This design comes from an exercise in tuning for small area, a short achievable clock period and few clock cycles per item on the open sky130 flow, not from production work.
Only simulation tests tie the RTL to the original design; equivalence was not proved.
The series may have gaps, and a smaller design here may also do less where the tests do not look.

Fig. 1: run 1, clock network drawn from the DEF
The bar under the picture is 100 um long.
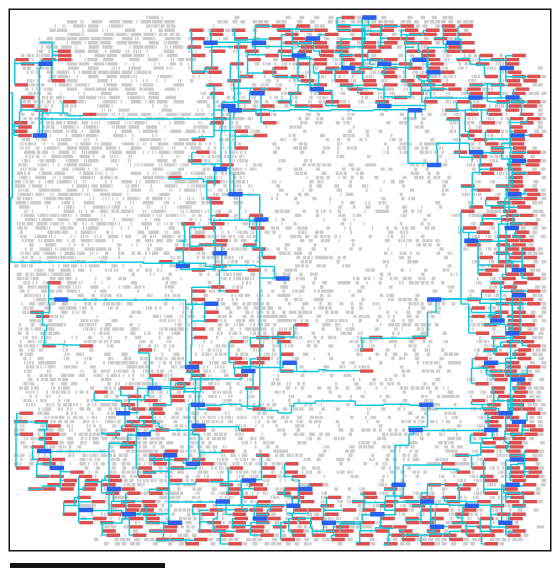
Fig. 2: run 1, metal 3
The bar under the picture is 100 um long.
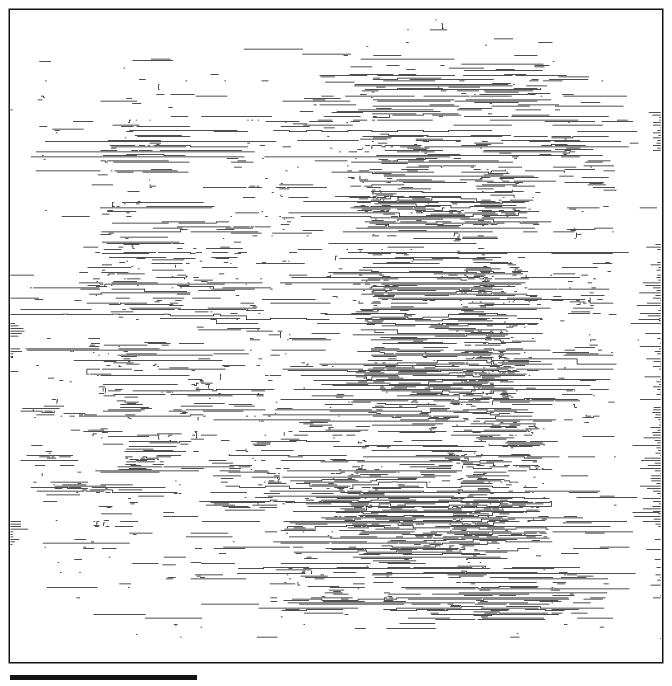
Fig. 3: run 1, signal wires on met1
The bar under the picture is 100 um long. Supply wires on this layer in gray.
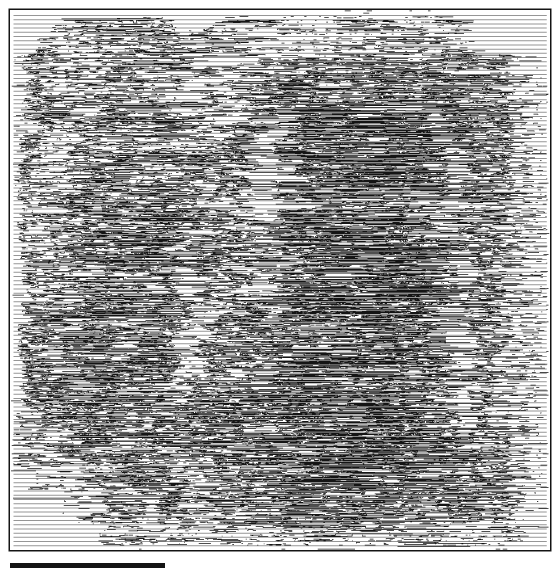
$ cat flow/constraint.sdc
create_clock -name core_clock -period 7.5 [get_ports {clk}]
set_input_delay 1.5000 -clock core_clock [delete_from_list [all_inputs] [get_ports {clk}]]
set_output_delay 1.5000 -clock core_clock [all_outputs]
set_load 0.01 [all_outputs]
$ cat flow/run.sh
#!/bin/bash
# synth_recipe.tcl (not shown) runs the flow's synth.tcl, then flattens the netlist and writes it again
# the make line also repeats each setting of config.mk as NAME=value (left out here)
make -C /OpenROAD-flow-scripts/flow DESIGN_CONFIG=/design/flow/config.mk WORK_HOME=/design/flow/orfs CLKGATE_MAP_FILE= SYNTH_SCRIPT=/design/flow/synth_recipe.tcl finish
$ cat flow/design.v
module SCPU(
    clk,
    rst_n,
    in_valid,
    instruction,
    MEM_out,
    busy,
    out_valid,
    out0,
    out1,
    out2,
    out3,
    out4,
    out5,
    out6,
    out7,
    out8,
    out9,
    out10,
    out11,
    out12,
    out13,
    out14,
    out15,
    WEN,
    ADDR,
    MEM_in
);
input clk, rst_n, in_valid;
input [18:0] instruction;
output busy;
output reg out_valid;
output reg signed [15:0] out0, out1, out2, out3, out4, out5, out6, out7,
                         out8, out9, out10, out11, out12, out13, out14, out15;
input signed [15:0] MEM_out;
output reg WEN;
output reg signed [15:0] MEM_in;    
output reg [12:0] ADDR;             
localparam OP_R    = 3'b000;
localparam OP_MULT = 3'b001;
localparam OP_BEQ  = 3'b010;
localparam OP_ADDI = 3'b011;
localparam OP_SUBI = 3'b100;
localparam OP_SW   = 3'b101;
localparam OP_LW   = 3'b110;
localparam OP_SLT  = 3'b111;
reg signed [15:0] Reg [0:15];
reg        wb_en_d, wb_en_l;
reg  [3:0] wb_d, wb_l;
reg [15:0] wb_val_d, wb_val_l;
function [15:0] rd_reg;
    input [3:0] idx;
    begin
        rd_reg = Reg[idx];
        if (wb_en_d && wb_d == idx) rd_reg = wb_val_d;
        if (wb_en_l && wb_l == idx) rd_reg = wb_val_l;
    end
endfunction
wire [2:0] opcode = instruction[18:16];
wire [3:0] rs     = instruction[15:12];
wire [3:0] rt     = instruction[11:8];
reg        IFID_valid;
reg [18:0] IFID_inst;
reg signed [15:0] IFIDrs_value, IFIDrt_value;
reg  [1:0] DH_counter;
wire [2:0] IFID_opcode = IFID_inst[18:16];
wire [3:0] IFID_rs     = IFID_inst[15:12];
wire [3:0] IFID_rt     = IFID_inst[11:8];
wire [3:0] IFID_rd     = IFID_inst[7:4];
wire [3:0] IFID_rl     = IFID_inst[3:0];
wire [3:0] IFID_func   = IFID_inst[3:0];
wire [7:0] IFID_imm    = IFID_inst[7:0];
reg        IDEX_valid;
reg  [2:0] IDEX_opcode;
reg  [3:0] IDEX_rt, IDEX_rd, IDEX_rl;
reg signed [31:0] IDEX_ALUresult;
reg        EXMEM_valid;
reg  [2:0] EXMEM_opcode;
reg  [3:0] EXMEM_rt, EXMEM_rd, EXMEM_rl;
reg signed [31:0] EXMEM_ALUresult;
reg        MEMWB_valid;
function writes;
    input [2:0] op;
    input [3:0] t, d, l, r;
    begin
        case (op)
            OP_R:                   writes = (d == r);
            OP_MULT, OP_BEQ, OP_SLT: writes = (d == r) || (l == r);
            OP_ADDI, OP_SUBI, OP_LW: writes = (t == r);
            default:                writes = 1'b0;
        endcase
    end
endfunction
wire IFID_go = IFID_valid && DH_counter == 2'd0;    
assign busy  = IFID_valid && DH_counter != 2'd0;     
wire accept  = in_valid && !busy;
wire dep2 = IFID_go &&
            (writes(IFID_opcode, IFID_rt, IFID_rd, IFID_rl, rs) ||
             writes(IFID_opcode, IFID_rt, IFID_rd, IFID_rl, rt));
wire dep1 = IDEX_valid &&
            (writes(IDEX_opcode, IDEX_rt, IDEX_rd, IDEX_rl, rs) ||
             writes(IDEX_opcode, IDEX_rt, IDEX_rd, IDEX_rl, rt));
reg signed [31:0] ALUresult;
wire signed [15:0] simm = {{8{IFID_imm[7]}}, IFID_imm};
wire [12:0] mem_addr = IFIDrs_value[12:0] + {5'd0, IFID_imm};
always @(*) begin
    ALUresult = 32'sd0;
    case (IFID_opcode)
        OP_R: begin
            case (IFID_func)
                4'b0000: ALUresult = IFIDrs_value & IFIDrt_value;
                4'b0001: ALUresult = IFIDrs_value | IFIDrt_value;
                4'b0010: ALUresult = IFIDrs_value ^ IFIDrt_value;
                4'b0011: ALUresult = IFIDrs_value + IFIDrt_value;
                4'b0100: ALUresult = IFIDrs_value - IFIDrt_value;
                default: ALUresult = 32'sd0;
            endcase
        end
        OP_MULT: ALUresult = IFIDrs_value * IFIDrt_value;
        OP_BEQ:  ALUresult = (IFIDrs_value == IFIDrt_value) ? 32'sd1 : 32'sd0;
        OP_SLT:  ALUresult = (IFIDrs_value <  IFIDrt_value) ? 32'sd1 : 32'sd0;
        OP_ADDI: ALUresult = IFIDrs_value + simm;
        OP_SUBI: ALUresult = IFIDrs_value - simm;
        default: ALUresult = 32'sd0;
    endcase
end
always @(*) begin
    wb_en_d  = 1'b0;
    wb_en_l  = 1'b0;
    wb_d     = EXMEM_rd;
    wb_l     = EXMEM_rl;
    wb_val_d = EXMEM_ALUresult[15:0];
    wb_val_l = EXMEM_ALUresult[15:0];
    if (EXMEM_valid) begin
        case (EXMEM_opcode)
            OP_R: begin
                wb_en_d = 1'b1;
            end
            OP_MULT: begin
                wb_en_d  = 1'b1;
                wb_en_l  = 1'b1;
                wb_val_d = EXMEM_ALUresult[31:16];
            end
            OP_BEQ, OP_SLT: begin
                wb_en_d  = 1'b1;
                wb_en_l  = 1'b1;
                wb_val_d = {15'd0,  EXMEM_ALUresult[0]};
                wb_val_l = {15'd0, ~EXMEM_ALUresult[0]};
            end
            OP_ADDI, OP_SUBI: begin
                wb_en_l = 1'b1;
                wb_l    = EXMEM_rt;
            end
            OP_LW: begin
                wb_en_l  = 1'b1;
                wb_l     = EXMEM_rt;
                wb_val_l = MEM_out;
            end
            default: ;
        endcase
    end
end
integer i;
always @(posedge clk or negedge rst_n) begin
    if (!rst_n) begin
        IFID_valid      <= 1'b0;
        IFID_inst       <= 19'd0;
        IFIDrs_value    <= 16'sd0;
        IFIDrt_value    <= 16'sd0;
        DH_counter      <= 2'd0;
        IDEX_valid      <= 1'b0;
        IDEX_opcode     <= 3'd0;
        IDEX_rt         <= 4'd0;
        IDEX_rd         <= 4'd0;
        IDEX_rl         <= 4'd0;
        IDEX_ALUresult  <= 32'sd0;
        EXMEM_valid     <= 1'b0;
        EXMEM_opcode    <= 3'd0;
        EXMEM_rt        <= 4'd0;
        EXMEM_rd        <= 4'd0;
        EXMEM_rl        <= 4'd0;
        EXMEM_ALUresult <= 32'sd0;
        MEMWB_valid     <= 1'b0;
        out_valid       <= 1'b0;
        WEN             <= 1'b1;
        ADDR            <= 13'd0;
        MEM_in          <= 16'sd0;
        for (i = 0; i < 16; i = i + 1) Reg[i] <= 16'sd0;
        out0  <= 0; out1  <= 0; out2  <= 0; out3  <= 0;
        out4  <= 0; out5  <= 0; out6  <= 0; out7  <= 0;
        out8  <= 0; out9  <= 0; out10 <= 0; out11 <= 0;
        out12 <= 0; out13 <= 0; out14 <= 0; out15 <= 0;
    end
    else begin
        if (accept) begin
            IFID_valid   <= 1'b1;
            IFID_inst    <= instruction;
            IFIDrs_value <= rd_reg(rs);
            IFIDrt_value <= rd_reg(rt);
            DH_counter   <= dep2 ? 2'd2 : (dep1 ? 2'd1 : 2'd0);
        end
        else if (busy) begin
            IFIDrs_value <= rd_reg(IFID_rs);
            IFIDrt_value <= rd_reg(IFID_rt);
            DH_counter   <= DH_counter - 2'd1;
        end
        else begin
            IFID_valid   <= 1'b0;
        end
        IDEX_valid     <= IFID_go;
        IDEX_opcode    <= IFID_opcode;
        IDEX_rt        <= IFID_rt;
        IDEX_rd        <= IFID_rd;
        IDEX_rl        <= IFID_rl;
        IDEX_ALUresult <= ALUresult;
        WEN            <= 1'b1;
        if (IFID_go && IFID_opcode == OP_SW) begin
            WEN    <= 1'b0;              
            ADDR   <= mem_addr;
            MEM_in <= IFIDrt_value;
        end
        if (IFID_go && IFID_opcode == OP_LW) begin
            ADDR   <= mem_addr;
        end
        EXMEM_valid     <= IDEX_valid;
        EXMEM_opcode    <= IDEX_opcode;
        EXMEM_rt        <= IDEX_rt;
        EXMEM_rd        <= IDEX_rd;
        EXMEM_rl        <= IDEX_rl;
        EXMEM_ALUresult <= IDEX_ALUresult;
        MEMWB_valid <= EXMEM_valid;
        if (wb_en_d) Reg[wb_d] <= wb_val_d;
        if (wb_en_l) Reg[wb_l] <= wb_val_l;
        out_valid <= MEMWB_valid;
        out0  <= Reg[0];  out1  <= Reg[1];  out2  <= Reg[2];  out3  <= Reg[3];
        out4  <= Reg[4];  out5  <= Reg[5];  out6  <= Reg[6];  out7  <= Reg[7];
        out8  <= Reg[8];  out9  <= Reg[9];  out10 <= Reg[10]; out11 <= Reg[11];
        out12 <= Reg[12]; out13 <= Reg[13]; out14 <= Reg[14]; out15 <= Reg[15];
    end
end
endmodule
$ cat flow/config.mk
export PLATFORM = sky130hd
export DESIGN_NAME = SCPU
export DESIGN_NICKNAME = SCPU
export VERILOG_FILES = /design/flow/design.v
export SDC_FILE = /design/flow/constraint.sdc
export NUM_CORES = 4
export LEC_CHECK = 0
export CAP_MARGIN = 40
export CORE_MARGIN = 2
export CORE_UTILIZATION = 40
export SLEW_MARGIN = 40
==> impl_metrics.ini, run 1 <==
[detailed_routing]
drt_pass1_iterations = 8
drt_iter0_markers = 7179
drt-met1-wl_um = 99100
drtAntennaViolNets = 0
vias = 47300
drc = 0
highest_layer = met5

[sta]
worstMarginPinSlew_ns = 1.01
finalClockSkew_ns = 0.0586
hold_ws_ns = 0.347
maxSlewHeadroom_pct = 32.5
period_share_pct = 91.3
fmax_mhz = 146

[global_route]
grt_pass1_wl_um = 371000
grt.total_usage_pct = 43.5
grtUsageMet2_pct = 63.7

[floorplanning]
die-height_um = 349
rows = 126
die_w_um = 349

[placed_design]
dp_hpwl_um = 197000

[yosys]
ys_ff_latch = 694
async_reset_ff_share_pct = 100
yosys.area_share.adder_pct = 15.6
yosysTopAreaCellShare_pct = 36.4
yosys.area_share.simple_pct = 12.7
ys.flop_type = dfrtp_1
synth_compound_area_share_pct = 23.3
synth_top_family_by_area = compound AO/OA/AOI/OAI gates
synth_cell_types = 95
synth.avg_cell_area_um2 = 9.27

[worst_setup_path]
crit_top_cell = fa_1
timing.rr.end = IDEX_ALUresult[30]
worstPathArrival_ns = 7.43
crit_slowest_cell = inv_1

[run_status]
status = no timing/DRC/antenna violations

[clock_tree]
cts_sinks = 694
cts_setup_buffers = 0
htreeDepth = 3
cts_resized = 0

[layout]
register_area_mm2 = 0.0174
regMostFlops = Reg
top_regs = Reg: 256 flops, EXMEM_ALUresult: 32 flops, IDEX_ALUresult: 32 flops

[min_path]
hold_start = IDEX_ALUresult[16]
min_path_type = register to register

[run]
cap_violations = 0
Testbench counts for the RTL of run 1, summed over its fixed seeds: cycles 22,220, instructions 16,000.
Notes on Fig. 1 above:
[cells driving clock nets] blue | count: 78
[flip-flops] red | count: 694
[clock wires] cyan | length: 9500 um
flops lie: widely spread

Notes on Fig. 2 above:
longest straight run: 150 um
main direction: horizontal

Notes on Fig. 3 above:
main direction: horizontal
longest straight run: 130 um
nets with wire on the layer: 5368
share of all routed wire: 37%
wire length on this layer: 99.1 mm

[run 1: cells in the final DEF, fill, tap and decap left out, types with 40 or more instances in the layout]
cell type,netlist,final
nor3_1,52,44
o21ai_0,418,417
mux2_2,40,40
a22o_1,68,68
inv_1,369,369
nor2_1,330,311
dfrtp_1,693,692
fa_1,266,266
xnor2_1,95,95
a21oi_1,192,192
buf_4,4,233
o22ai_1,42,42
clkbuf_16,0,78
nand4_1,65,65
mux2i_1,80,77
clkdlybuf4s50_1,0,316
nand3_1,74,74
ha_1,165,165
nand2_1,578,572
a22oi_1,251,250
o211ai_1,268,268
xor2_1,42,42
a221oi_1,62,62
[run 1: worst reg2reg max path: stages, from the launching register on]
cell and delay [ns]:
dfrtp_1 0.51, inv_1 0.59, nor2_1 0.15, fa_1 0.56, fa_1 0.44, fa_1 0.52, fa_1 0.51, fa_1 0.55
inv_1 0.07, fa_1 0.53, inv_1 0.07, ha_1 0.35, a21o_1 0.22, a21o_1 0.18, a2111oi_0 0.40, or3_1 0.21
o21ai_0 0.12, a311oi_1 0.30, o41ai_2 0.14, xor2_1 0.15, a21o_1 0.19
[run 1: worst max-delay path by stage]
stage	startpoint	end	slack, ns	cells past startpoint
floorplan	IFIDrt_value[3]	IDEX_ALUresult[31]	1.29	21
global placement	IFIDrt_value[6]	IDEX_ALUresult[30]	0.80	20
detailed placement	IFIDrt_value[6]	IDEX_ALUresult[30]	0.78	20
CTS	IFIDrt_value[6]	IDEX_ALUresult[30]	0.76	20
global route	IFIDrs_value[15]	IDEX_ALUresult[30]	0.42	20
finish	IFIDrt_value[6]	IDEX_ALUresult[30]	0.65	20
[run 1: per-stage QoR]
stage / area, um^2 / util [%] / setup WS, ns
5_1_grt: 56300 / 47.7 / 0.421
4_1_cts: 56200 / 47.6 / 0.760
2_1_floorplan: 47600 / - / 1.29
3_5_place_dp: 53500 / 45.3 / 0.782
3_3_place_gp: 53200 / 45.0 / 0.796
6_report: 56300 / 47.7 / 0.650
[run 1: final cells by class]
class | count | share of cell area, %
antenna | 24 | 0.107
clock buffer | 113 | 3.98
clock inverter | 28 | 0.904
inverter | 384 | 2.56
multi-input combinational | 3627 | 49.0
sequential | 694 | 30.8
tap | 1536 | 3.41
timing repair buffer | 567 | 9.23
==> run 2: a larger rewrite; changed files in full <==
==> flow/design.v <==
module SCPU(
    clk,
    rst_n,
    in_valid,
    instruction,
    MEM_out,
    busy,
    out_valid,
    out0,
    out1,
    out2,
    out3,
    out4,
    out5,
    out6,
    out7,
    out8,
    out9,
    out10,
    out11,
    out12,
    out13,
    out14,
    out15,
    WEN,
    ADDR,
    MEM_in
);
input clk, rst_n, in_valid;
input [18:0] instruction;
output busy;
output reg out_valid;
output signed [15:0] out0, out1, out2, out3, out4, out5, out6, out7,
                     out8, out9, out10, out11, out12, out13, out14, out15;
input signed [15:0] MEM_out;
output reg WEN;
output signed [15:0] MEM_in;    
output reg [12:0] ADDR;         
localparam OP_R    = 3'b000;
localparam OP_MULT = 3'b001;
localparam OP_BEQ  = 3'b010;
localparam OP_ADDI = 3'b011;
localparam OP_SUBI = 3'b100;
localparam OP_SW   = 3'b101;
localparam OP_LW   = 3'b110;
localparam OP_SLT  = 3'b111;
reg [255:0] RF;
assign out0  = RF[ 0*16 +: 16]; assign out1  = RF[ 1*16 +: 16];
assign out2  = RF[ 2*16 +: 16]; assign out3  = RF[ 3*16 +: 16];
assign out4  = RF[ 4*16 +: 16]; assign out5  = RF[ 5*16 +: 16];
assign out6  = RF[ 6*16 +: 16]; assign out7  = RF[ 7*16 +: 16];
assign out8  = RF[ 8*16 +: 16]; assign out9  = RF[ 9*16 +: 16];
assign out10 = RF[10*16 +: 16]; assign out11 = RF[11*16 +: 16];
assign out12 = RF[12*16 +: 16]; assign out13 = RF[13*16 +: 16];
assign out14 = RF[14*16 +: 16]; assign out15 = RF[15*16 +: 16];
function wr_l;
    input [2:0] op;
    wr_l = (op != OP_SW);
endfunction
function [3:0] dst_l;
    input [18:0] w;
    case (w[18:16])
        OP_R:                     dst_l = w[7:4];
        OP_MULT, OP_BEQ, OP_SLT:  dst_l = w[3:0];
        default:                  dst_l = w[11:8];
    endcase
endfunction
function wr_d;
    input [2:0] op;
    wr_d = (op == OP_MULT) || (op == OP_BEQ) || (op == OP_SLT);
endfunction
function uses_rt;
    input [2:0] op;
    uses_rt = (op == OP_R) || (op == OP_MULT) || (op == OP_BEQ) ||
              (op == OP_SLT) || (op == OP_SW);
endfunction
function is_mem;
    input [2:0] op;
    is_mem = (op == OP_SW) || (op == OP_LW);
endfunction
function is_slow;
    input [2:0] op;
    is_slow = (op == OP_MULT) || (op == OP_LW);
endfunction
reg        ir_v;
reg [18:0] ir;
reg        stall;             
reg        ex_v;
reg        ex_wl, ex_wd;      
reg  [3:0] ex_dl, ex_dd;
reg        ex_mult, ex_load;
reg        ex_sub, ex_and, ex_or, ex_xor, ex_arith, ex_cmp, ex_slt;
reg [15:0] A, B;
reg        wb_v;
reg        wb_wl, wb_wd;
reg  [3:0] wb_dl, wb_dd;
reg        wb_mult, wb_load;
reg [15:0] wb_res;
reg [31:0] wb_s, wb_c;        
assign busy   = stall;
assign MEM_in = B;
wire accept = in_valid && !stall;
wire [2:0] ir_op = ir[18:16];
wire [3:0] ir_rs = ir[15:12];
wire [3:0] ir_rt = ir[11:8];
wire [7:0] ir_imm = ir[7:0];
wire [3:0] ir_func = ir[3:0];
wire       ir_wl = ir_v && wr_l(ir_op);
wire       ir_wd = ir_v && wr_d(ir_op);
wire [3:0] ir_dl = dst_l(ir);
wire [3:0] ir_dd = ir[7:4];
wire [15:0] ex_vl;
wire        ex_c;
wire [15:0] ex_vd = {15'd0, ex_c};
wire [31:0] prod = wb_s + wb_c;
wire [15:0] wb_vl = wb_mult ? prod[15:0] : (wb_load ? MEM_out : wb_res);
wire [15:0] wb_vd = wb_mult ? prod[31:16] : {15'd0, ~wb_res[0]};
function [15:0] rf_rd;
    input [255:0] rf;
    input [3:0] idx;
    rf_rd = rf[idx*16 +: 16];
endfunction
wire [15:0] rf_rs = rf_rd(RF, ir_rs);
wire [15:0] rf_rt = rf_rd(RF, ir_rt);
wire ex_l_rs = ex_wl && ex_dl == ir_rs;
wire ex_d_rs = ex_wd && ex_dd == ir_rs;
wire wb_l_rs = wb_wl && wb_dl == ir_rs;
wire wb_d_rs = wb_wd && wb_dd == ir_rs;
wire ex_l_rt = ex_wl && ex_dl == ir_rt;
wire ex_d_rt = ex_wd && ex_dd == ir_rt;
wire wb_l_rt = wb_wl && wb_dl == ir_rt;
wire wb_d_rt = wb_wd && wb_dd == ir_rt;
wire [15:0] val_rs = ex_l_rs ? ex_vl : ex_d_rs ? ex_vd :
                     wb_l_rs ? wb_vl : wb_d_rs ? wb_vd : rf_rs;
wire [15:0] val_rt = ex_l_rt ? ex_vl : ex_d_rt ? ex_vd :
                     wb_l_rt ? wb_vl : wb_d_rt ? wb_vd : rf_rt;
wire [15:0] adr_rs = wb_l_rs ? (wb_load ? MEM_out : wb_res) :
                     wb_d_rs ? {15'd0, ~wb_res[0]} : rf_rs;
wire go = ir_v && !stall;
wire [2:0] in_op = instruction[18:16];
wire [3:0] in_rs = instruction[15:12];
wire [3:0] in_rt = instruction[11:8];
wire ir_w_inrs = (ir_wl && ir_dl == in_rs) || (ir_wd && ir_dd == in_rs);
wire ir_w_inrt = (ir_wl && ir_dl == in_rt) || (ir_wd && ir_dd == in_rt);
wire ex_w_inrs = (ex_wl && ex_dl == in_rs) || (ex_wd && ex_dd == in_rs);
wire ir_slow   = is_slow(ir_op);
wire haz_new = (ir_w_inrs && (ir_slow || is_mem(in_op))) ||
               (ir_w_inrt && ir_slow && uses_rt(in_op)) ||
               (ex_w_inrs && ex_mult && is_mem(in_op));
wire haz_hold = is_mem(ir_op) && ex_mult && (ex_l_rs || ex_d_rs);
wire stall_next = stall ? haz_hold : (accept && haz_new);
wire [15:0] Bx  = B ^ {16{ex_sub}};
wire [15:0] sum = A + Bx + {15'd0, ex_sub};
wire        eq  = (A == B);
wire        lt  = (A[15] ^ B[15]) ? A[15] : sum[15];
assign      ex_c = ex_slt ? lt : eq;
assign ex_vl = ({16{ex_and}}   & (A & B)) |
               ({16{ex_or}}    & (A | B)) |
               ({16{ex_xor}}   & (A ^ B)) |
               ({16{ex_arith}} & sum) |
               {15'd0, ex_cmp & ~ex_c};
wire [16:0] bx = {B, 1'b0};
wire [31:0] pp [0:8];
wire  [7:0] bneg;
genvar gi;
generate
    for (gi = 0; gi < 8; gi = gi + 1) begin : g_booth
        wire [2:0] t   = bx[2*gi+2 : 2*gi];
        wire       one = t[1] ^ t[0];
        wire       two = (t[2] & ~t[1] & ~t[0]) | (~t[2] & t[1] & t[0]);
        wire       neg = t[2] & ~(t[1] & t[0]);
        wire [16:0] m  = ({17{one}} & {A[15], A}) | ({17{two}} & {A, 1'b0});
        wire [16:0] e  = m ^ {17{neg}};
        wire [31:0] r  = {15'd0, ~e[16], e[15:0]};
        assign bneg[gi] = neg;
        if (gi == 0) begin : g_first
            assign pp[gi] = r;
        end else begin : g_rest
            assign pp[gi] = (r << (2*gi)) | ({31'd0, bneg[gi-1]} << (2*gi-2));
        end
    end
endgenerate
assign pp[8] = 32'hAAAB0000 | ({31'd0, bneg[7]} << 14);
function [63:0] csa;
    input [31:0] x, y, z;
    reg [31:0] s, c;
    begin
        s = x ^ y ^ z;
        c = (x & y) | (x & z) | (y & z);
        csa = {c[30:0], 1'b0, s};
    end
endfunction
wire [63:0] l1a = csa(pp[0], pp[1], pp[2]);
wire [63:0] l1b = csa(pp[3], pp[4], pp[5]);
wire [63:0] l1c = csa(pp[6], pp[7], pp[8]);
wire [63:0] l2a = csa(l1a[31:0], l1a[63:32], l1b[31:0]);
wire [63:0] l2b = csa(l1b[63:32], l1c[31:0], l1c[63:32]);
wire [63:0] l3a = csa(l2a[31:0], l2a[63:32], l2b[31:0]);
wire [63:0] l4a = csa(l3a[31:0], l3a[63:32], l2b[63:32]);
always @(posedge clk or negedge rst_n) begin
    if (!rst_n) begin
        ir_v      <= 1'b0;
        stall     <= 1'b0;
        ex_v      <= 1'b0;
        ex_wl     <= 1'b0;
        ex_wd     <= 1'b0;
        wb_v      <= 1'b0;
        wb_wl     <= 1'b0;
        wb_wd     <= 1'b0;
        out_valid <= 1'b0;
        WEN       <= 1'b1;
    end
    else begin
        if (accept)      ir_v <= 1'b1;
        else if (!stall) ir_v <= 1'b0;
        stall     <= stall_next;
        ex_v      <= go;
        ex_wl     <= go && ir_wl;
        ex_wd     <= go && ir_wd;
        wb_v      <= ex_v;
        wb_wl     <= ex_wl;
        wb_wd     <= ex_wd;
        out_valid <= wb_v;
        WEN       <= !(go && ir_op == OP_SW);
    end
end
always @(posedge clk) begin
    if (accept) ir <= instruction;
    ex_dl    <= ir_dl;
    ex_dd    <= ir_dd;
    ex_mult  <= ir_op == OP_MULT;
    ex_load  <= ir_op == OP_LW;
    ex_sub   <= ir_op == OP_SUBI || ir_op == OP_BEQ || ir_op == OP_SLT ||
                (ir_op == OP_R && ir_func == 4'd4);
    ex_and   <= ir_op == OP_R && ir_func == 4'd0;
    ex_or    <= ir_op == OP_R && ir_func == 4'd1;
    ex_xor   <= ir_op == OP_R && ir_func == 4'd2;
    ex_arith <= ir_op == OP_ADDI || ir_op == OP_SUBI ||
                (ir_op == OP_R && (ir_func == 4'd3 || ir_func == 4'd4));
    ex_cmp   <= ir_op == OP_BEQ || ir_op == OP_SLT;
    ex_slt   <= ir_op == OP_SLT;
    A        <= val_rs;
    B        <= (ir_op == OP_ADDI || ir_op == OP_SUBI) ?
                {{8{ir_imm[7]}}, ir_imm} : val_rt;
    ADDR     <= adr_rs[12:0] + {5'd0, ir_imm};
    wb_dl    <= ex_dl;
    wb_dd    <= ex_dd;
    wb_mult  <= ex_mult;
    wb_load  <= ex_load;
    wb_res   <= ex_vl;
    wb_s     <= l4a[31:0];
    wb_c     <= l4a[63:32];
end
genvar gr;
generate
    for (gr = 0; gr < 16; gr = gr + 1) begin : g_rf
        always @(posedge clk or negedge rst_n) begin
            if (!rst_n)
                RF[gr*16 +: 16] <= 16'd0;
            else if (wb_wl && wb_dl == gr)
                RF[gr*16 +: 16] <= wb_vl;
            else if (wb_wd && wb_dd == gr)
                RF[gr*16 +: 16] <= wb_vd;
        end
    end
endgenerate
endmodule
==> run 2 against run 1 <==
  * Synthesized area decreased by 35%
  * Sequential share of layout area down 3.5 points
  * Sequential cell count is 262 lower
  * Synthesized cell count down 35%
  * Critical path type unchanged
  * Critical endpoint is now ADDR[10]
  * Largest cell class unchanged
  * Highest routed layer unchanged
==> impl_metrics.ini, run 2 <==
[run_status]
status = no timing/DRC/antenna violations

[placed_design]
place_ws_ns = 3.05
dp_hpwl_um = 97300
io_buffers = 325

[layout]
regMostFlops = RF
syn2layout_area_growth_pct = 19.9
layout.nonclk_buf_share_pct = 10.8
largestClassByArea = multi-input gates
multi_input_gates = 2469
drive_gt1_share_pct = 12.5
design.seq.count = 432
non_clock_inverter_count = 170
seq_area_share_pct = 27.3
multi_input_area_share_pct = 52.2
multi_input_area_mm2 = 0.0195
register_area_mm2 = 0.0102
top_regs = RF: 256 flops, wb_s: 32 flops, wb_c: 27 flops
layout_commonest_cell = nand2_1
largest_reg_flops = 256
clock_area_share_pct = 4.49
nClkBuffers = 64
buffers = 423
layout_common_cells = nand2_1, clkdlybuf4s50_1, a21oi_1
diodes = 3

[detailed_routing]
drt_pass1_iterations = 7
drtAntennaViolNets = 0
via_per_inst = 6.29
vias = 29100
drc = 0
drt_iter0_markers = 3652

[yosys]
ys.flop_type = dfrtp_1
yosysTopAreaCellShare_pct = 21.3
synth.cell_area_mm2 = 0.0311
synth.area.top_cells = dfrtp_1, mux4_2, dfxtp_1
syn_inst = 3351
ys_top_cells_by_count = nand2_1, a21oi_1, nor2_1
synth_cell_types = 86
ys_ff_latch = 432
synth_top_area_cell = dfrtp_1
synth.avg_cell_area_um2 = 9.29
async_reset_ff_share_pct = 61.6
syn-num-nets = 3616
yosysWarnings = 1
yosysSeqAreaShare_pct = 32.7
synth.most_common_cell = nand2_1

[worst_setup_path]
crit_end = ADDR[10]
crit_slowest_cell = edfxtp_1
max_stage_delay_ns = 0.73
timing.rr.end = ADDR[10]
cpLargestDelayFamily = compound AO/OA/AOI/OAI gates
crit_required_ns = 7.98
r2r_setup_slack_ns = 3.06
worst_setup_path_startpoint = ir[15]
r2r_cells = 17
crit_cells = 17
worstPathArrival_ns = 4.92
timing.critical_path.buf_inv = 1
crit_path_start_kind = register
endpoint_kind = register
crit_fanout = 19
crit_top_cell = nor2_1

[clock_tree]
cts_sinks = 432
cts_max_path_buffers = 3
cts_setup_buffers = 0
cts_resized = 0
cts_tree = built
htreeDepth = 2
cts_made_buffers = 50

[global_route]
grt.total_usage_pct = 33.1
grt_overflow = 0
grt_pass1_wl_um = 198000
antenna_found_initial = 4
grt_pass1_vias = 27900

[run]
cap_violations = 0

[sta]
worstMarginPinSlew_ns = 0.908
finalSetupTns_ns = 0
maxSlewHeadroom_pct = 39.4
finalMaxSlewViolations = 0
rsz0062_at_grt = false
fmax_mhz = 225
period_share_pct = 59.3
post-route-min-period_ns = 4.44
finalClockSkew_ns = 0.0423
fin_ws_ns = 3.06
hold_ws_ns = 0.332

[floorplanning]
die-height_um = 283
die_area_mm2 = 0.0801
design.core.area_mm2 = 0.0772
start_util_pct = 40.3
tap_cells = 1040
die_w_um = 283
pin_count = 326
rows = 102

[min_path]
min_path_type = register to register
Testbench counts for the RTL of run 2, summed over its fixed seeds: cycles 16,887, instructions 16,000.
run 2: cell types whose count changed in the layout (fill, tap and decap cells not counted), moves of 160 or more:
cell,change
dfrtp_1,-427
inv_1,-200
o21ai_0,-278
mux4_2,+160
nand2_1,-162
o211ai_1,-232
fa_1,-181
run 2: layer usage:
metal | share of wire, % | track usage, % | vias to the layer above
li1 | - | - | 12400
met1 | 38 | 43.2 | 14200
met2 | 44 | 50.0 | 2074
met3 | 12 | 10.3 | 449
met4 | 5.6 | 15.7 | 4
met5 | 0.095 | 1.01 | -
run 2: through the flow:
step	instances	instance area, um^2	utilization, %
final	4629	37300	48.3
after global routing	4626	37300	48.3
after CTS	4624	37300	48.3
after detailed placement	4532	35600	46.1
after global placement	4528	35400	45.8
after floorplan	3351	31100	-
run 2: cells by family (layout without fill, tap and decap cells):
group | Yosys count | count (layout) | share of synthesized area, %
muxes | 199 | 199 | 12.9
other | 0 | 3 | 0
xor gates and xnor gates | 243 | 243 | 6.89
buffers and inverters | 450 | 685 | 5.73
DFF | 432 | 432 | 32.7
adders and majority gates | 227 | 227 | 11.2
and+or+nand+nor | 905 | 905 | 12.2
AOI/OAI and AO/OA | 895 | 895 | 18.5
run 2: worst min-delay path by stage:
stage	depth (start not counted)	slack (ns)	start	to
after floorplan	0	0.31	ex_load	wb_load
after global placement	0	0.32	ex_load	wb_load
after detailed placement	0	0.32	ex_load	wb_load
after CTS	0	0.34	ex_load	wb_load
after global routing	0	0.35	ex_load	wb_load
final	0	0.33	ex_load	wb_load
run 2: worst register-to-register path: stages (launching register included):
cell      delay [ns]
edfxtp_1        0.73
buf_4           0.41
mux4_2          0.35
mux4_2          0.50
nor2_1          0.17
a211oi_1        0.11
a21o_1          0.20
ha_1            0.22
fa_1            0.43
a21oi_1         0.14
nor2_1          0.05
nor2_1          0.14
o21ai_0         0.13
o21ai_0         0.16
nand2b_1        0.08
a21oi_1         0.24
nor2_1          0.09
xor2_1          0.15
Fig. 4: run 2, the routed nets
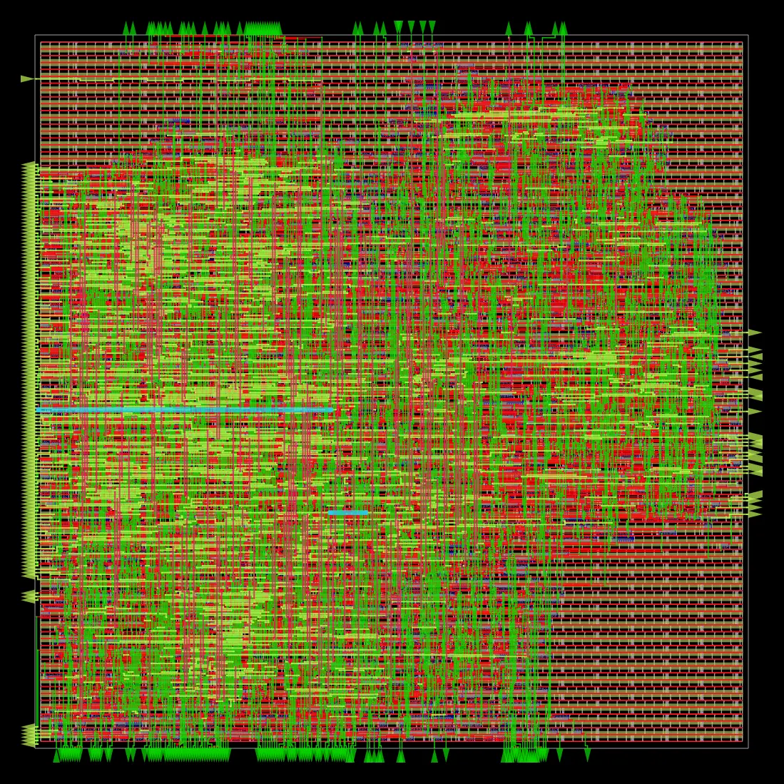
Highest Signal Layer: met5
Met1 Routed Length: 52100 um
routed len/inst: 29.4 um

Fig. 5: run 2, signal wires on met1
The bar under the picture is 100 um long. Supply wires on this layer in gray.
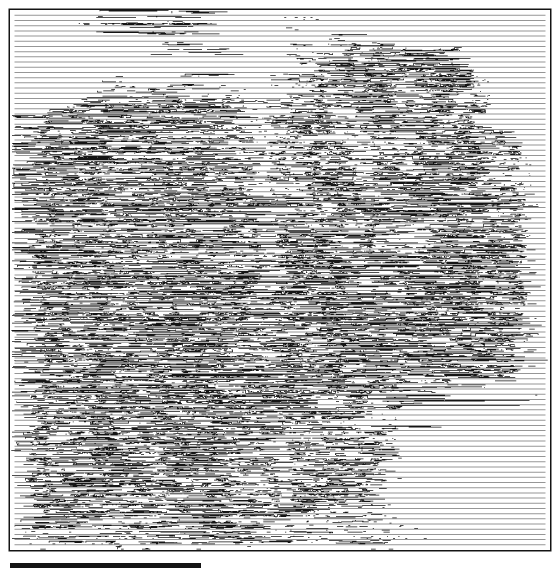
share of all routed wire: 38%
main direction: horizontal

--- run 3 (changed files replaced; the others as in run 2) ---
removed: flow/run.sh
==> flow/design.v <==
module SCPU(
    clk,
    rst_n,
    in_valid,
    instruction,
    MEM_out,
    busy,
    out_valid,
    out0,
    out1,
    out2,
    out3,
    out4,
    out5,
    out6,
    out7,
    out8,
    out9,
    out10,
    out11,
    out12,
    out13,
    out14,
    out15,
    WEN,
    ADDR,
    MEM_in
);
input clk, rst_n, in_valid;
input [18:0] instruction;
output busy;
output reg out_valid;
output signed [15:0] out0, out1, out2, out3, out4, out5, out6, out7,
                     out8, out9, out10, out11, out12, out13, out14, out15;
input signed [15:0] MEM_out;
output reg WEN;
output signed [15:0] MEM_in;    
output reg [12:0] ADDR;         
localparam OP_R    = 3'b000;
localparam OP_MULT = 3'b001;
localparam OP_BEQ  = 3'b010;
localparam OP_ADDI = 3'b011;
localparam OP_SUBI = 3'b100;
localparam OP_SW   = 3'b101;
localparam OP_LW   = 3'b110;
localparam OP_SLT  = 3'b111;
reg [255:0] RF;
assign out0  = RF[ 0*16 +: 16]; assign out1  = RF[ 1*16 +: 16];
assign out2  = RF[ 2*16 +: 16]; assign out3  = RF[ 3*16 +: 16];
assign out4  = RF[ 4*16 +: 16]; assign out5  = RF[ 5*16 +: 16];
assign out6  = RF[ 6*16 +: 16]; assign out7  = RF[ 7*16 +: 16];
assign out8  = RF[ 8*16 +: 16]; assign out9  = RF[ 9*16 +: 16];
assign out10 = RF[10*16 +: 16]; assign out11 = RF[11*16 +: 16];
assign out12 = RF[12*16 +: 16]; assign out13 = RF[13*16 +: 16];
assign out14 = RF[14*16 +: 16]; assign out15 = RF[15*16 +: 16];
function wr_l;
    input [2:0] op;
    wr_l = (op != OP_SW);
endfunction
function [3:0] dst_l;
    input [18:0] w;
    case (w[18:16])
        OP_R:                     dst_l = w[7:4];
        OP_MULT, OP_BEQ, OP_SLT:  dst_l = w[3:0];
        default:                  dst_l = w[11:8];
    endcase
endfunction
function wr_d;
    input [2:0] op;
    wr_d = (op == OP_MULT) || (op == OP_BEQ) || (op == OP_SLT);
endfunction
function uses_rt;
    input [2:0] op;
    uses_rt = (op == OP_R) || (op == OP_MULT) || (op == OP_BEQ) ||
              (op == OP_SLT) || (op == OP_SW);
endfunction
function is_mem;
    input [2:0] op;
    is_mem = (op == OP_SW) || (op == OP_LW);
endfunction
function is_slow;
    input [2:0] op;
    is_slow = (op == OP_MULT) || (op == OP_LW);
endfunction
function is_mult;
    input [2:0] op;
    is_mult = (op == OP_MULT);
endfunction
function [31:0] ks_add;
    input [31:0] a, b;
    input        cin;
    reg   [31:0] g, p, p0;
    integer d, i;
    begin
        p0 = a ^ b;
        g  = (a & b) | {31'd0, p0[0] & cin};
        p  = p0;
        for (d = 1; d < 32; d = d * 2) begin
            for (i = 31; i >= d; i = i - 1) begin
                g[i] = g[i] | (p[i] & g[i-d]);
                p[i] = p[i] & p[i-d];
            end
        end
        ks_add = p0 ^ {g[30:0], cin};
    end
endfunction
reg        ir_v;
reg [18:0] ir;
reg [15:0] rs_oh, rt_oh;      
reg  [3:0] h_rs, h_rt;
reg        stall;             
reg        ex_v;
reg        ex_wl, ex_wd;      
reg  [3:0] ex_dl, ex_dd;
reg        ex_mult, ex_load;
reg        ex_sub, ex_and, ex_or, ex_xor, ex_arith, ex_cmp, ex_slt;
reg [15:0] A, B;
reg  [7:0] bk_one, bk_two, bk_neg;    
reg        wb_v;
reg        wb_wl, wb_wd;
reg  [3:0] wb_dl, wb_dd;
reg        wb_mult, wb_load;
reg [15:0] wb_res;
reg [31:0] wb_s, wb_c;        
assign busy   = stall;
assign MEM_in = B;
wire accept = in_valid && !stall;
wire [2:0] ir_op = ir[18:16];
wire [3:0] ir_rs = ir[15:12];
wire [3:0] ir_rt = ir[11:8];
wire [7:0] ir_imm = ir[7:0];
wire [3:0] ir_func = ir[3:0];
wire       ir_wl = ir_v && wr_l(ir_op);
wire       ir_wd = ir_v && wr_d(ir_op);
wire [3:0] ir_dl = dst_l(ir);
wire [3:0] ir_dd = ir[7:4];
wire [15:0] ex_vl;
wire        ex_c;
wire [15:0] ex_vd = {15'd0, ex_c};
wire [31:0] prod = ks_add(wb_s, wb_c, 1'b0);
wire [15:0] wb_ld = wb_load ? MEM_out : wb_res;       
wire [15:0] wb_vl = wb_mult ? prod[15:0] : wb_ld;
wire [15:0] wb_vd = wb_mult ? prod[31:16] : {15'd0, ~wb_res[0]};
wire s_exl_rs = h_rs[3];
wire s_exd_rs = !h_rs[3] && h_rs[2];
wire s_wbl_rs = !h_rs[3] && !h_rs[2] && h_rs[1];
wire s_wbd_rs = !h_rs[3] && !h_rs[2] && !h_rs[1] && h_rs[0];
wire s_rf_rs  = !(|h_rs);
wire s_exl_rt = h_rt[3];
wire s_exd_rt = !h_rt[3] && h_rt[2];
wire s_wbl_rt = !h_rt[3] && !h_rt[2] && h_rt[1];
wire s_wbd_rt = !h_rt[3] && !h_rt[2] && !h_rt[1] && h_rt[0];
wire s_rf_rt  = !(|h_rt);
function [15:0] rf_rd;
    input [255:0] rf;
    input [15:0] oh;
    integer k;
    begin
        rf_rd = 16'd0;
        for (k = 0; k < 16; k = k + 1)
            rf_rd = rf_rd | (rf[k*16 +: 16] & {16{oh[k]}});
    end
endfunction
wire [15:0] rf_rs = rf_rd(RF, rs_oh);
wire [15:0] rf_rt = rf_rd(RF, rt_oh);
wire [15:0] slow_rs = ({16{s_rf_rs}}  & rf_rs) |
                      ({16{s_wbl_rs & !wb_mult}} & wb_ld) |
                      {15'd0, s_wbd_rs & !wb_mult & ~wb_res[0]};
wire [15:0] slow_rt = ({16{s_rf_rt}}  & rf_rt) |
                      ({16{s_wbl_rt & !wb_mult}} & wb_ld) |
                      {15'd0, s_wbd_rt & !wb_mult & ~wb_res[0]};
wire [15:0] val_rs = slow_rs |
                     ({16{s_exl_rs}} & ex_vl) | ({16{s_exd_rs}} & ex_vd) |
                     ({16{s_wbl_rs & wb_mult}} & prod[15:0]) |
                     ({16{s_wbd_rs & wb_mult}} & prod[31:16]);
wire [15:0] val_rt = slow_rt |
                     ({16{s_exl_rt}} & ex_vl) | ({16{s_exd_rt}} & ex_vd) |
                     ({16{s_wbl_rt & wb_mult}} & prod[15:0]) |
                     ({16{s_wbd_rt & wb_mult}} & prod[31:16]);
wire [15:0] adr_rs = ({16{s_rf_rs}}  & rf_rs) |
                     ({16{s_wbl_rs}} & wb_res) |
                     {15'd0, s_wbd_rs & ~wb_res[0]};
wire [31:0] adr_sum = ks_add({19'd0, adr_rs[12:0]}, {24'd0, ir_imm}, 1'b0);
wire go = ir_v && !stall;
wire [2:0] in_op = instruction[18:16];
wire [3:0] in_rs = instruction[15:12];
wire [3:0] in_rt = instruction[11:8];
wire [3:0] hn_rs = {ir_wl && ir_dl == in_rs, ir_wd && ir_dd == in_rs,
                    ex_wl && ex_dl == in_rs, ex_wd && ex_dd == in_rs};
wire [3:0] hn_rt = {ir_wl && ir_dl == in_rt, ir_wd && ir_dd == in_rt,
                    ex_wl && ex_dl == in_rt, ex_wd && ex_dd == in_rt};
wire [3:0] hh_rs = {2'b00, h_rs[3:2]};
wire [3:0] hh_rt = {2'b00, h_rt[3:2]};
wire ir_slow = ir_v && is_slow(ir_op);
wire haz_new = ((|hn_rs[3:2]) && (ir_slow || is_mem(in_op))) ||
               ((|hn_rt[3:2]) && ((ir_slow && uses_rt(in_op)) || is_mult(in_op))) ||
               ((|hn_rs[1:0]) && (ex_mult || ex_load) && is_mem(in_op)) ||
               ((|hn_rt[1:0]) && ex_mult && is_mult(in_op));
wire haz_hold = ((|h_rs[3:2]) && (ex_mult || ex_load) && is_mem(ir_op)) ||
                ((|h_rt[3:2]) && ex_mult && is_mult(ir_op));
wire stall_next = stall ? haz_hold : (accept && haz_new);
wire [15:0] Bx  = B ^ {16{ex_sub}};
wire [31:0] sum32 = ks_add({16'd0, A}, {16'd0, Bx}, ex_sub);
wire [15:0] sum = sum32[15:0];
wire        eq  = (A == B);
wire        lt  = (A[15] ^ B[15]) ? A[15] : sum[15];
assign      ex_c = ex_slt ? lt : eq;
assign ex_vl = ({16{ex_and}}   & (A & B)) |
               ({16{ex_or}}    & (A | B)) |
               ({16{ex_xor}}   & (A ^ B)) |
               ({16{ex_arith}} & sum) |
               {15'd0, ex_cmp & ~ex_c};
wire [16:0] bx = {slow_rt, 1'b0};
wire  [7:0] bn_one, bn_two, bn_neg;
genvar gi;
generate
    for (gi = 0; gi < 8; gi = gi + 1) begin : g_booth
        wire [2:0] t = bx[2*gi+2 : 2*gi];
        assign bn_one[gi] = t[1] ^ t[0];
        assign bn_two[gi] = (t[2] & ~t[1] & ~t[0]) | (~t[2] & t[1] & t[0]);
        assign bn_neg[gi] = t[2] & ~(t[1] & t[0]);
    end
endgenerate
wire [16:0] pp0_m = ({17{bk_one[0]}} & {A[15], A}) | ({17{bk_two[0]}} & {A, 1'b0});
wire [16:0] pp0 = pp0_m ^ {17{bk_neg[0]}};
wire [16:0] pp1_m = ({17{bk_one[1]}} & {A[15], A}) | ({17{bk_two[1]}} & {A, 1'b0});
wire [16:0] pp1 = pp1_m ^ {17{bk_neg[1]}};
wire [16:0] pp2_m = ({17{bk_one[2]}} & {A[15], A}) | ({17{bk_two[2]}} & {A, 1'b0});
wire [16:0] pp2 = pp2_m ^ {17{bk_neg[2]}};
wire [16:0] pp3_m = ({17{bk_one[3]}} & {A[15], A}) | ({17{bk_two[3]}} & {A, 1'b0});
wire [16:0] pp3 = pp3_m ^ {17{bk_neg[3]}};
wire [16:0] pp4_m = ({17{bk_one[4]}} & {A[15], A}) | ({17{bk_two[4]}} & {A, 1'b0});
wire [16:0] pp4 = pp4_m ^ {17{bk_neg[4]}};
wire [16:0] pp5_m = ({17{bk_one[5]}} & {A[15], A}) | ({17{bk_two[5]}} & {A, 1'b0});
wire [16:0] pp5 = pp5_m ^ {17{bk_neg[5]}};
wire [16:0] pp6_m = ({17{bk_one[6]}} & {A[15], A}) | ({17{bk_two[6]}} & {A, 1'b0});
wire [16:0] pp6 = pp6_m ^ {17{bk_neg[6]}};
wire [16:0] pp7_m = ({17{bk_one[7]}} & {A[15], A}) | ({17{bk_two[7]}} & {A, 1'b0});
wire [16:0] pp7 = pp7_m ^ {17{bk_neg[7]}};
wire ds0 = pp0[10] ^ pp1[8];
wire dc0 = pp0[10] & pp1[8];
wire ds1 = pp0[11] ^ pp1[9];
wire dc1 = pp0[11] & pp1[9];
wire ds2 = pp0[12] ^ pp1[10] ^ pp2[8];
wire dc2 = (pp0[12] & pp1[10]) | (pp0[12] & pp2[8]) | (pp1[10] & pp2[8]);
wire ds3 = pp3[6] ^ pp4[4];
wire dc3 = pp3[6] & pp4[4];
wire ds4 = pp0[13] ^ pp1[11] ^ pp2[9];
wire dc4 = (pp0[13] & pp1[11]) | (pp0[13] & pp2[9]) | (pp1[11] & pp2[9]);
wire ds5 = pp3[7] ^ pp4[5];
wire dc5 = pp3[7] & pp4[5];
wire ds6 = pp0[14] ^ pp1[12] ^ pp2[10];
wire dc6 = (pp0[14] & pp1[12]) | (pp0[14] & pp2[10]) | (pp1[12] & pp2[10]);
wire ds7 = pp3[8] ^ pp4[6] ^ pp5[4];
wire dc7 = (pp3[8] & pp4[6]) | (pp3[8] & pp5[4]) | (pp4[6] & pp5[4]);
wire ds8 = pp6[2] ^ pp7[0];
wire dc8 = pp6[2] & pp7[0];
wire ds9 = pp0[15] ^ pp1[13] ^ pp2[11];
wire dc9 = (pp0[15] & pp1[13]) | (pp0[15] & pp2[11]) | (pp1[13] & pp2[11]);
wire ds10 = pp3[9] ^ pp4[7] ^ pp5[5];
wire dc10 = (pp3[9] & pp4[7]) | (pp3[9] & pp5[5]) | (pp4[7] & pp5[5]);
wire ds11 = pp6[3] ^ pp7[1];
wire dc11 = pp6[3] & pp7[1];
wire ds12 = pp0[16] ^ pp1[14] ^ pp2[12];
wire dc12 = (pp0[16] & pp1[14]) | (pp0[16] & pp2[12]) | (pp1[14] & pp2[12]);
wire ds13 = pp3[10] ^ pp4[8] ^ pp5[6];
wire dc13 = (pp3[10] & pp4[8]) | (pp3[10] & pp5[6]) | (pp4[8] & pp5[6]);
wire ds14 = pp6[4] ^ pp7[2];
wire dc14 = pp6[4] & pp7[2];
wire ds15 = pp0[16] ^ pp1[15] ^ pp2[13];
wire dc15 = (pp0[16] & pp1[15]) | (pp0[16] & pp2[13]) | (pp1[15] & pp2[13]);
wire ds16 = pp3[11] ^ pp4[9] ^ pp5[7];
wire dc16 = (pp3[11] & pp4[9]) | (pp3[11] & pp5[7]) | (pp4[9] & pp5[7]);
wire ds17 = pp6[5] ^ pp7[3];
wire dc17 = pp6[5] & pp7[3];
wire ds18 = ~pp0[16] ^ ~pp1[16] ^ pp2[14];
wire dc18 = (~pp0[16] & ~pp1[16]) | (~pp0[16] & pp2[14]) | (~pp1[16] & pp2[14]);
wire ds19 = pp3[12] ^ pp4[10] ^ pp5[8];
wire dc19 = (pp3[12] & pp4[10]) | (pp3[12] & pp5[8]) | (pp4[10] & pp5[8]);
wire ds20 = pp6[6] ^ pp7[4];
wire dc20 = pp6[6] & pp7[4];
wire ds21 = 1'b1 ^ pp2[15] ^ pp3[13];
wire dc21 = (1'b1 & pp2[15]) | (1'b1 & pp3[13]) | (pp2[15] & pp3[13]);
wire ds22 = pp4[11] ^ pp5[9] ^ pp6[7];
wire dc22 = (pp4[11] & pp5[9]) | (pp4[11] & pp6[7]) | (pp5[9] & pp6[7]);
wire ds23 = ~pp2[16] ^ pp3[14] ^ pp4[12];
wire dc23 = (~pp2[16] & pp3[14]) | (~pp2[16] & pp4[12]) | (pp3[14] & pp4[12]);
wire ds24 = 1'b1 ^ pp3[15];
wire dc24 = 1'b1 & pp3[15];
wire ds25 = pp0[6] ^ pp1[4];
wire dc25 = pp0[6] & pp1[4];
wire ds26 = pp0[7] ^ pp1[5];
wire dc26 = pp0[7] & pp1[5];
wire ds27 = pp0[8] ^ pp1[6] ^ pp2[4];
wire dc27 = (pp0[8] & pp1[6]) | (pp0[8] & pp2[4]) | (pp1[6] & pp2[4]);
wire ds28 = pp3[2] ^ pp4[0];
wire dc28 = pp3[2] & pp4[0];
wire ds29 = pp0[9] ^ pp1[7] ^ pp2[5];
wire dc29 = (pp0[9] & pp1[7]) | (pp0[9] & pp2[5]) | (pp1[7] & pp2[5]);
wire ds30 = pp3[3] ^ pp4[1];
wire dc30 = pp3[3] & pp4[1];
wire ds31 = pp2[6] ^ pp3[4] ^ pp4[2];
wire dc31 = (pp2[6] & pp3[4]) | (pp2[6] & pp4[2]) | (pp3[4] & pp4[2]);
wire ds32 = pp5[0] ^ bk_neg[5] ^ ds0;
wire dc32 = (pp5[0] & bk_neg[5]) | (pp5[0] & ds0) | (bk_neg[5] & ds0);
wire ds33 = pp2[7] ^ pp3[5] ^ pp4[3];
wire dc33 = (pp2[7] & pp3[5]) | (pp2[7] & pp4[3]) | (pp3[5] & pp4[3]);
wire ds34 = pp5[1] ^ ds1 ^ dc0;
wire dc34 = (pp5[1] & ds1) | (pp5[1] & dc0) | (ds1 & dc0);
wire ds35 = pp5[2] ^ pp6[0] ^ bk_neg[6];
wire dc35 = (pp5[2] & pp6[0]) | (pp5[2] & bk_neg[6]) | (pp6[0] & bk_neg[6]);
wire ds36 = ds2 ^ ds3 ^ dc1;
wire dc36 = (ds2 & ds3) | (ds2 & dc1) | (ds3 & dc1);
wire ds37 = pp5[3] ^ pp6[1] ^ ds4;
wire dc37 = (pp5[3] & pp6[1]) | (pp5[3] & ds4) | (pp6[1] & ds4);
wire ds38 = ds5 ^ dc2 ^ dc3;
wire dc38 = (ds5 & dc2) | (ds5 & dc3) | (dc2 & dc3);
wire ds39 = bk_neg[7] ^ ds6 ^ ds7;
wire dc39 = (bk_neg[7] & ds6) | (bk_neg[7] & ds7) | (ds6 & ds7);
wire ds40 = ds8 ^ dc4 ^ dc5;
wire dc40 = (ds8 & dc4) | (ds8 & dc5) | (dc4 & dc5);
wire ds41 = ds9 ^ ds10 ^ ds11;
wire dc41 = (ds9 & ds10) | (ds9 & ds11) | (ds10 & ds11);
wire ds42 = dc6 ^ dc7 ^ dc8;
wire dc42 = (dc6 & dc7) | (dc6 & dc8) | (dc7 & dc8);
wire ds43 = ds12 ^ ds13 ^ ds14;
wire dc43 = (ds12 & ds13) | (ds12 & ds14) | (ds13 & ds14);
wire ds44 = dc9 ^ dc10 ^ dc11;
wire dc44 = (dc9 & dc10) | (dc9 & dc11) | (dc10 & dc11);
wire ds45 = ds15 ^ ds16 ^ ds17;
wire dc45 = (ds15 & ds16) | (ds15 & ds17) | (ds16 & ds17);
wire ds46 = dc12 ^ dc13 ^ dc14;
wire dc46 = (dc12 & dc13) | (dc12 & dc14) | (dc13 & dc14);
wire ds47 = ds18 ^ ds19 ^ ds20;
wire dc47 = (ds18 & ds19) | (ds18 & ds20) | (ds19 & ds20);
wire ds48 = dc15 ^ dc16 ^ dc17;
wire dc48 = (dc15 & dc16) | (dc15 & dc17) | (dc16 & dc17);
wire ds49 = pp7[5] ^ ds21 ^ ds22;
wire dc49 = (pp7[5] & ds21) | (pp7[5] & ds22) | (ds21 & ds22);
wire ds50 = dc18 ^ dc19 ^ dc20;
wire dc50 = (dc18 & dc19) | (dc18 & dc20) | (dc19 & dc20);
wire ds51 = pp5[10] ^ pp6[8] ^ pp7[6];
wire dc51 = (pp5[10] & pp6[8]) | (pp5[10] & pp7[6]) | (pp6[8] & pp7[6]);
wire ds52 = ds23 ^ dc21 ^ dc22;
wire dc52 = (ds23 & dc21) | (ds23 & dc22) | (dc21 & dc22);
wire ds53 = pp4[13] ^ pp5[11] ^ pp6[9];
wire dc53 = (pp4[13] & pp5[11]) | (pp4[13] & pp6[9]) | (pp5[11] & pp6[9]);
wire ds54 = pp7[7] ^ ds24 ^ dc23;
wire dc54 = (pp7[7] & ds24) | (pp7[7] & dc23) | (ds24 & dc23);
wire ds55 = ~pp3[16] ^ pp4[14] ^ pp5[12];
wire dc55 = (~pp3[16] & pp4[14]) | (~pp3[16] & pp5[12]) | (pp4[14] & pp5[12]);
wire ds56 = pp6[10] ^ pp7[8] ^ dc24;
wire dc56 = (pp6[10] & pp7[8]) | (pp6[10] & dc24) | (pp7[8] & dc24);
wire ds57 = 1'b1 ^ pp4[15] ^ pp5[13];
wire dc57 = (1'b1 & pp4[15]) | (1'b1 & pp5[13]) | (pp4[15] & pp5[13]);
wire ds58 = pp6[11] ^ pp7[9];
wire dc58 = pp6[11] & pp7[9];
wire ds59 = ~pp4[16] ^ pp5[14] ^ pp6[12];
wire dc59 = (~pp4[16] & pp5[14]) | (~pp4[16] & pp6[12]) | (pp5[14] & pp6[12]);
wire ds60 = 1'b1 ^ pp5[15];
wire dc60 = 1'b1 & pp5[15];
wire ds61 = pp0[4] ^ pp1[2];
wire dc61 = pp0[4] & pp1[2];
wire ds62 = pp0[5] ^ pp1[3];
wire dc62 = pp0[5] & pp1[3];
wire ds63 = pp2[2] ^ pp3[0] ^ bk_neg[3];
wire dc63 = (pp2[2] & pp3[0]) | (pp2[2] & bk_neg[3]) | (pp3[0] & bk_neg[3]);
wire ds64 = pp2[3] ^ pp3[1] ^ ds26;
wire dc64 = (pp2[3] & pp3[1]) | (pp2[3] & ds26) | (pp3[1] & ds26);
wire ds65 = bk_neg[4] ^ ds27 ^ ds28;
wire dc65 = (bk_neg[4] & ds27) | (bk_neg[4] & ds28) | (ds27 & ds28);
wire ds66 = ds29 ^ ds30 ^ dc27;
wire dc66 = (ds29 & ds30) | (ds29 & dc27) | (ds30 & dc27);
wire ds67 = ds31 ^ ds32 ^ dc29;
wire dc67 = (ds31 & ds32) | (ds31 & dc29) | (ds32 & dc29);
wire ds68 = ds33 ^ ds34 ^ dc31;
wire dc68 = (ds33 & ds34) | (ds33 & dc31) | (ds34 & dc31);
wire ds69 = ds35 ^ ds36 ^ dc33;
wire dc69 = (ds35 & ds36) | (ds35 & dc33) | (ds36 & dc33);
wire ds70 = ds37 ^ ds38 ^ dc35;
wire dc70 = (ds37 & ds38) | (ds37 & dc35) | (ds38 & dc35);
wire ds71 = ds39 ^ ds40 ^ dc37;
wire dc71 = (ds39 & ds40) | (ds39 & dc37) | (ds40 & dc37);
wire ds72 = ds41 ^ ds42 ^ dc39;
wire dc72 = (ds41 & ds42) | (ds41 & dc39) | (ds42 & dc39);
wire ds73 = ds43 ^ ds44 ^ dc41;
wire dc73 = (ds43 & ds44) | (ds43 & dc41) | (ds44 & dc41);
wire ds74 = ds45 ^ ds46 ^ dc43;
wire dc74 = (ds45 & ds46) | (ds45 & dc43) | (ds46 & dc43);
wire ds75 = ds47 ^ ds48 ^ dc45;
wire dc75 = (ds47 & ds48) | (ds47 & dc45) | (ds48 & dc45);
wire ds76 = ds49 ^ ds50 ^ dc47;
wire dc76 = (ds49 & ds50) | (ds49 & dc47) | (ds50 & dc47);
wire ds77 = ds51 ^ ds52 ^ dc49;
wire dc77 = (ds51 & ds52) | (ds51 & dc49) | (ds52 & dc49);
wire ds78 = ds53 ^ ds54 ^ dc51;
wire dc78 = (ds53 & ds54) | (ds53 & dc51) | (ds54 & dc51);
wire ds79 = ds55 ^ ds56 ^ dc53;
wire dc79 = (ds55 & ds56) | (ds55 & dc53) | (ds56 & dc53);
wire ds80 = ds57 ^ ds58 ^ dc55;
wire dc80 = (ds57 & ds58) | (ds57 & dc55) | (ds58 & dc55);
wire ds81 = pp7[10] ^ ds59 ^ dc57;
wire dc81 = (pp7[10] & ds59) | (pp7[10] & dc57) | (ds59 & dc57);
wire ds82 = pp6[13] ^ pp7[11] ^ ds60;
wire dc82 = (pp6[13] & pp7[11]) | (pp6[13] & ds60) | (pp7[11] & ds60);
wire ds83 = ~pp5[16] ^ pp6[14] ^ pp7[12];
wire dc83 = (~pp5[16] & pp6[14]) | (~pp5[16] & pp7[12]) | (pp6[14] & pp7[12]);
wire ds84 = 1'b1 ^ pp6[15];
wire dc84 = 1'b1 & pp6[15];
wire ds85 = pp0[2] ^ pp1[0];
wire dc85 = pp0[2] & pp1[0];
wire ds86 = pp0[3] ^ pp1[1];
wire dc86 = pp0[3] & pp1[1];
wire ds87 = pp2[0] ^ bk_neg[2] ^ ds61;
wire dc87 = (pp2[0] & bk_neg[2]) | (pp2[0] & ds61) | (bk_neg[2] & ds61);
wire ds88 = pp2[1] ^ ds62 ^ dc61;
wire dc88 = (pp2[1] & ds62) | (pp2[1] & dc61) | (ds62 & dc61);
wire ds89 = ds25 ^ ds63 ^ dc62;
wire dc89 = (ds25 & ds63) | (ds25 & dc62) | (ds63 & dc62);
wire ds90 = dc25 ^ ds64 ^ dc63;
wire dc90 = (dc25 & ds64) | (dc25 & dc63) | (ds64 & dc63);
wire ds91 = dc26 ^ ds65 ^ dc64;
wire dc91 = (dc26 & ds65) | (dc26 & dc64) | (ds65 & dc64);
wire ds92 = dc28 ^ ds66 ^ dc65;
wire dc92 = (dc28 & ds66) | (dc28 & dc65) | (ds66 & dc65);
wire ds93 = dc30 ^ ds67 ^ dc66;
wire dc93 = (dc30 & ds67) | (dc30 & dc66) | (ds67 & dc66);
wire ds94 = dc32 ^ ds68 ^ dc67;
wire dc94 = (dc32 & ds68) | (dc32 & dc67) | (ds68 & dc67);
wire ds95 = dc34 ^ ds69 ^ dc68;
wire dc95 = (dc34 & ds69) | (dc34 & dc68) | (ds69 & dc68);
wire ds96 = dc36 ^ ds70 ^ dc69;
wire dc96 = (dc36 & ds70) | (dc36 & dc69) | (ds70 & dc69);
wire ds97 = dc38 ^ ds71 ^ dc70;
wire dc97 = (dc38 & ds71) | (dc38 & dc70) | (ds71 & dc70);
wire ds98 = dc40 ^ ds72 ^ dc71;
wire dc98 = (dc40 & ds72) | (dc40 & dc71) | (ds72 & dc71);
wire ds99 = dc42 ^ ds73 ^ dc72;
wire dc99 = (dc42 & ds73) | (dc42 & dc72) | (ds73 & dc72);
wire ds100 = dc44 ^ ds74 ^ dc73;
wire dc100 = (dc44 & ds74) | (dc44 & dc73) | (ds74 & dc73);
wire ds101 = dc46 ^ ds75 ^ dc74;
wire dc101 = (dc46 & ds75) | (dc46 & dc74) | (ds75 & dc74);
wire ds102 = dc48 ^ ds76 ^ dc75;
wire dc102 = (dc48 & ds76) | (dc48 & dc75) | (ds76 & dc75);
wire ds103 = dc50 ^ ds77 ^ dc76;
wire dc103 = (dc50 & ds77) | (dc50 & dc76) | (ds77 & dc76);
wire ds104 = dc52 ^ ds78 ^ dc77;
wire dc104 = (dc52 & ds78) | (dc52 & dc77) | (ds78 & dc77);
wire ds105 = dc54 ^ ds79 ^ dc78;
wire dc105 = (dc54 & ds79) | (dc54 & dc78) | (ds79 & dc78);
wire ds106 = dc56 ^ ds80 ^ dc79;
wire dc106 = (dc56 & ds80) | (dc56 & dc79) | (ds80 & dc79);
wire ds107 = dc58 ^ ds81 ^ dc80;
wire dc107 = (dc58 & ds81) | (dc58 & dc80) | (ds81 & dc80);
wire ds108 = dc59 ^ ds82 ^ dc81;
wire dc108 = (dc59 & ds82) | (dc59 & dc81) | (ds82 & dc81);
wire ds109 = dc60 ^ ds83 ^ dc82;
wire dc109 = (dc60 & ds83) | (dc60 & dc82) | (ds83 & dc82);
wire ds110 = pp7[13] ^ ds84 ^ dc83;
wire dc110 = (pp7[13] & ds84) | (pp7[13] & dc83) | (ds84 & dc83);
wire ds111 = ~pp6[16] ^ pp7[14] ^ dc84;
wire dc111 = (~pp6[16] & pp7[14]) | (~pp6[16] & dc84) | (pp7[14] & dc84);
wire ds112 = 1'b1 ^ pp7[15];
wire dc112 = 1'b1 & pp7[15];
wire [31:0] mt_s = {1'b1, ~pp7[16], ds112, ds111, ds110, ds109, ds108, ds107, ds106, ds105, ds104, ds103, ds102, ds101, ds100, ds99, ds98, ds97, ds96, ds95, ds94, ds93, ds92, ds91, ds90, ds89, ds88, ds87, ds86, bk_neg[1], pp0[1], pp0[0]};
wire [31:0] mt_c = {1'b0, dc112, dc111, dc110, dc109, dc108, dc107, dc106, dc105, dc104, dc103, dc102, dc101, dc100, dc99, dc98, dc97, dc96, dc95, dc94, dc93, dc92, dc91, dc90, dc89, dc88, dc87, dc86, dc85, ds85, 1'b0, bk_neg[0]};
function [15:0] onehot;
    input [3:0] idx;
    onehot = 16'd1 << idx;
endfunction
always @(posedge clk or negedge rst_n) begin
    if (!rst_n) begin
        ir_v      <= 1'b0;
        stall     <= 1'b0;
        ex_v      <= 1'b0;
        ex_wl     <= 1'b0;
        ex_wd     <= 1'b0;
        wb_v      <= 1'b0;
        wb_wl     <= 1'b0;
        wb_wd     <= 1'b0;
        out_valid <= 1'b0;
        WEN       <= 1'b1;
    end
    else begin
        if (accept)      ir_v <= 1'b1;
        else if (!stall) ir_v <= 1'b0;
        stall     <= stall_next;
        ex_v      <= go;
        ex_wl     <= go && ir_wl;
        ex_wd     <= go && ir_wd;
        wb_v      <= ex_v;
        wb_wl     <= ex_wl;
        wb_wd     <= ex_wd;
        out_valid <= wb_v;
        WEN       <= !(go && ir_op == OP_SW);
    end
end
always @(posedge clk) begin
    if (!stall) begin
        ir    <= instruction;
        rs_oh <= onehot(in_rs);
        rt_oh <= onehot(in_rt);
        h_rs  <= hn_rs;
        h_rt  <= hn_rt;
    end
    else begin
        h_rs  <= hh_rs;
        h_rt  <= hh_rt;
    end
    ex_dl    <= ir_dl;
    ex_dd    <= ir_dd;
    ex_mult  <= ir_op == OP_MULT;
    ex_load  <= ir_op == OP_LW;
    ex_sub   <= ir_op == OP_SUBI || ir_op == OP_BEQ || ir_op == OP_SLT ||
                (ir_op == OP_R && ir_func == 4'd4);
    ex_and   <= ir_op == OP_R && ir_func == 4'd0;
    ex_or    <= ir_op == OP_R && ir_func == 4'd1;
    ex_xor   <= ir_op == OP_R && ir_func == 4'd2;
    ex_arith <= ir_op == OP_ADDI || ir_op == OP_SUBI ||
                (ir_op == OP_R && (ir_func == 4'd3 || ir_func == 4'd4));
    ex_cmp   <= ir_op == OP_BEQ || ir_op == OP_SLT;
    ex_slt   <= ir_op == OP_SLT;
    A        <= val_rs;
    B        <= (ir_op == OP_ADDI || ir_op == OP_SUBI) ?
                {{8{ir_imm[7]}}, ir_imm} : val_rt;
    bk_one   <= bn_one;
    bk_two   <= bn_two;
    bk_neg   <= bn_neg;
    ADDR     <= adr_sum[12:0];
    wb_dl    <= ex_dl;
    wb_dd    <= ex_dd;
    wb_mult  <= ex_mult;
    wb_load  <= ex_load;
    wb_res   <= ex_vl;
    wb_s     <= mt_s;
    wb_c     <= mt_c;
end
genvar gr;
generate
    for (gr = 0; gr < 16; gr = gr + 1) begin : g_rf
        always @(posedge clk or negedge rst_n) begin
            if (!rst_n)
                RF[gr*16 +: 16] <= 16'd0;
            else if (wb_wl && wb_dl == gr)
                RF[gr*16 +: 16] <= wb_vl;
            else if (wb_wd && wb_dd == gr)
                RF[gr*16 +: 16] <= wb_vd;
        end
    end
endgenerate
endmodule
==> flow/flow/run.sh <==
#!/bin/bash
# Standard ORFS layout (standard.sh), with the port buffers taken from
# the plain buffer family (buf_1) so that the resizer may size them freely.
set -euo pipefail
bash standard.sh "BUFFER_PORTS_ARGS=-buffer_cell sky130_fd_sc_hd__buf_1" finish > orfs_make.log 2>&1
==> flow/standard.sh <==
#!/bin/bash
# synth_recipe.tcl (not shown) runs the flow's synth.tcl, then flattens the netlist and writes it again
# the make line also repeats each setting of config.mk as NAME=value (left out here)
make -C /OpenROAD-flow-scripts/flow DESIGN_CONFIG=/design/flow/config.mk WORK_HOME=/design/flow/orfs CLKGATE_MAP_FILE= SYNTH_SCRIPT=/design/flow/synth_recipe.tcl "${@:-finish}"
==> flow/config.mk <==
export PLATFORM = sky130hd
export DESIGN_NAME = SCPU
export DESIGN_NICKNAME = SCPU
export VERILOG_FILES = /design/flow/design.v
export SDC_FILE = /design/flow/constraint.sdc
export NUM_CORES = 4
export LEC_CHECK = 0
export CAP_MARGIN = 40
export CORE_MARGIN = 2
export CORE_UTILIZATION = 55
export SETUP_SLACK_MARGIN = 4.3
export SLEW_MARGIN = 40
==> run 3 against run 2 <==
  * Still clean
  * Sequential share of layout area rose by 4.1 points
  * Fmax rose by 32%
  * Synthesized area rose by 2.0%
  * Wire length rose by 25%
  * First-iteration DRC count rose by 62%
  * Synthesized cell count rose by 5.5%
  * Worst hold slack improved by 0.021 ns
  * Count of clock-buffer cells in the layout rose by 13
==> impl_metrics.ini, run 3 <==
[detailed_routing]
wirelength_um = 170000
drt_pass1_iterations = 7
vias = 35200
drt_iter0_markers = 5907
drtAntennaViolNets = 0
drc = 0
via_per_inst = 7.57
post_drt_wl_per_cell_um = 36.5

[worst_setup_path]
timing.critical_path.buf_inv = 3
crit_fanout = 5
r2r-start = rs_oh[0]
worstPathArrival_ns = 3.93
endpoint_kind = register
crit_path_start_kind = register
cpLargestDelayFamily = compound AO/OA/AOI/OAI gates
crit_required_ns = 8.06
cp_cell_sequence = buf_12, buf_4, buf_4, a221oi_2, a31oi_1, a21o_1, ha_1, nand2_1, o21ai_2, and3_4, nand3_2, xnor2_1
worst_setup_path_startpoint = rs_oh[0]
max_stage_delay_ns = 0.54
crit_slowest_cell = a221oi_2
crit_type = register to register
crit_top_cell = buf_4

[sta]
maxSlewHeadroom_pct = 38.0
worstMarginPinSlew_ns = 0.920
fmax_mhz = 297
finalMaxSlewViolations = 0
post-route-min-period_ns = 3.37
finalSetupTns_ns = 0
finalClockSkew_ns = 0.0438
period_share_pct = 44.9
rsz0062_at_grt = true
setup_viol = 0
hold_viol_final = 0
hold_ws_ns = 0.353

[yosys]
synth.avg_cell_area_um2 = 8.99
synth_cell_types = 89
yosysTopAreaCellShare_pct = 20.9
ys.flop_type = dfrtp_1
ys_ff_latch = 494
synth_edf_count = 47
syn_inst = 3535
synth.cell_area_mm2 = 0.0318
synth_top_area_cell = dfrtp_1
synth.area.top_cells = dfrtp_1, dfxtp_1, a22oi_1
syn-num-nets = 3772
synth.most_common_cell = nor2_1
async_reset_ff_share_pct = 53.8
yosysWarnings = 1
ys_top_cells_by_count = nor2_1, a22oi_1, clkbuf_1
yosysSeqAreaShare_pct = 36.8

[layout]
regMostFlops = RF
layout_common_cells = nor2_1, buf_1, a22oi_1
final_nets = 4065
syn2layout_area_growth_pct = 17.9
layout_commonest_cell = nor2_1
largest_reg_flops = 256
top_regs = RF: 256 flops, wb_s: 31 flops, wb_c: 30 flops
drive_gt1_share_pct = 13.7

[floorplanning]
die_w_um = 244
die_area_mm2 = 0.0597
design.core.area_mm2 = 0.0574
die-height_um = 244
rows = 88
pin_count = 326
start_util_pct = 55.4

[clock_tree]
cts_sinks = 494
clk_latency_ns = 0.68
cts_resized = 103
hold_buffers = 0
clk_pin_slew_ns = 0.06
cts_max_path_buffers = 3
clock-root-buffer = clkbuf_16
htreeDepth = 2
cts_setup_buffers = 39
cts_made_buffers = 55
cts_tree = built

[placed_design]
dp_hpwl_um = 115000
gp_congestion = 1.06
io_buffers = 325

[global_route]
grt_overflow = 0
grt_max_degree = 76
antenna_found_initial = 8
grt_pass1_vias = 32500
grt_pass1_wl_um = 230000

[run]
cap_violations = 0

[min_path]
min_path_type = register to register
hold_start = ex_v

[run_status]
status = no timing/DRC/antenna violations
Testbench counts for the RTL of run 3, summed over its fixed seeds: cycles 17,116, instructions 16,000.
-- run 3: cell count changes after synthesis, sizes merged, moves of 34 or more --
cell,delta
a21oi,-56
a221oi,+163
a22o,+53
a22oi,+170
clkbuf,+67
dfxtp,+34
mux4,-160
nand2,-176
nor2,+97
o21ai,-43
-- run 3: metal layers --
layer  part of all wire, %  global-route usage [%]  vias to the layer above
met3                    17                    23.1                     1164
li1                      -                       -                    13500
met4                   9.4                    37.2                       14
met1                    34                    65.8                    16800
met2                    40                    75.1                     3668
met5                  0.11                    1.47                        -
-- run 3: worst reg2reg max path, stage by stage (launching register included) --
cell	delay, ns
edfxtp_1	0.43
buf_12	0.16
buf_4	0.17
buf_4	0.18
a221oi_2	0.54
a31oi_1	0.36
a21o_1	0.25
ha_1	0.43
nand2_1	0.11
o21ai_2	0.17
and3_4	0.22
nand3_2	0.08
xnor2_1	0.14
-- run 3: final cells by class --
cell class | instances | area, um^2
clock inverters | 26 | 243
clock buffers | 77 | 1570
diodes | 7 | 17.5
repair buffers | 551 | 3270
inverters | 145 | 547
well taps | 765 | 957
fillers | 4530 | 19900
multi-input cells | 2581 | 19100
flip-flops and latches | 494 | 11800
-- run 3: cells by family after synthesis --
group,Yosys count,share of synthesized area (%)
buffers and inverters,460,5.66
muxes,63,2.04
and+or+nand+nor,925,12.9
AOI/OAI and AO/OA,1164,26.2
DFF,494,36.8
adders and majority gates,199,9.90
xor gates and xnor gates,230,6.46
-- run 3: per-stage QoR --
stage | util (%) | setup WS [ns] | cell area, um^2 | std cells
final | 65.3 | 4.13 | 37500 | 4646
after floorplan | - | 4.26 | 31800 | 3535
after global routing | 65.3 | 4.14 | 37400 | 4641
after global placement | 58.7 | 3.72 | 33600 | 4427
after detailed placement | 58.9 | 3.68 | 33800 | 4430
after CTS | 63.3 | 4.25 | 36300 | 4572
-- run 3: path summary, 6_finish.rpt --
check	endpoint	slack, ns	cells past startpoint
max	ADDR[12]	4.13	12
min	wb_v	0.35	0
max reg2reg	ADDR[12]	4.13	12
min reg2reg	wb_v	0.35	0
max in group asynchronous	RF[137]	5.32	2
min in group asynchronous	RF[75]	0.91	1
Fig. 6: run 3, signal wires on met1
The bar under the picture is 50 um long. Supply wires on this layer in gray.
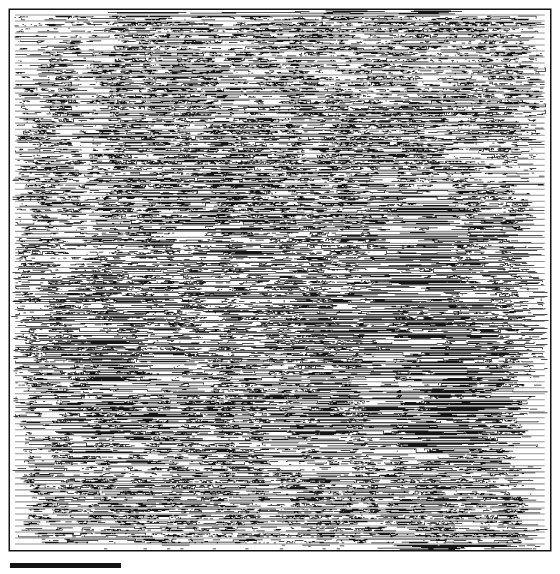
longest straight run: 92.0 um
share of all routed wire: 34%
main direction: horizontal
nets with wire on the layer: 3750

Fig. 7: run 3, the routed nets
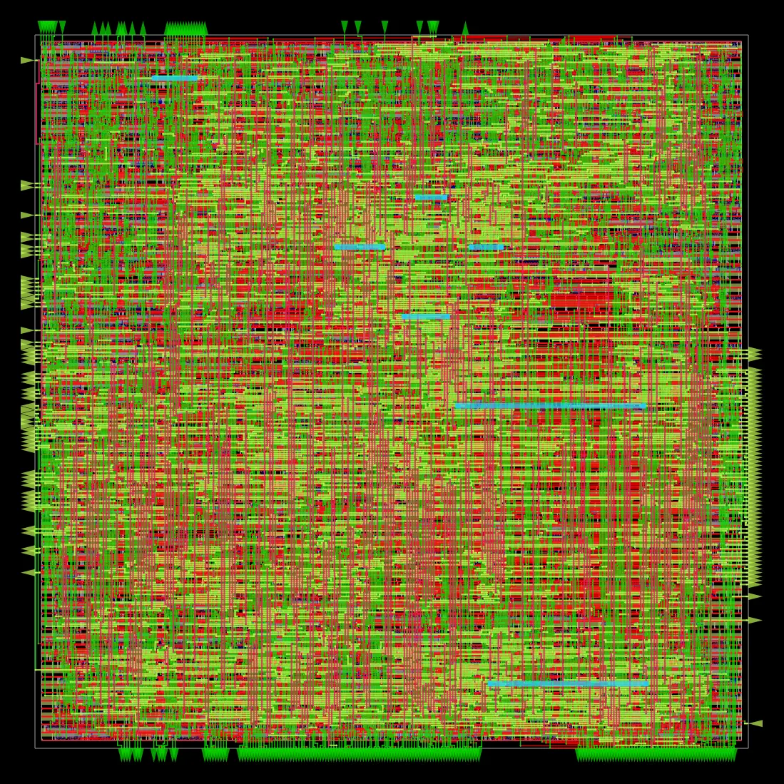
wire length on met2: 67500 um
GR Util All Layers: 53.5%

==> run 4, diff against run 3 <==
--- a/flow/config.mk
+++ b/flow/config.mk
@@ -8,5 +8,7 @@
 export CAP_MARGIN = 40
 export CORE_MARGIN = 2
 export CORE_UTILIZATION = 55
+export CTS_CLUSTER_DIAMETER = 80
+export CTS_CLUSTER_SIZE = 24
 export SETUP_SLACK_MARGIN = 4.3
 export SLEW_MARGIN = 40
==> run 4 against run 3 <==
  * Largest cell class unchanged
  * Global-route usage down 0.48 points
  * Count of clock-buffer cells in the layout is 37 lower
  * Register-to-register slack improved by 0.07 ns
  * Highest routed layer unchanged
==> impl_metrics.ini, run 4 <==
[layout]
multi_input_area_mm2 = 0.0190
layout_common_cells = nor2_1, buf_1, a22oi_1
fillers = 4698
drive_gt1_share_pct = 11.7
fin_area_mm2 = 0.0364
largest_reg_flops = 256

[detailed_routing]
vias = 34600
wirelength_um = 167000
drtAntennaViolNets = 0
drt_pass1_iterations = 7

[clock_tree]
clock-root-buffer = clkbuf_16
clk_latency_ns = 0.66
hold_buffers = 0
htreeDepth = 1
cts_sinks = 494

[sta]
finalMaxSlewViolations = 0
worstMarginPinSlew_ns = 1.13
finalClockSkew_ns = 0.0287
finalSetupTns_ns = 0
maxSlewHeadroom_pct = 24.0
fmax_mhz = 303
rsz0062_at_grt = true
hold_viol_final = 0
post-route-min-period_ns = 3.30

[run]
cap_violations = 0

[worst_setup_path]
worstPathArrival_ns = 3.88
crit_slowest_cell = edfxtp_1
timing.critical_path.buf_inv = 1
crit_path_start_kind = register
endpoint_kind = register
cpLargestDelayFamily = compound AO/OA/AOI/OAI gates
crit_type = register to register
crit_required_ns = 8.08

[floorplanning]
die_area_mm2 = 0.0597
rows = 88
design.core.area_mm2 = 0.0574
die_w_um = 244

[global_route]
use_met1_pct = 65.9
grtUsageMet2_pct = 75.5
grt_overflow = 0
grt_pass1_vias = 31900
grt.busiest_layer = met2

[run_status]
status = no timing/DRC/antenna violations

[placed_design]
io_buffers = 325
dpl_cell_area_mm2 = 0.0338
gp_congestion = 1.06

[yosys]
synth_cell_types = 89
synth.cell_area_mm2 = 0.0318
synth_top_area_cell = dfrtp_1
ys_top_cells_by_count = nor2_1, a22oi_1, clkbuf_1
yosysWarnings = 1
ys_ff_latch = 494
synth.most_common_cell = nor2_1
yosysSeqAreaShare_pct = 36.8
synth_edf_count = 47
yosysTopAreaCellShare_pct = 20.9
-- run 4: metal layers --
layer | wire length, um | up-vias
met1 | 56700 | 16600
met5 | 98 | -
met2 | 67400 | 3568
li1 | - | 13400
met4 | 14800 | 10
met3 | 28000 | 1021
-- run 4: cells by family after synthesis --
| kind of cell | after synthesis | synth area share [%] |
|---|---|---|
| xor gates and xnor gates | 230 | 6.46 |
| DFF | 494 | 36.8 |
| AOI/OAI and AO/OA | 1164 | 26.2 |
| and+or+nand+nor | 925 | 12.9 |
| adders and majority gates | 199 | 9.90 |
| buffers and inverters | 460 | 5.66 |
| muxes | 63 | 2.04 |
-- run 4: path summary, 6_finish.rpt --
check | startpoint | endpoint | slack, ns | depth (start not counted)
max reg2reg | rs_oh[0] | ADDR[12] | 4.20 | 16
max in group asynchronous | rst_n | RF[183] | 5.31 | 2
min in group asynchronous | rst_n | RF[75] | 0.88 | 1
min reg2reg | ex_v | wb_v | 0.36 | 0
min | ex_v | wb_v | 0.36 | 0
max | rs_oh[0] | ADDR[12] | 4.20 | 16
-- run 4: metrics by stage --
| step | std cells | hold slack (ns) | setup WS, ns |
|---|---|---|---|
| 2_1_floorplan | 3535 | 0.329 | 4.26 |
| 3_3_place_gp | 4427 | 0.337 | 3.72 |
| 3_5_place_dp | 4430 | 0.339 | 3.68 |
| 4_1_cts | 4512 | 0.363 | 4.25 |
| 5_1_grt | 4562 | 0.362 | 4.12 |
| 6_report | 4568 | 0.362 | 4.20 |
-- run 4: final cells by class --
class                      instances  share of cell area, %
clock buffer                      40                   2.46
multi-input combinational       2582                   52.2
sequential                       494                   32.4
tap                              765                   2.63
inverter                         145                   1.50
clock inverter                    16                  0.571
antenna                            7                 0.0482
timing repair buffer             519                   8.22
-- run 4: timing repair --
action | in CTS | in global routing
endpoints found under the setup margin | 168 | 226
pin swaps | 19 | 30
setup buffers | 26 | 45
gates cloned | 0 | 3
resized for setup | 95 | 94
Fig. 8: run 4, metal 3
The bar under the picture is 50 um long.
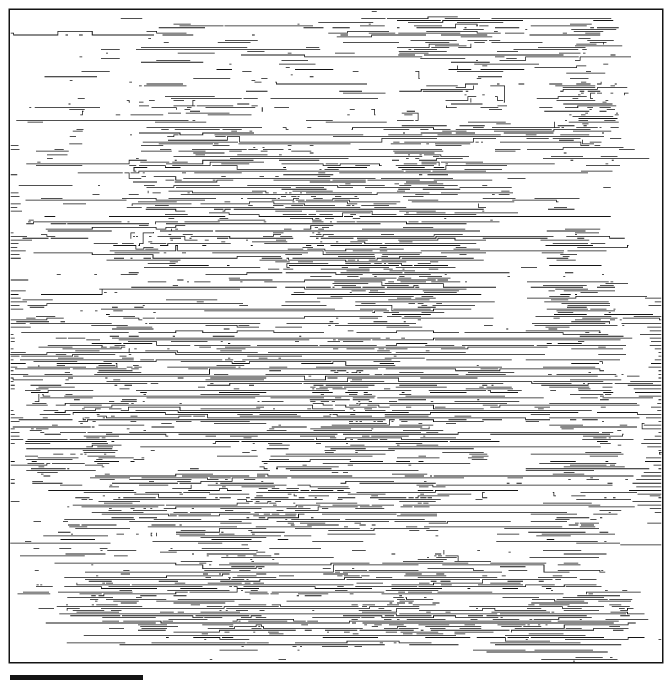
nets with wire on the layer: 893
wire length on this layer: 28.0 mm

Fig. 9: run 4, clock network drawn from the DEF
The bar under the picture is 50 um long.
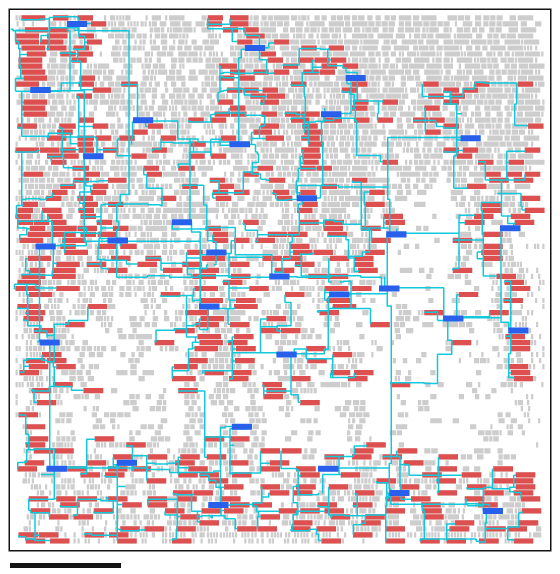
[cells driving clock nets] blue | count: 31
[clock wires] cyan | length: 6090 um
[flip-flops] red | count: 494
routed clock nets: 32

==> run 5, diff against run 4 <==
--- a/flow/design.v
+++ b/flow/design.v
@@ -497,17 +497,11 @@
     end
 end
 always @(posedge clk) begin
-    if (!stall) begin
-        ir    <= instruction;
-        rs_oh <= onehot(in_rs);
-        rt_oh <= onehot(in_rt);
-        h_rs  <= hn_rs;
-        h_rt  <= hn_rt;
-    end
-    else begin
-        h_rs  <= hh_rs;
-        h_rt  <= hh_rt;
-    end
+    if (!stall) ir <= instruction;
+    rs_oh <= onehot(stall ? ir_rs : in_rs);
+    rt_oh <= onehot(stall ? ir_rt : in_rt);
+    h_rs  <= stall ? hh_rs : hn_rs;
+    h_rt  <= stall ? hh_rt : hn_rt;
     ex_dl    <= ir_dl;
     ex_dd    <= ir_dd;
     ex_mult  <= ir_op == OP_MULT;
==> run 5 against run 4 <==
  * Count of clock-buffer cells in the layout shrank 3
  * Non-clock buffer count fell by 17
  * Still clean on timing, DRC and antenna
  * Worst hold slack better by 0.0053 ns
  * Sequential cell count increased by 4
  * Via count fell by 1.0%
  * Critical path depth shrank 8
==> impl_metrics.ini, run 5 <==
[layout]
layout_common_cells = a22oi_1, buf_1, nand2_1
fillers = 4458
final_cells = 4540

[run_status]
status = no timing/DRC/antenna violations

[worst_setup_path]
timing.critical_path.buf_inv = 2
cpLargestDelayFamily = adder cells
r2r_setup_slack_ns = 4.20
crit_path_start_kind = register
crit_type = register to register
timing.rr.end = wb_s[20]
crit_required_ns = 7.99
r2r-start = bk_one[2]
endpoint_kind = register
worstPathArrival_ns = 3.79
r2r_cells = 8

[global_route]
grt.busiest_layer = met2
grt_pass1_vias = 32200
use_met1_pct = 63.8
grt_overflow = 0
grtUsageMet2_pct = 76.2

[sta]
fmax_mhz = 303
post-route-min-period_ns = 3.30
finalMaxSlewViolations = 0
hold_viol_final = 0
maxSlewHeadroom_pct = 36.7
worstMarginPinSlew_ns = 0.946

[placed_design]
dpl.cell_count = 4405
dpl_cell_area_mm2 = 0.0335
gp_congestion = 1.07

[detailed_routing]
met3_length_um = 22200
wl_met2_um = 67800
drtAntennaViolNets = 0
highest_layer = met5
drt-met1-wl_um = 54600
vias = 34200

[yosys]
synth_cell_types = 84
ys_ff_latch = 498
synth_top_area_cell = dfrtp_1
yosysSeqAreaShare_pct = 36.5
yosysTopAreaCellShare_pct = 21.1
synth.cell_area_mm2 = 0.0315
synth.most_common_cell = a22oi_1

[clock_tree]
cts_sinks = 498
htreeDepth = 1
clock-root-buffer = clkbuf_16

[floorplanning]
die_area_mm2 = 0.0592
die_w_um = 243
design.core.area_mm2 = 0.0565
rows = 87

[min_path]
hold_start = ex_v
holdPathStages = 0
Testbench counts for the RTL of run 5, summed over its fixed seeds: cycles 17,116, instructions 16,000.
-- run 5: worst reg2reg max path, delay by kind of cell, from the launching register on --
family                   cells  cell delay, ns
adder cells (fa/ha/maj)      4            1.97
buffers and inverters        2            0.13
flip-flops                   1            0.44
AO/OA/AOI/OAI                1            0.37
XOR/XNOR                     1            0.24
-- run 5: timing repair --
| item | in CTS | in global routing |
|---|---|---|
| hold buffers | 0 | 0 |
| endpoints found under the setup margin | 144 | 148 |
| pin swaps | 10 | 34 |
| gates cloned | 0 | 0 |
| resized for setup | 95 | 128 |
| buffers inserted | 14 | 56 |
-- run 5: through the flow --
stage                     hold WS (ns)  setup WS (ns)
after global routing             0.373           4.16
after CTS                        0.368           4.23
after global placement           0.337           3.74
after detailed placement         0.338           3.58
after floorplan                  0.329           4.26
final                            0.368           4.20
-- run 5: worst max path at each step --
| stage | from | endpoint | slack, ns | cells after the start |
|---|---|---|---|---|
| after floorplan | A[3] | wb_s[14] | 4.26 | 11 |
| after global placement | wb_s[7] | RF[79] | 3.74 | 9 |
| after detailed placement | h_rs[3] | ADDR[11] | 3.58 | 12 |
| after CTS | rs_oh[0] | ADDR[11] | 4.23 | 15 |
| after global routing | bk_one[2] | wb_s[20] | 4.16 | 8 |
| final | bk_one[2] | wb_s[20] | 4.20 | 8 |
-- run 5: kinds of logic (layout without fill, tap and decap cells) --
family,after synthesis,after routing,synth area share (%)
simple gates,827,827,12.1
other cells,0,6,0
compound gates,1263,1263,27.8
flops,498,498,36.5
buf+inv,470,718,5.76
xor+xnor,223,223,6.20
fa+ha+maj,199,199,9.98
mux,50,50,1.63
-- run 5: cell type report --
| type | count | area, um^2 | area share (%) |
|---|---|---|---|
| clock inverter | 20 | 272 | 0.753 |
| tap | 756 | 946 | 2.62 |
| multi-input combinational | 2562 | 19000 | 52.7 |
| clock buffer | 37 | 798 | 2.21 |
| timing repair buffer | 502 | 2840 | 7.86 |
| inverter | 159 | 601 | 1.67 |
| sequential | 498 | 11600 | 32.2 |
| antenna | 6 | 15.0 | 0.0416 |
Fig. 10: run 5, local utilization
The bar under the picture is 50 um long. The die is cut into 24 by 24 equal tiles; black is low, pale yellow is high, 0 to 100% covered.
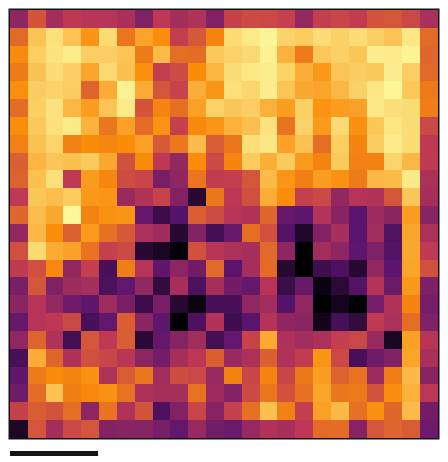
nearly empty tiles: 1.0%
fullest tile: 98%
mean over tiles: 59%
tiles over 75% full: 33%

Fig. 11: run 5, clock network drawn from the DEF
The bar under the picture is 50 um long.
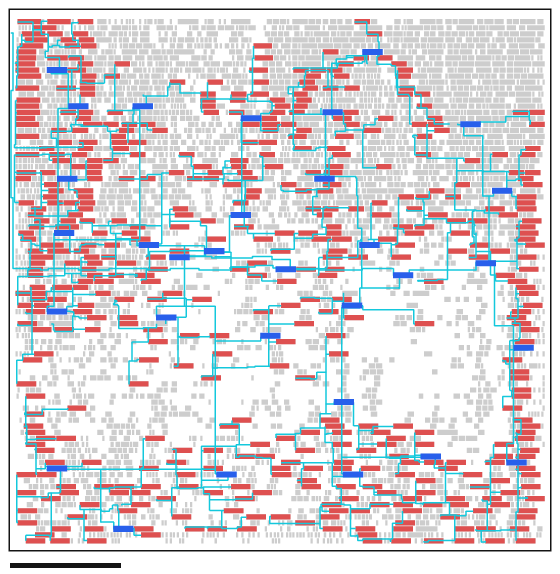
[clock wires] cyan | length: 6040 um
[flip-flops] red | count: 498
[cells driving clock nets] blue | count: 31
routed clock nets: 32
flops lie: widely spread

==> run 6, diff against run 5 <==
--- a/flow/design.v
+++ b/flow/design.v
@@ -142,15 +142,13 @@
 wire [15:0] wb_vl = wb_mult ? prod[15:0] : wb_ld;
 wire [15:0] wb_vd = wb_mult ? prod[31:16] : {15'd0, ~wb_res[0]};
 wire s_exl_rs = h_rs[3];
-wire s_exd_rs = !h_rs[3] && h_rs[2];
-wire s_wbl_rs = !h_rs[3] && !h_rs[2] && h_rs[1];
-wire s_wbd_rs = !h_rs[3] && !h_rs[2] && !h_rs[1] && h_rs[0];
-wire s_rf_rs  = !(|h_rs);
+wire s_exd_rs = h_rs[2];
+wire s_wbl_rs = h_rs[1];
+wire s_wbd_rs = h_rs[0];
 wire s_exl_rt = h_rt[3];
-wire s_exd_rt = !h_rt[3] && h_rt[2];
-wire s_wbl_rt = !h_rt[3] && !h_rt[2] && h_rt[1];
-wire s_wbd_rt = !h_rt[3] && !h_rt[2] && !h_rt[1] && h_rt[0];
-wire s_rf_rt  = !(|h_rt);
+wire s_exd_rt = h_rt[2];
+wire s_wbl_rt = h_rt[1];
+wire s_wbd_rt = h_rt[0];
 function [15:0] rf_rd;
     input [255:0] rf;
     input [15:0] oh;
@@ -163,10 +161,10 @@
 endfunction
 wire [15:0] rf_rs = rf_rd(RF, rs_oh);
 wire [15:0] rf_rt = rf_rd(RF, rt_oh);
-wire [15:0] slow_rs = ({16{s_rf_rs}}  & rf_rs) |
+wire [15:0] slow_rs = rf_rs |
                       ({16{s_wbl_rs & !wb_mult}} & wb_ld) |
                       {15'd0, s_wbd_rs & !wb_mult & ~wb_res[0]};
-wire [15:0] slow_rt = ({16{s_rf_rt}}  & rf_rt) |
+wire [15:0] slow_rt = rf_rt |
                       ({16{s_wbl_rt & !wb_mult}} & wb_ld) |
                       {15'd0, s_wbd_rt & !wb_mult & ~wb_res[0]};
 wire [15:0] val_rs = slow_rs |
@@ -177,7 +175,7 @@
                      ({16{s_exl_rt}} & ex_vl) | ({16{s_exd_rt}} & ex_vd) |
                      ({16{s_wbl_rt & wb_mult}} & prod[15:0]) |
                      ({16{s_wbd_rt & wb_mult}} & prod[31:16]);
-wire [15:0] adr_rs = ({16{s_rf_rs}}  & rf_rs) |
+wire [15:0] adr_rs = rf_rs |
                      ({16{s_wbl_rs}} & wb_res) |
                      {15'd0, s_wbd_rs & ~wb_res[0]};
 wire [31:0] adr_sum = ks_add({19'd0, adr_rs[12:0]}, {24'd0, ir_imm}, 1'b0);
@@ -199,6 +197,12 @@
 wire haz_hold = ((|h_rs[3:2]) && (ex_mult || ex_load) && is_mem(ir_op)) ||
                 ((|h_rt[3:2]) && ex_mult && is_mult(ir_op));
 wire stall_next = stall ? haz_hold : (accept && haz_new);
+function [3:0] first_hit;
+    input [3:0] h;
+    first_hit = h[3] ? 4'b1000 : h[2] ? 4'b0100 : h[1] ? 4'b0010 : {3'b000, h[0]};
+endfunction
+wire [3:0] h_rs_n = stall ? hh_rs : first_hit(hn_rs);
+wire [3:0] h_rt_n = stall ? hh_rt : first_hit(hn_rt);
 wire [15:0] Bx  = B ^ {16{ex_sub}};
 wire [31:0] sum32 = ks_add({16'd0, A}, {16'd0, Bx}, ex_sub);
 wire [15:0] sum = sum32[15:0];
@@ -498,10 +502,10 @@
 end
 always @(posedge clk) begin
     if (!stall) ir <= instruction;
-    rs_oh <= onehot(stall ? ir_rs : in_rs);
-    rt_oh <= onehot(stall ? ir_rt : in_rt);
-    h_rs  <= stall ? hh_rs : hn_rs;
-    h_rt  <= stall ? hh_rt : hn_rt;
+    rs_oh <= onehot(stall ? ir_rs : in_rs) & {16{~|h_rs_n}};
+    rt_oh <= onehot(stall ? ir_rt : in_rt) & {16{~|h_rt_n}};
+    h_rs  <= h_rs_n;
+    h_rt  <= h_rt_n;
     ex_dl    <= ir_dl;
     ex_dd    <= ir_dd;
     ex_mult  <= ir_op == OP_MULT;
==> run 6 against run 5 <==
  * Worst hold slack got worse by 0.0013 ns
  * Design area fell by 0.13%
  * Core utilization rose by 0.29 points
  * Critical path type unchanged
  * Count of clock-buffer cells in the layout grew 5
  * Via count is 4.4% lower
  * Synthesized cell count shrank 2.4%
  * Sequential share of layout area barely moved
  * Wire length fell by 6.5%
  * Critical endpoint is now RF[141]
==> impl_metrics.ini, run 6 <==
[yosys]
yosysSeqAreaShare_pct = 37.0
synth_top_area_cell = dfrtp_1
synth_cell_types = 90
synth.most_common_cell = a22oi_1
ys_ff_latch = 498
yosysTopAreaCellShare_pct = 21.3
synth.cell_area_mm2 = 0.0311

[detailed_routing]
vias = 32700
drtAntennaViolNets = 0
met3_length_um = 20800
wl_met2_um = 62500

[placed_design]
gp_congestion = 1.09
dpl.cell_count = 4334

[worst_setup_path]
endpoint_kind = register
crit_type = register to register
crit_path_start_kind = register

[global_route]
grt_overflow = 0
grt.busiest_layer = met2
grt_pass1_vias = 31400
grtUsageMet2_pct = 71.8
use_met1_pct = 62.4

[layout]
diodes = 0
final_cells = 4487
layout_common_cells = a22oi_1, buf_1, nor2_1

[clock_tree]
htreeDepth = 2
clock-root-buffer = clkbuf_16
cts_sinks = 498

[sta]
hold_viol_final = 0
finalMaxSlewViolations = 0
maxSlewHeadroom_pct = 37.6
fmax_mhz = 314
post-route-min-period_ns = 3.18
worstMarginPinSlew_ns = 0.932

[floorplanning]
rows = 87
die_w_um = 242

[run_status]
status = no timing/DRC/antenna violations
Testbench counts for the RTL of run 6, summed over its fixed seeds: cycles 17,116, instructions 16,000.
run 6: worst max-delay path, cell delays in order (launching register included):
cell and delay, ns:
dfxtp_2 0.34, ha_4 0.26, a21o_1 0.20, a31o_1 0.24, o211ai_1 0.29, nand4_1 0.19, buf_4 0.18, a2111oi_4 0.44
a21oi_2 0.13, xor2_2 0.22, buf_12 0.18, a221oi_4 0.27, a21oi_1 0.08
run 6: per-stage QoR:
stage                     setup WS (ns)  hold slack, ns  util [%]  cell area, um^2
after floorplan                    4.30           0.329         -            31100
after global placement             3.80           0.340      58.7            33000
after detailed placement           3.71           0.340      58.9            33100
after CTS                          4.28           0.370      62.0            34800
after global routing               4.24           0.375      64.1            36000
final                              4.32           0.366      64.1            36000
run 6: timing repair:
| action | 4_1_cts | 5_1_grt |
|---|---|---|
| gates cloned | 1 | 0 |
| gates resized for setup | 87 | 145 |
| pin swaps | 35 | 61 |
| setup buffers | 25 | 63 |
| hold buffers | 0 | 0 |
| setup endpoints to repair | 197 | 222 |
run 6: final cells by class:
type	count	area (um^2)
repair buffers	528	3040
clock inverters	21	246
well taps	756	946
multi-input cells	2487	18700
clock buffers	42	933
fillers	4684	20100
flip-flops and latches	498	11600
inverters	155	582
run 6: cell families (layout without fill, tap and decap cells):
logic type	after synthesis	after routing	synth area share [%]
adder cells (fa/ha/maj)	200	200	10.2
XOR/XNOR	238	238	6.83
buffers and inverters	460	746	5.67
flip-flops	498	498	37.0
AND/OR/NAND/NOR	829	830	12.0
multiplexers	53	53	1.76
AO/OA/AOI/OAI	1166	1166	26.6
run 6: final timing paths:
kind                          from       to  slack [ns]  cells past startpoint
setup / recovery           wb_s[6]  RF[141]        4.32                     12
hold reg to reg               ex_v     wb_v        0.37                      0
max in group asynchronous    rst_n   RF[55]        5.58                      2
setup reg to reg           wb_s[6]  RF[141]        4.32                     12
hold / removal                ex_v     wb_v        0.37                      0
min in group asynchronous    rst_n  RF[109]        0.83                      1
Fig. 12: run 6, clock network drawn from the DEF
The bar under the picture is 50 um long.
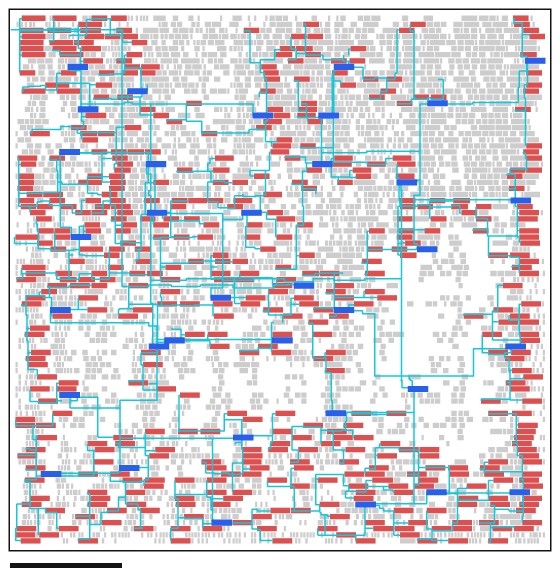
[flip-flops] red | count: 498
[clock wires] cyan | length: 6230 um
[cells driving clock nets] blue | count: 35
routed clock nets: 36
flops lie: widely spread

Fig. 13: run 6, the routed nets
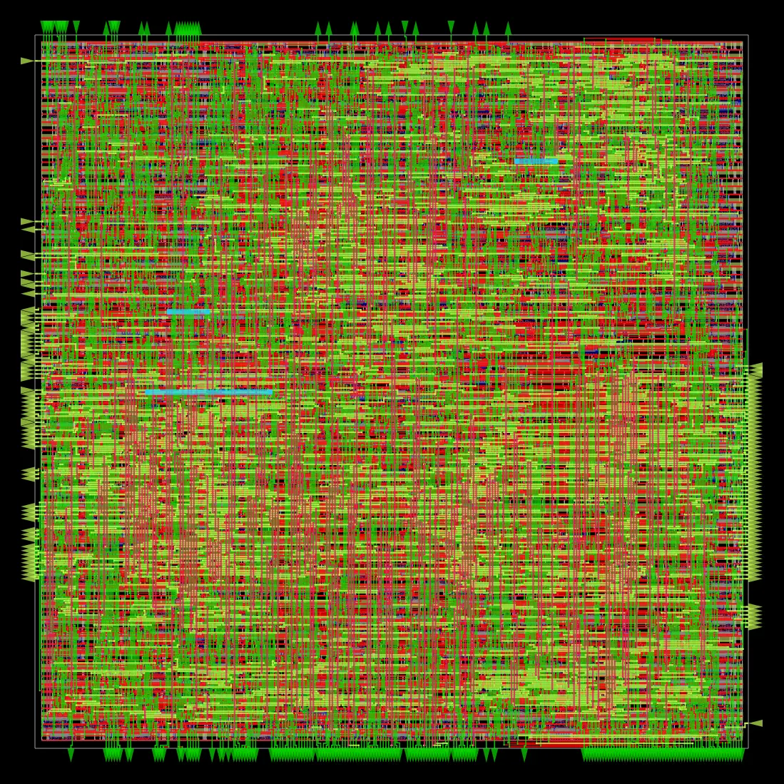
final WL: 149000 um
GR Util All Layers: 48.8%
Met1 Routed Length: 52600 um
routed len/inst: 33.1 um

==> run 7, diff against run 6 <==
--- a/flow/config.mk
+++ b/flow/config.mk
@@ -10,5 +10,5 @@
 export CORE_UTILIZATION = 55
 export CTS_CLUSTER_DIAMETER = 80
 export CTS_CLUSTER_SIZE = 24
-export SETUP_SLACK_MARGIN = 4.3
+export SETUP_SLACK_MARGIN = 4.45
 export SLEW_MARGIN = 40
==> run 7 against run 6 <==
  * First-iteration DRC count up 3.2%
  * Design area is 5.8% higher
  * Via count grew 2.6%
  * Critical path depth grew 1
  * Sequential cell count is the same
==> impl_metrics.ini, run 7 <==
[detailed_routing]
wirelength_um = 155000
drt_pass1_iterations = 9
drtAntennaViolNets = 0
post_drt_wl_per_cell_um = 33.9
vias = 33600

[worst_setup_path]
crit_end = RF[244]
crit_path_start_kind = register
crit_required_ns = 8.06
crit_type = register to register
timing.rr.end = RF[244]
worst_setup_path_startpoint = wb_s[0]
r2r-start = wb_s[0]
worstPathArrival_ns = 3.82
r2r_cells = 13
r2r_setup_slack_ns = 4.24
endpoint_kind = register

[sta]
fin_ws_ns = 4.24
hold_viol_final = 0
fmax_mhz = 306
maxSlewHeadroom_pct = 30.6
worstMarginPinSlew_ns = 1.04
post-route-min-period_ns = 3.26
setup_viol = 0
finalMaxSlewViolations = 0

[yosys]
synth.most_common_cell = a22oi_1
synth_cell_types = 90
synth.cell_area_mm2 = 0.0311
yosysTopAreaCellShare_pct = 21.3
ys_ff_latch = 498
synth_top_area_cell = dfrtp_1
syn_inst = 3444
yosysSeqAreaShare_pct = 37.0
ys_top_cells_by_count = a22oi_1, nor2_1, clkbuf_1

[layout]
multi_input_gates = 2489
nClkBuffers = 41
register_area_mm2 = 0.0116
multi_input_area_share_pct = 52.1
non_clock_inverter_count = 155
layout_commonest_cell = a22oi_1
largestClassByArea = multi-input gates
seq_area_share_pct = 30.4
design.seq.count = 498
layout.nonclk_buf_share_pct = 10.7
buffers = 605
layout_common_cells = a22oi_1, buf_1, nor2_1
fillers = 4429
diodes = 1
clock_area_share_pct = 2.85
syn2layout_area_growth_pct = 22.6
multi_input_area_mm2 = 0.0198

[floorplanning]
die_w_um = 242
design.core.area_mm2 = 0.0562
rows = 87
die_area_mm2 = 0.0584
die-height_um = 242
tap_cells = 756

[global_route]
grt_pass1_vias = 31500
antenna_found_initial = 6
grt_overflow = 0

[clock_tree]
cts_max_path_buffers = 3
hold_buffers = 0
htreeDepth = 1
cts_sinks = 498
clock-root-buffer = clkbuf_16
clk_pin_slew_ns = 0.10

[run_status]
status = no timing/DRC/antenna violations

[placed_design]
place_ws_ns = 3.61
gp_congestion = 1.07
## run 7: cell count changes in the layout (fill, tap and decap cells not counted), moves of 14 or more
cell      before  now
a22oi_2        8   42
a22oi_1      366  332
buf_4        169  199
buf_6         13   35
buf_12        18   34
a221oi_2      26   72
ha_4           9   23
a221oi_1     138   95
## run 7: worst min path at each step
stage,endpoint,depth (start not counted),startpoint,slack (ns)
after floorplan,wb_c[0],0,bk_neg[0],0.33
after global placement,out_valid,0,wb_v,0.33
after detailed placement,wb_v,0,ex_v,0.34
after CTS,wb_v,0,ex_v,0.36
after global routing,wb_v,0,ex_v,0.37
final,wb_v,0,ex_v,0.36
## run 7: repair_timing
item,in CTS,in global routing
pin swaps,89,142
endpoints found under the setup margin,275,226
hold endpoints to repair,0,0
setup buffers,109,50
gates resized for setup,235,223
cloned,5,8
## run 7: per-layer routing
| metal | global-route usage [%] | vias up | wire (um) |
|---|---|---|---|
| li1 | - | 13300 | - |
| met1 | 62.8 | 16200 | 53300 |
| met2 | 73.9 | 3134 | 65700 |
| met3 | 15.1 | 896 | 22200 |
| met4 | 29.9 | 10 | 13400 |
| met5 | 0 | - | 59 |
## run 7: metrics by stage
stage                     area (um^2)  hold slack [ns]  util (%)  instances
after floorplan                 31300            0.330         -       3444
after global placement          33000            0.334      58.7       4328
after detailed placement        33100            0.336      58.9       4328
after CTS                       36200            0.358      64.4       4500
after global routing            38100            0.365      67.8       4561
final                           38100            0.357      67.8       4562
## run 7: worst max-delay path, stage by stage (launching register included)
cell	delay, ns
dfxtp_2	0.34
ha_4	0.17
ha_4	0.17
a211oi_4	0.24
o211ai_1	0.21
a221oi_4	0.39
buf_6	0.16
o21bai_4	0.09
a221o_1	0.41
a21oi_4	0.25
xnor2_4	0.24
nand2_2	0.14
buf_8	0.18
o31ai_2	0.17
## run 7: kinds of logic after synthesis
group | after synthesis | synth area share (%)
AO/OA/AOI/OAI | 1166 | 26.6
AND/OR/NAND/NOR | 829 | 12.0
flip-flops | 498 | 37.0
buffers and inverters | 460 | 5.67
XOR/XNOR | 238 | 6.83
adder cells (fa/ha/maj) | 200 | 10.2
multiplexers | 53 | 1.76
Fig. 14: run 7, signal wires on met1
The bar under the picture is 50 um long. Supply wires on this layer in gray.
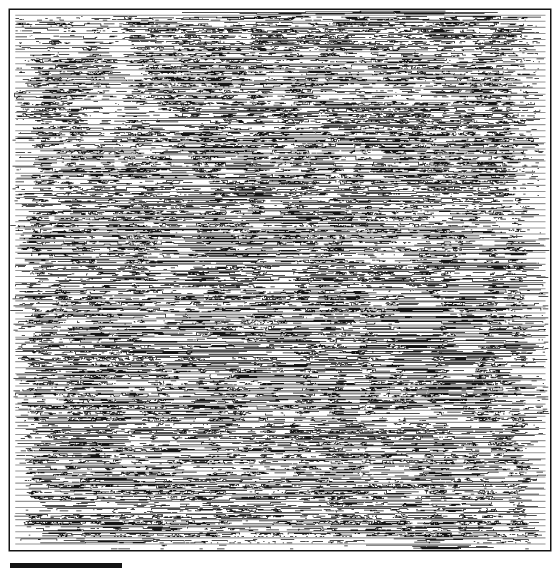
nets with wire on the layer: 3708
main direction: horizontal
longest straight run: 101 um
share of all routed wire: 34%

Fig. 15: run 7, the routed nets
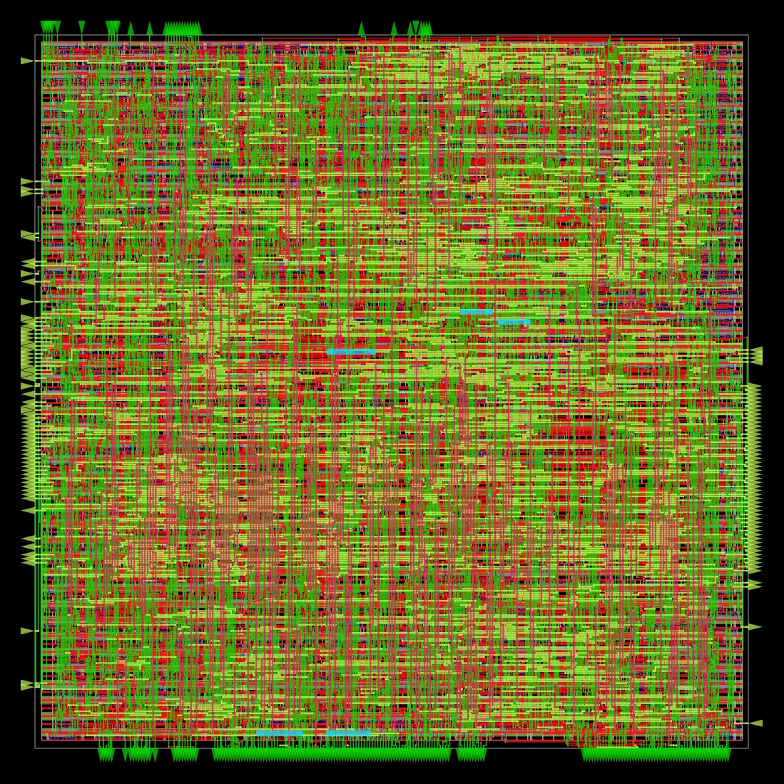
GR Util All Layers: 49.4%
met3 WL: 22200 um

==> run 8, diff against run 7 <==
--- a/flow/config.mk
+++ b/flow/config.mk
@@ -7,8 +7,8 @@
 export LEC_CHECK = 0
 export CAP_MARGIN = 40
 export CORE_MARGIN = 2
-export CORE_UTILIZATION = 55
+export CORE_UTILIZATION = 62
 export CTS_CLUSTER_DIAMETER = 80
 export CTS_CLUSTER_SIZE = 24
-export SETUP_SLACK_MARGIN = 4.45
+export SETUP_SLACK_MARGIN = 4.3
 export SLEW_MARGIN = 40
==> run 8 against run 7 <==
  * Still clean on timing, DRC and antenna
  * Core utilization increased by 4.0 points
  * Clock skew decreased by 0.016 ns
  * Worst setup slack got worse by 0.020 ns
==> impl_metrics.ini, run 8 <==
[run_status]
status = no timing/DRC/antenna violations

[yosys]
async_reset_ff_share_pct = 53.4
ys_ff_latch = 498
yosysTopAreaCellShare_pct = 21.3
yosysSeqAreaShare_pct = 37.0
yosysWarnings = 1
ys.flop_type = dfrtp_1
synth_top_area_cell = dfrtp_1
synth.avg_cell_area_um2 = 9.02
ys_top_cells_by_count = a22oi_1, nor2_1, clkbuf_1
synth.most_common_cell = a22oi_1
synth.area.top_cells = dfrtp_1, dfxtp_1, a22oi_1
syn-num-nets = 3682
synth_edf_count = 19
synth_cell_types = 90
synth.cell_area_mm2 = 0.0311
syn_inst = 3444

[clock_tree]
clk_pin_slew_ns = 0.09
cts_sinks = 498
clock-root-buffer = clkbuf_16
clk_latency_ns = 0.65
cts_made_buffers = 29
cts_max_path_buffers = 3
htreeDepth = 1
cts_tree = built

[global_route]
grt.total_usage_pct = 53.3
grt_overflow = 0
antenna_found_initial = 3
grt_max_degree = 127
grt_pass1_vias = 31600
grt_pass1_wl_um = 208000

[sta]
setup_viol = 0
finalClockSkew_ns = 0.0380
finalMaxSlewViolations = 0
fmax_mhz = 304
rsz0062_at_grt = true
period_share_pct = 43.8
finalSetupTns_ns = 0
hold_ws_ns = 0.371
maxSlewHeadroom_pct = 37.8
post-route-min-period_ns = 3.28
hold_viol_final = 0
worstMarginPinSlew_ns = 0.931
fin_ws_ns = 4.22

[detailed_routing]
via_per_inst = 7.69
drc = 0
drt_iter0_markers = 6557
drtAntennaViolNets = 0
drt_pass1_iterations = 11

[layout]
layout_commonest_cell = a22oi_1
final_util_pct = 71.8
regMostFlops = RF
largest_reg_flops = 256
drive_gt1_share_pct = 12.7
syn2layout_area_growth_pct = 15.2
final_nets = 3932
fin_area_mm2 = 0.0358
layout_common_cells = a22oi_1, buf_1, nor2_1
top_regs = RF: 256 flops, wb_s: 31 flops, wb_c: 30 flops
fillers = 3627
final_cells = 4391

[placed_design]
gp_congestion = 1.06
dpl_cell_area_mm2 = 0.0330
place_ws_ns = 3.66
dpl.cell_count = 4246
dp_hpwl_um = 103000
io_buffers = 325

[worst_setup_path]
worstPathArrival_ns = 3.86
timing.critical_path.buf_inv = 1
crit_slowest_cell = nor2_4
cp_cell_sequence = buf_4, a22oi_1, nand4_1, nor2_4, nand2_2, ha_1, a21o_1, a21o_1, a21oi_2, nor2_1, o21ai_1, a21boi_1, o21a_1, o2111ai_2, xnor2_1
crit_fanout = 16
endpoint_kind = register
crit_top_cell = a21o_1
max_stage_delay_ns = 0.32
crit_type = register to register
crit_required_ns = 8.08
crit_path_start_kind = register
cpLargestDelayFamily = compound AO/OA/AOI/OAI gates

[floorplanning]
start_util_pct = 62.3
die_area_mm2 = 0.0519
design.core.area_mm2 = 0.0499
rows = 82
die-height_um = 228
die_w_um = 228
pin_count = 326

[min_path]
min_path_type = register to register

[run]
cap_violations = 0
## run 8: cell counts after synthesis
Identical to the previous run, type by type.
## run 8: cell families after synthesis
| logic type | after synthesis | share of synthesized area [%] |
|---|---|---|
| simple gates | 829 | 12.0 |
| compound gates | 1166 | 26.6 |
| buf+inv | 460 | 5.67 |
| xor+xnor | 238 | 6.83 |
| mux | 53 | 1.76 |
| fa+ha+maj | 200 | 10.2 |
| flops | 498 | 37.0 |
## run 8: path summary, 6_finish.rpt
path	startpoint	to	slack [ns]	cells after the start
max in group asynchronous	rst_n	out_valid	5.54	2
setup / recovery	rs_oh[2]	ADDR[11]	4.22	15
hold reg to reg	ex_v	wb_v	0.37	0
hold / removal	ex_v	wb_v	0.37	0
setup reg to reg	rs_oh[2]	ADDR[11]	4.22	15
min in group asynchronous	rst_n	RF[78]	0.82	1
## run 8: layer usage
layer	vias to the layer above	share of wire, %	track usage (%)	wire (um)
li1	13100	-	-	-
met1	15900	33	67.2	48400
met2	3565	41	77.2	60300
met3	1154	16	17.6	23500
met4	2	10	37.7	15300
met5	-	0.0088	0	13
## run 8: worst reg2reg max path: stages (launching register included)
cell	delay, ns
dfxtp_1	0.31
buf_4	0.24
a22oi_1	0.27
nand4_1	0.26
nor2_4	0.32
nand2_2	0.13
ha_1	0.30
a21o_1	0.17
a21o_1	0.20
a21oi_2	0.16
nor2_1	0.08
o21ai_1	0.14
a21boi_1	0.10
o21a_1	0.20
o2111ai_2	0.19
xnor2_1	0.14
## run 8: cell type report
cell class                 count  area (um^2)  area share, %
sequential                   498        11600           32.3
clock inverter                13          149          0.416
inverter                     155          584           1.63
tap                          672          841           2.35
timing repair buffer         524         3110           8.70
antenna                        2         5.00         0.0140
clock buffer                  41          855           2.39
multi-input combinational   2486        18700           52.2
## run 8: what timing repair did
action	CTS	global route
gates resized for setup	86	147
hold buffers	0	0
buffers inserted	35	51
pin swaps	25	62
setup endpoints to repair	200	253
cloned	0	2
Fig. 16: run 8, local utilization
The bar under the picture is 50 um long. The die is cut into 23 by 23 equal tiles; black is low, pale yellow is high, 0 to 100% covered.
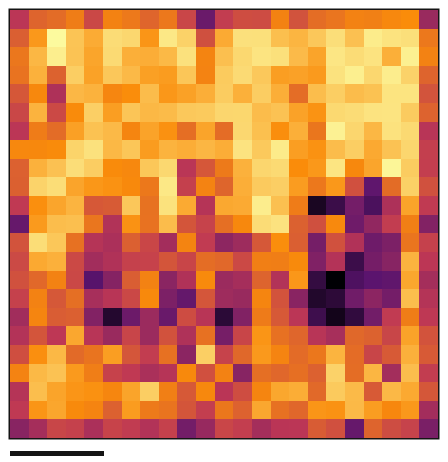
mean over tiles: 67%
nearly empty tiles: 0.20%
fullest tile: 99%
tiles over 75% full: 42%

Fig. 17: run 8, the routed nets
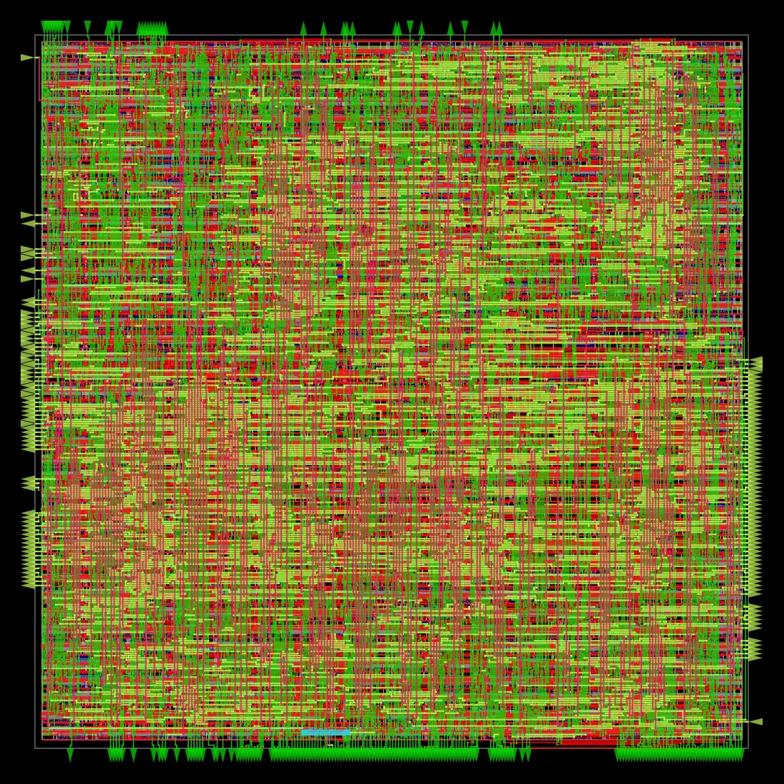
routed len/inst: 33.6 um
final WL: 148000 um
detailed-route via count: 33700


==> notes/layouts.md <==
Pictures saved along the way, in no particular order.

Metal 3.
image #1
The bar under the picture is 50 um long.
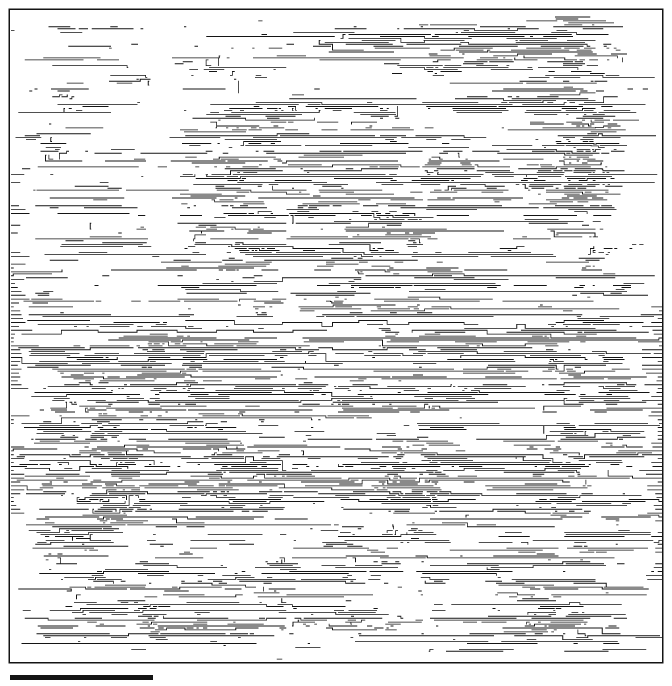
image #2
The bar under the picture is 100 um long.
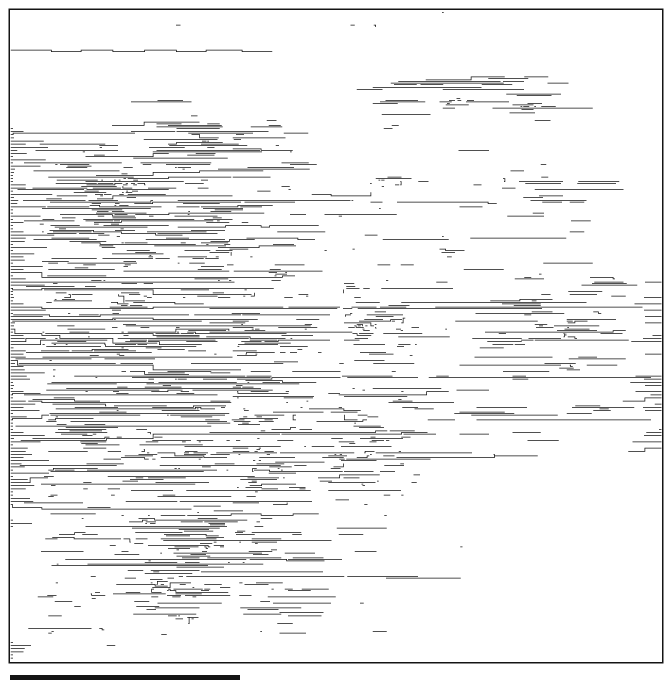
image #3
The bar under the picture is 50 um long.
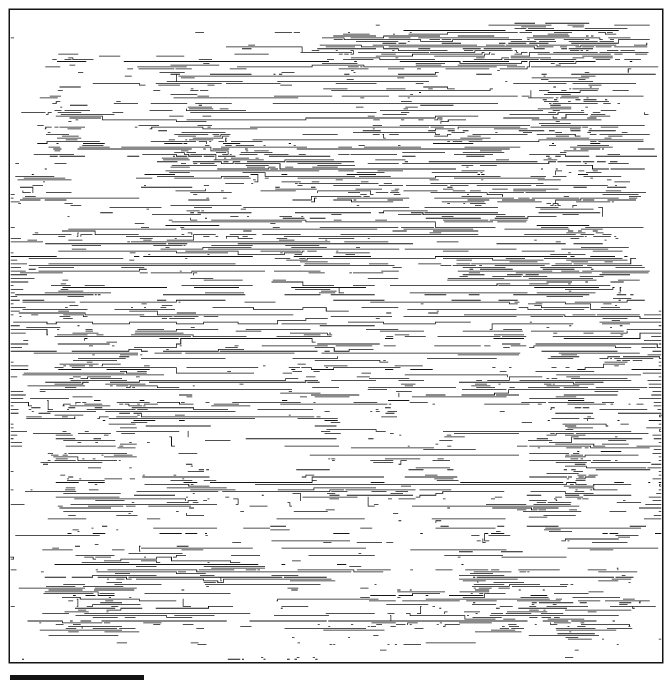
image #1 -> run 8
image #3 -> run 5
image #2 -> run 2
- largest die: image #2

Key to image #3:
longest straight run: 116 um
nets with wire on the layer: 962

[afterwards: timing with drivers on the ports]
The flow's constraints put no driver on any port. The routed layouts listed below were extracted and timed again, unchanged, in two steps.
Step 1 assumes that a clkbuf_16 drives the clock port and a buf_2 every other input.
Step 2, shift: input delay + t, output delay - t, t = (earliest + latest rising clock arrival at the registers) / 2. This alone moves slack from input paths to output paths.
a / b / c = ideal ports / drivers / drivers and shift; a / b = the first two.
| run | t (ns) | setup slack, ns | worst setup path at the end |
|---|---|---|---|
| run 1 | 0.748 | 0.650 / 0.650 / 0.650 | register to register |
| run 2 | 0.691 | 3.056 / 3.056 / 2.971 | input to register |
| run 3 | 0.726 | 4.134 / 4.134 / 4.054 | input to register |
| run 4 | 0.716 | 4.200 / 4.200 / 4.073 | input to register |
| run 5 | 0.705 | 4.198 / 4.198 / 3.863 | input to register |
| run 6 | 0.660 | 4.319 / 4.319 / 3.898 | input to register |
| run 7 | 0.708 | 4.235 / 4.235 / 3.792 | input to register |
| run 8 | 0.699 | 4.215 / 4.215 / 3.975 | input to register |
After both steps every run listed still meets setup and hold. The setup slack of run 7, which loses most, moves by 0.000 ns with the drivers and by -0.443 ns with both steps.
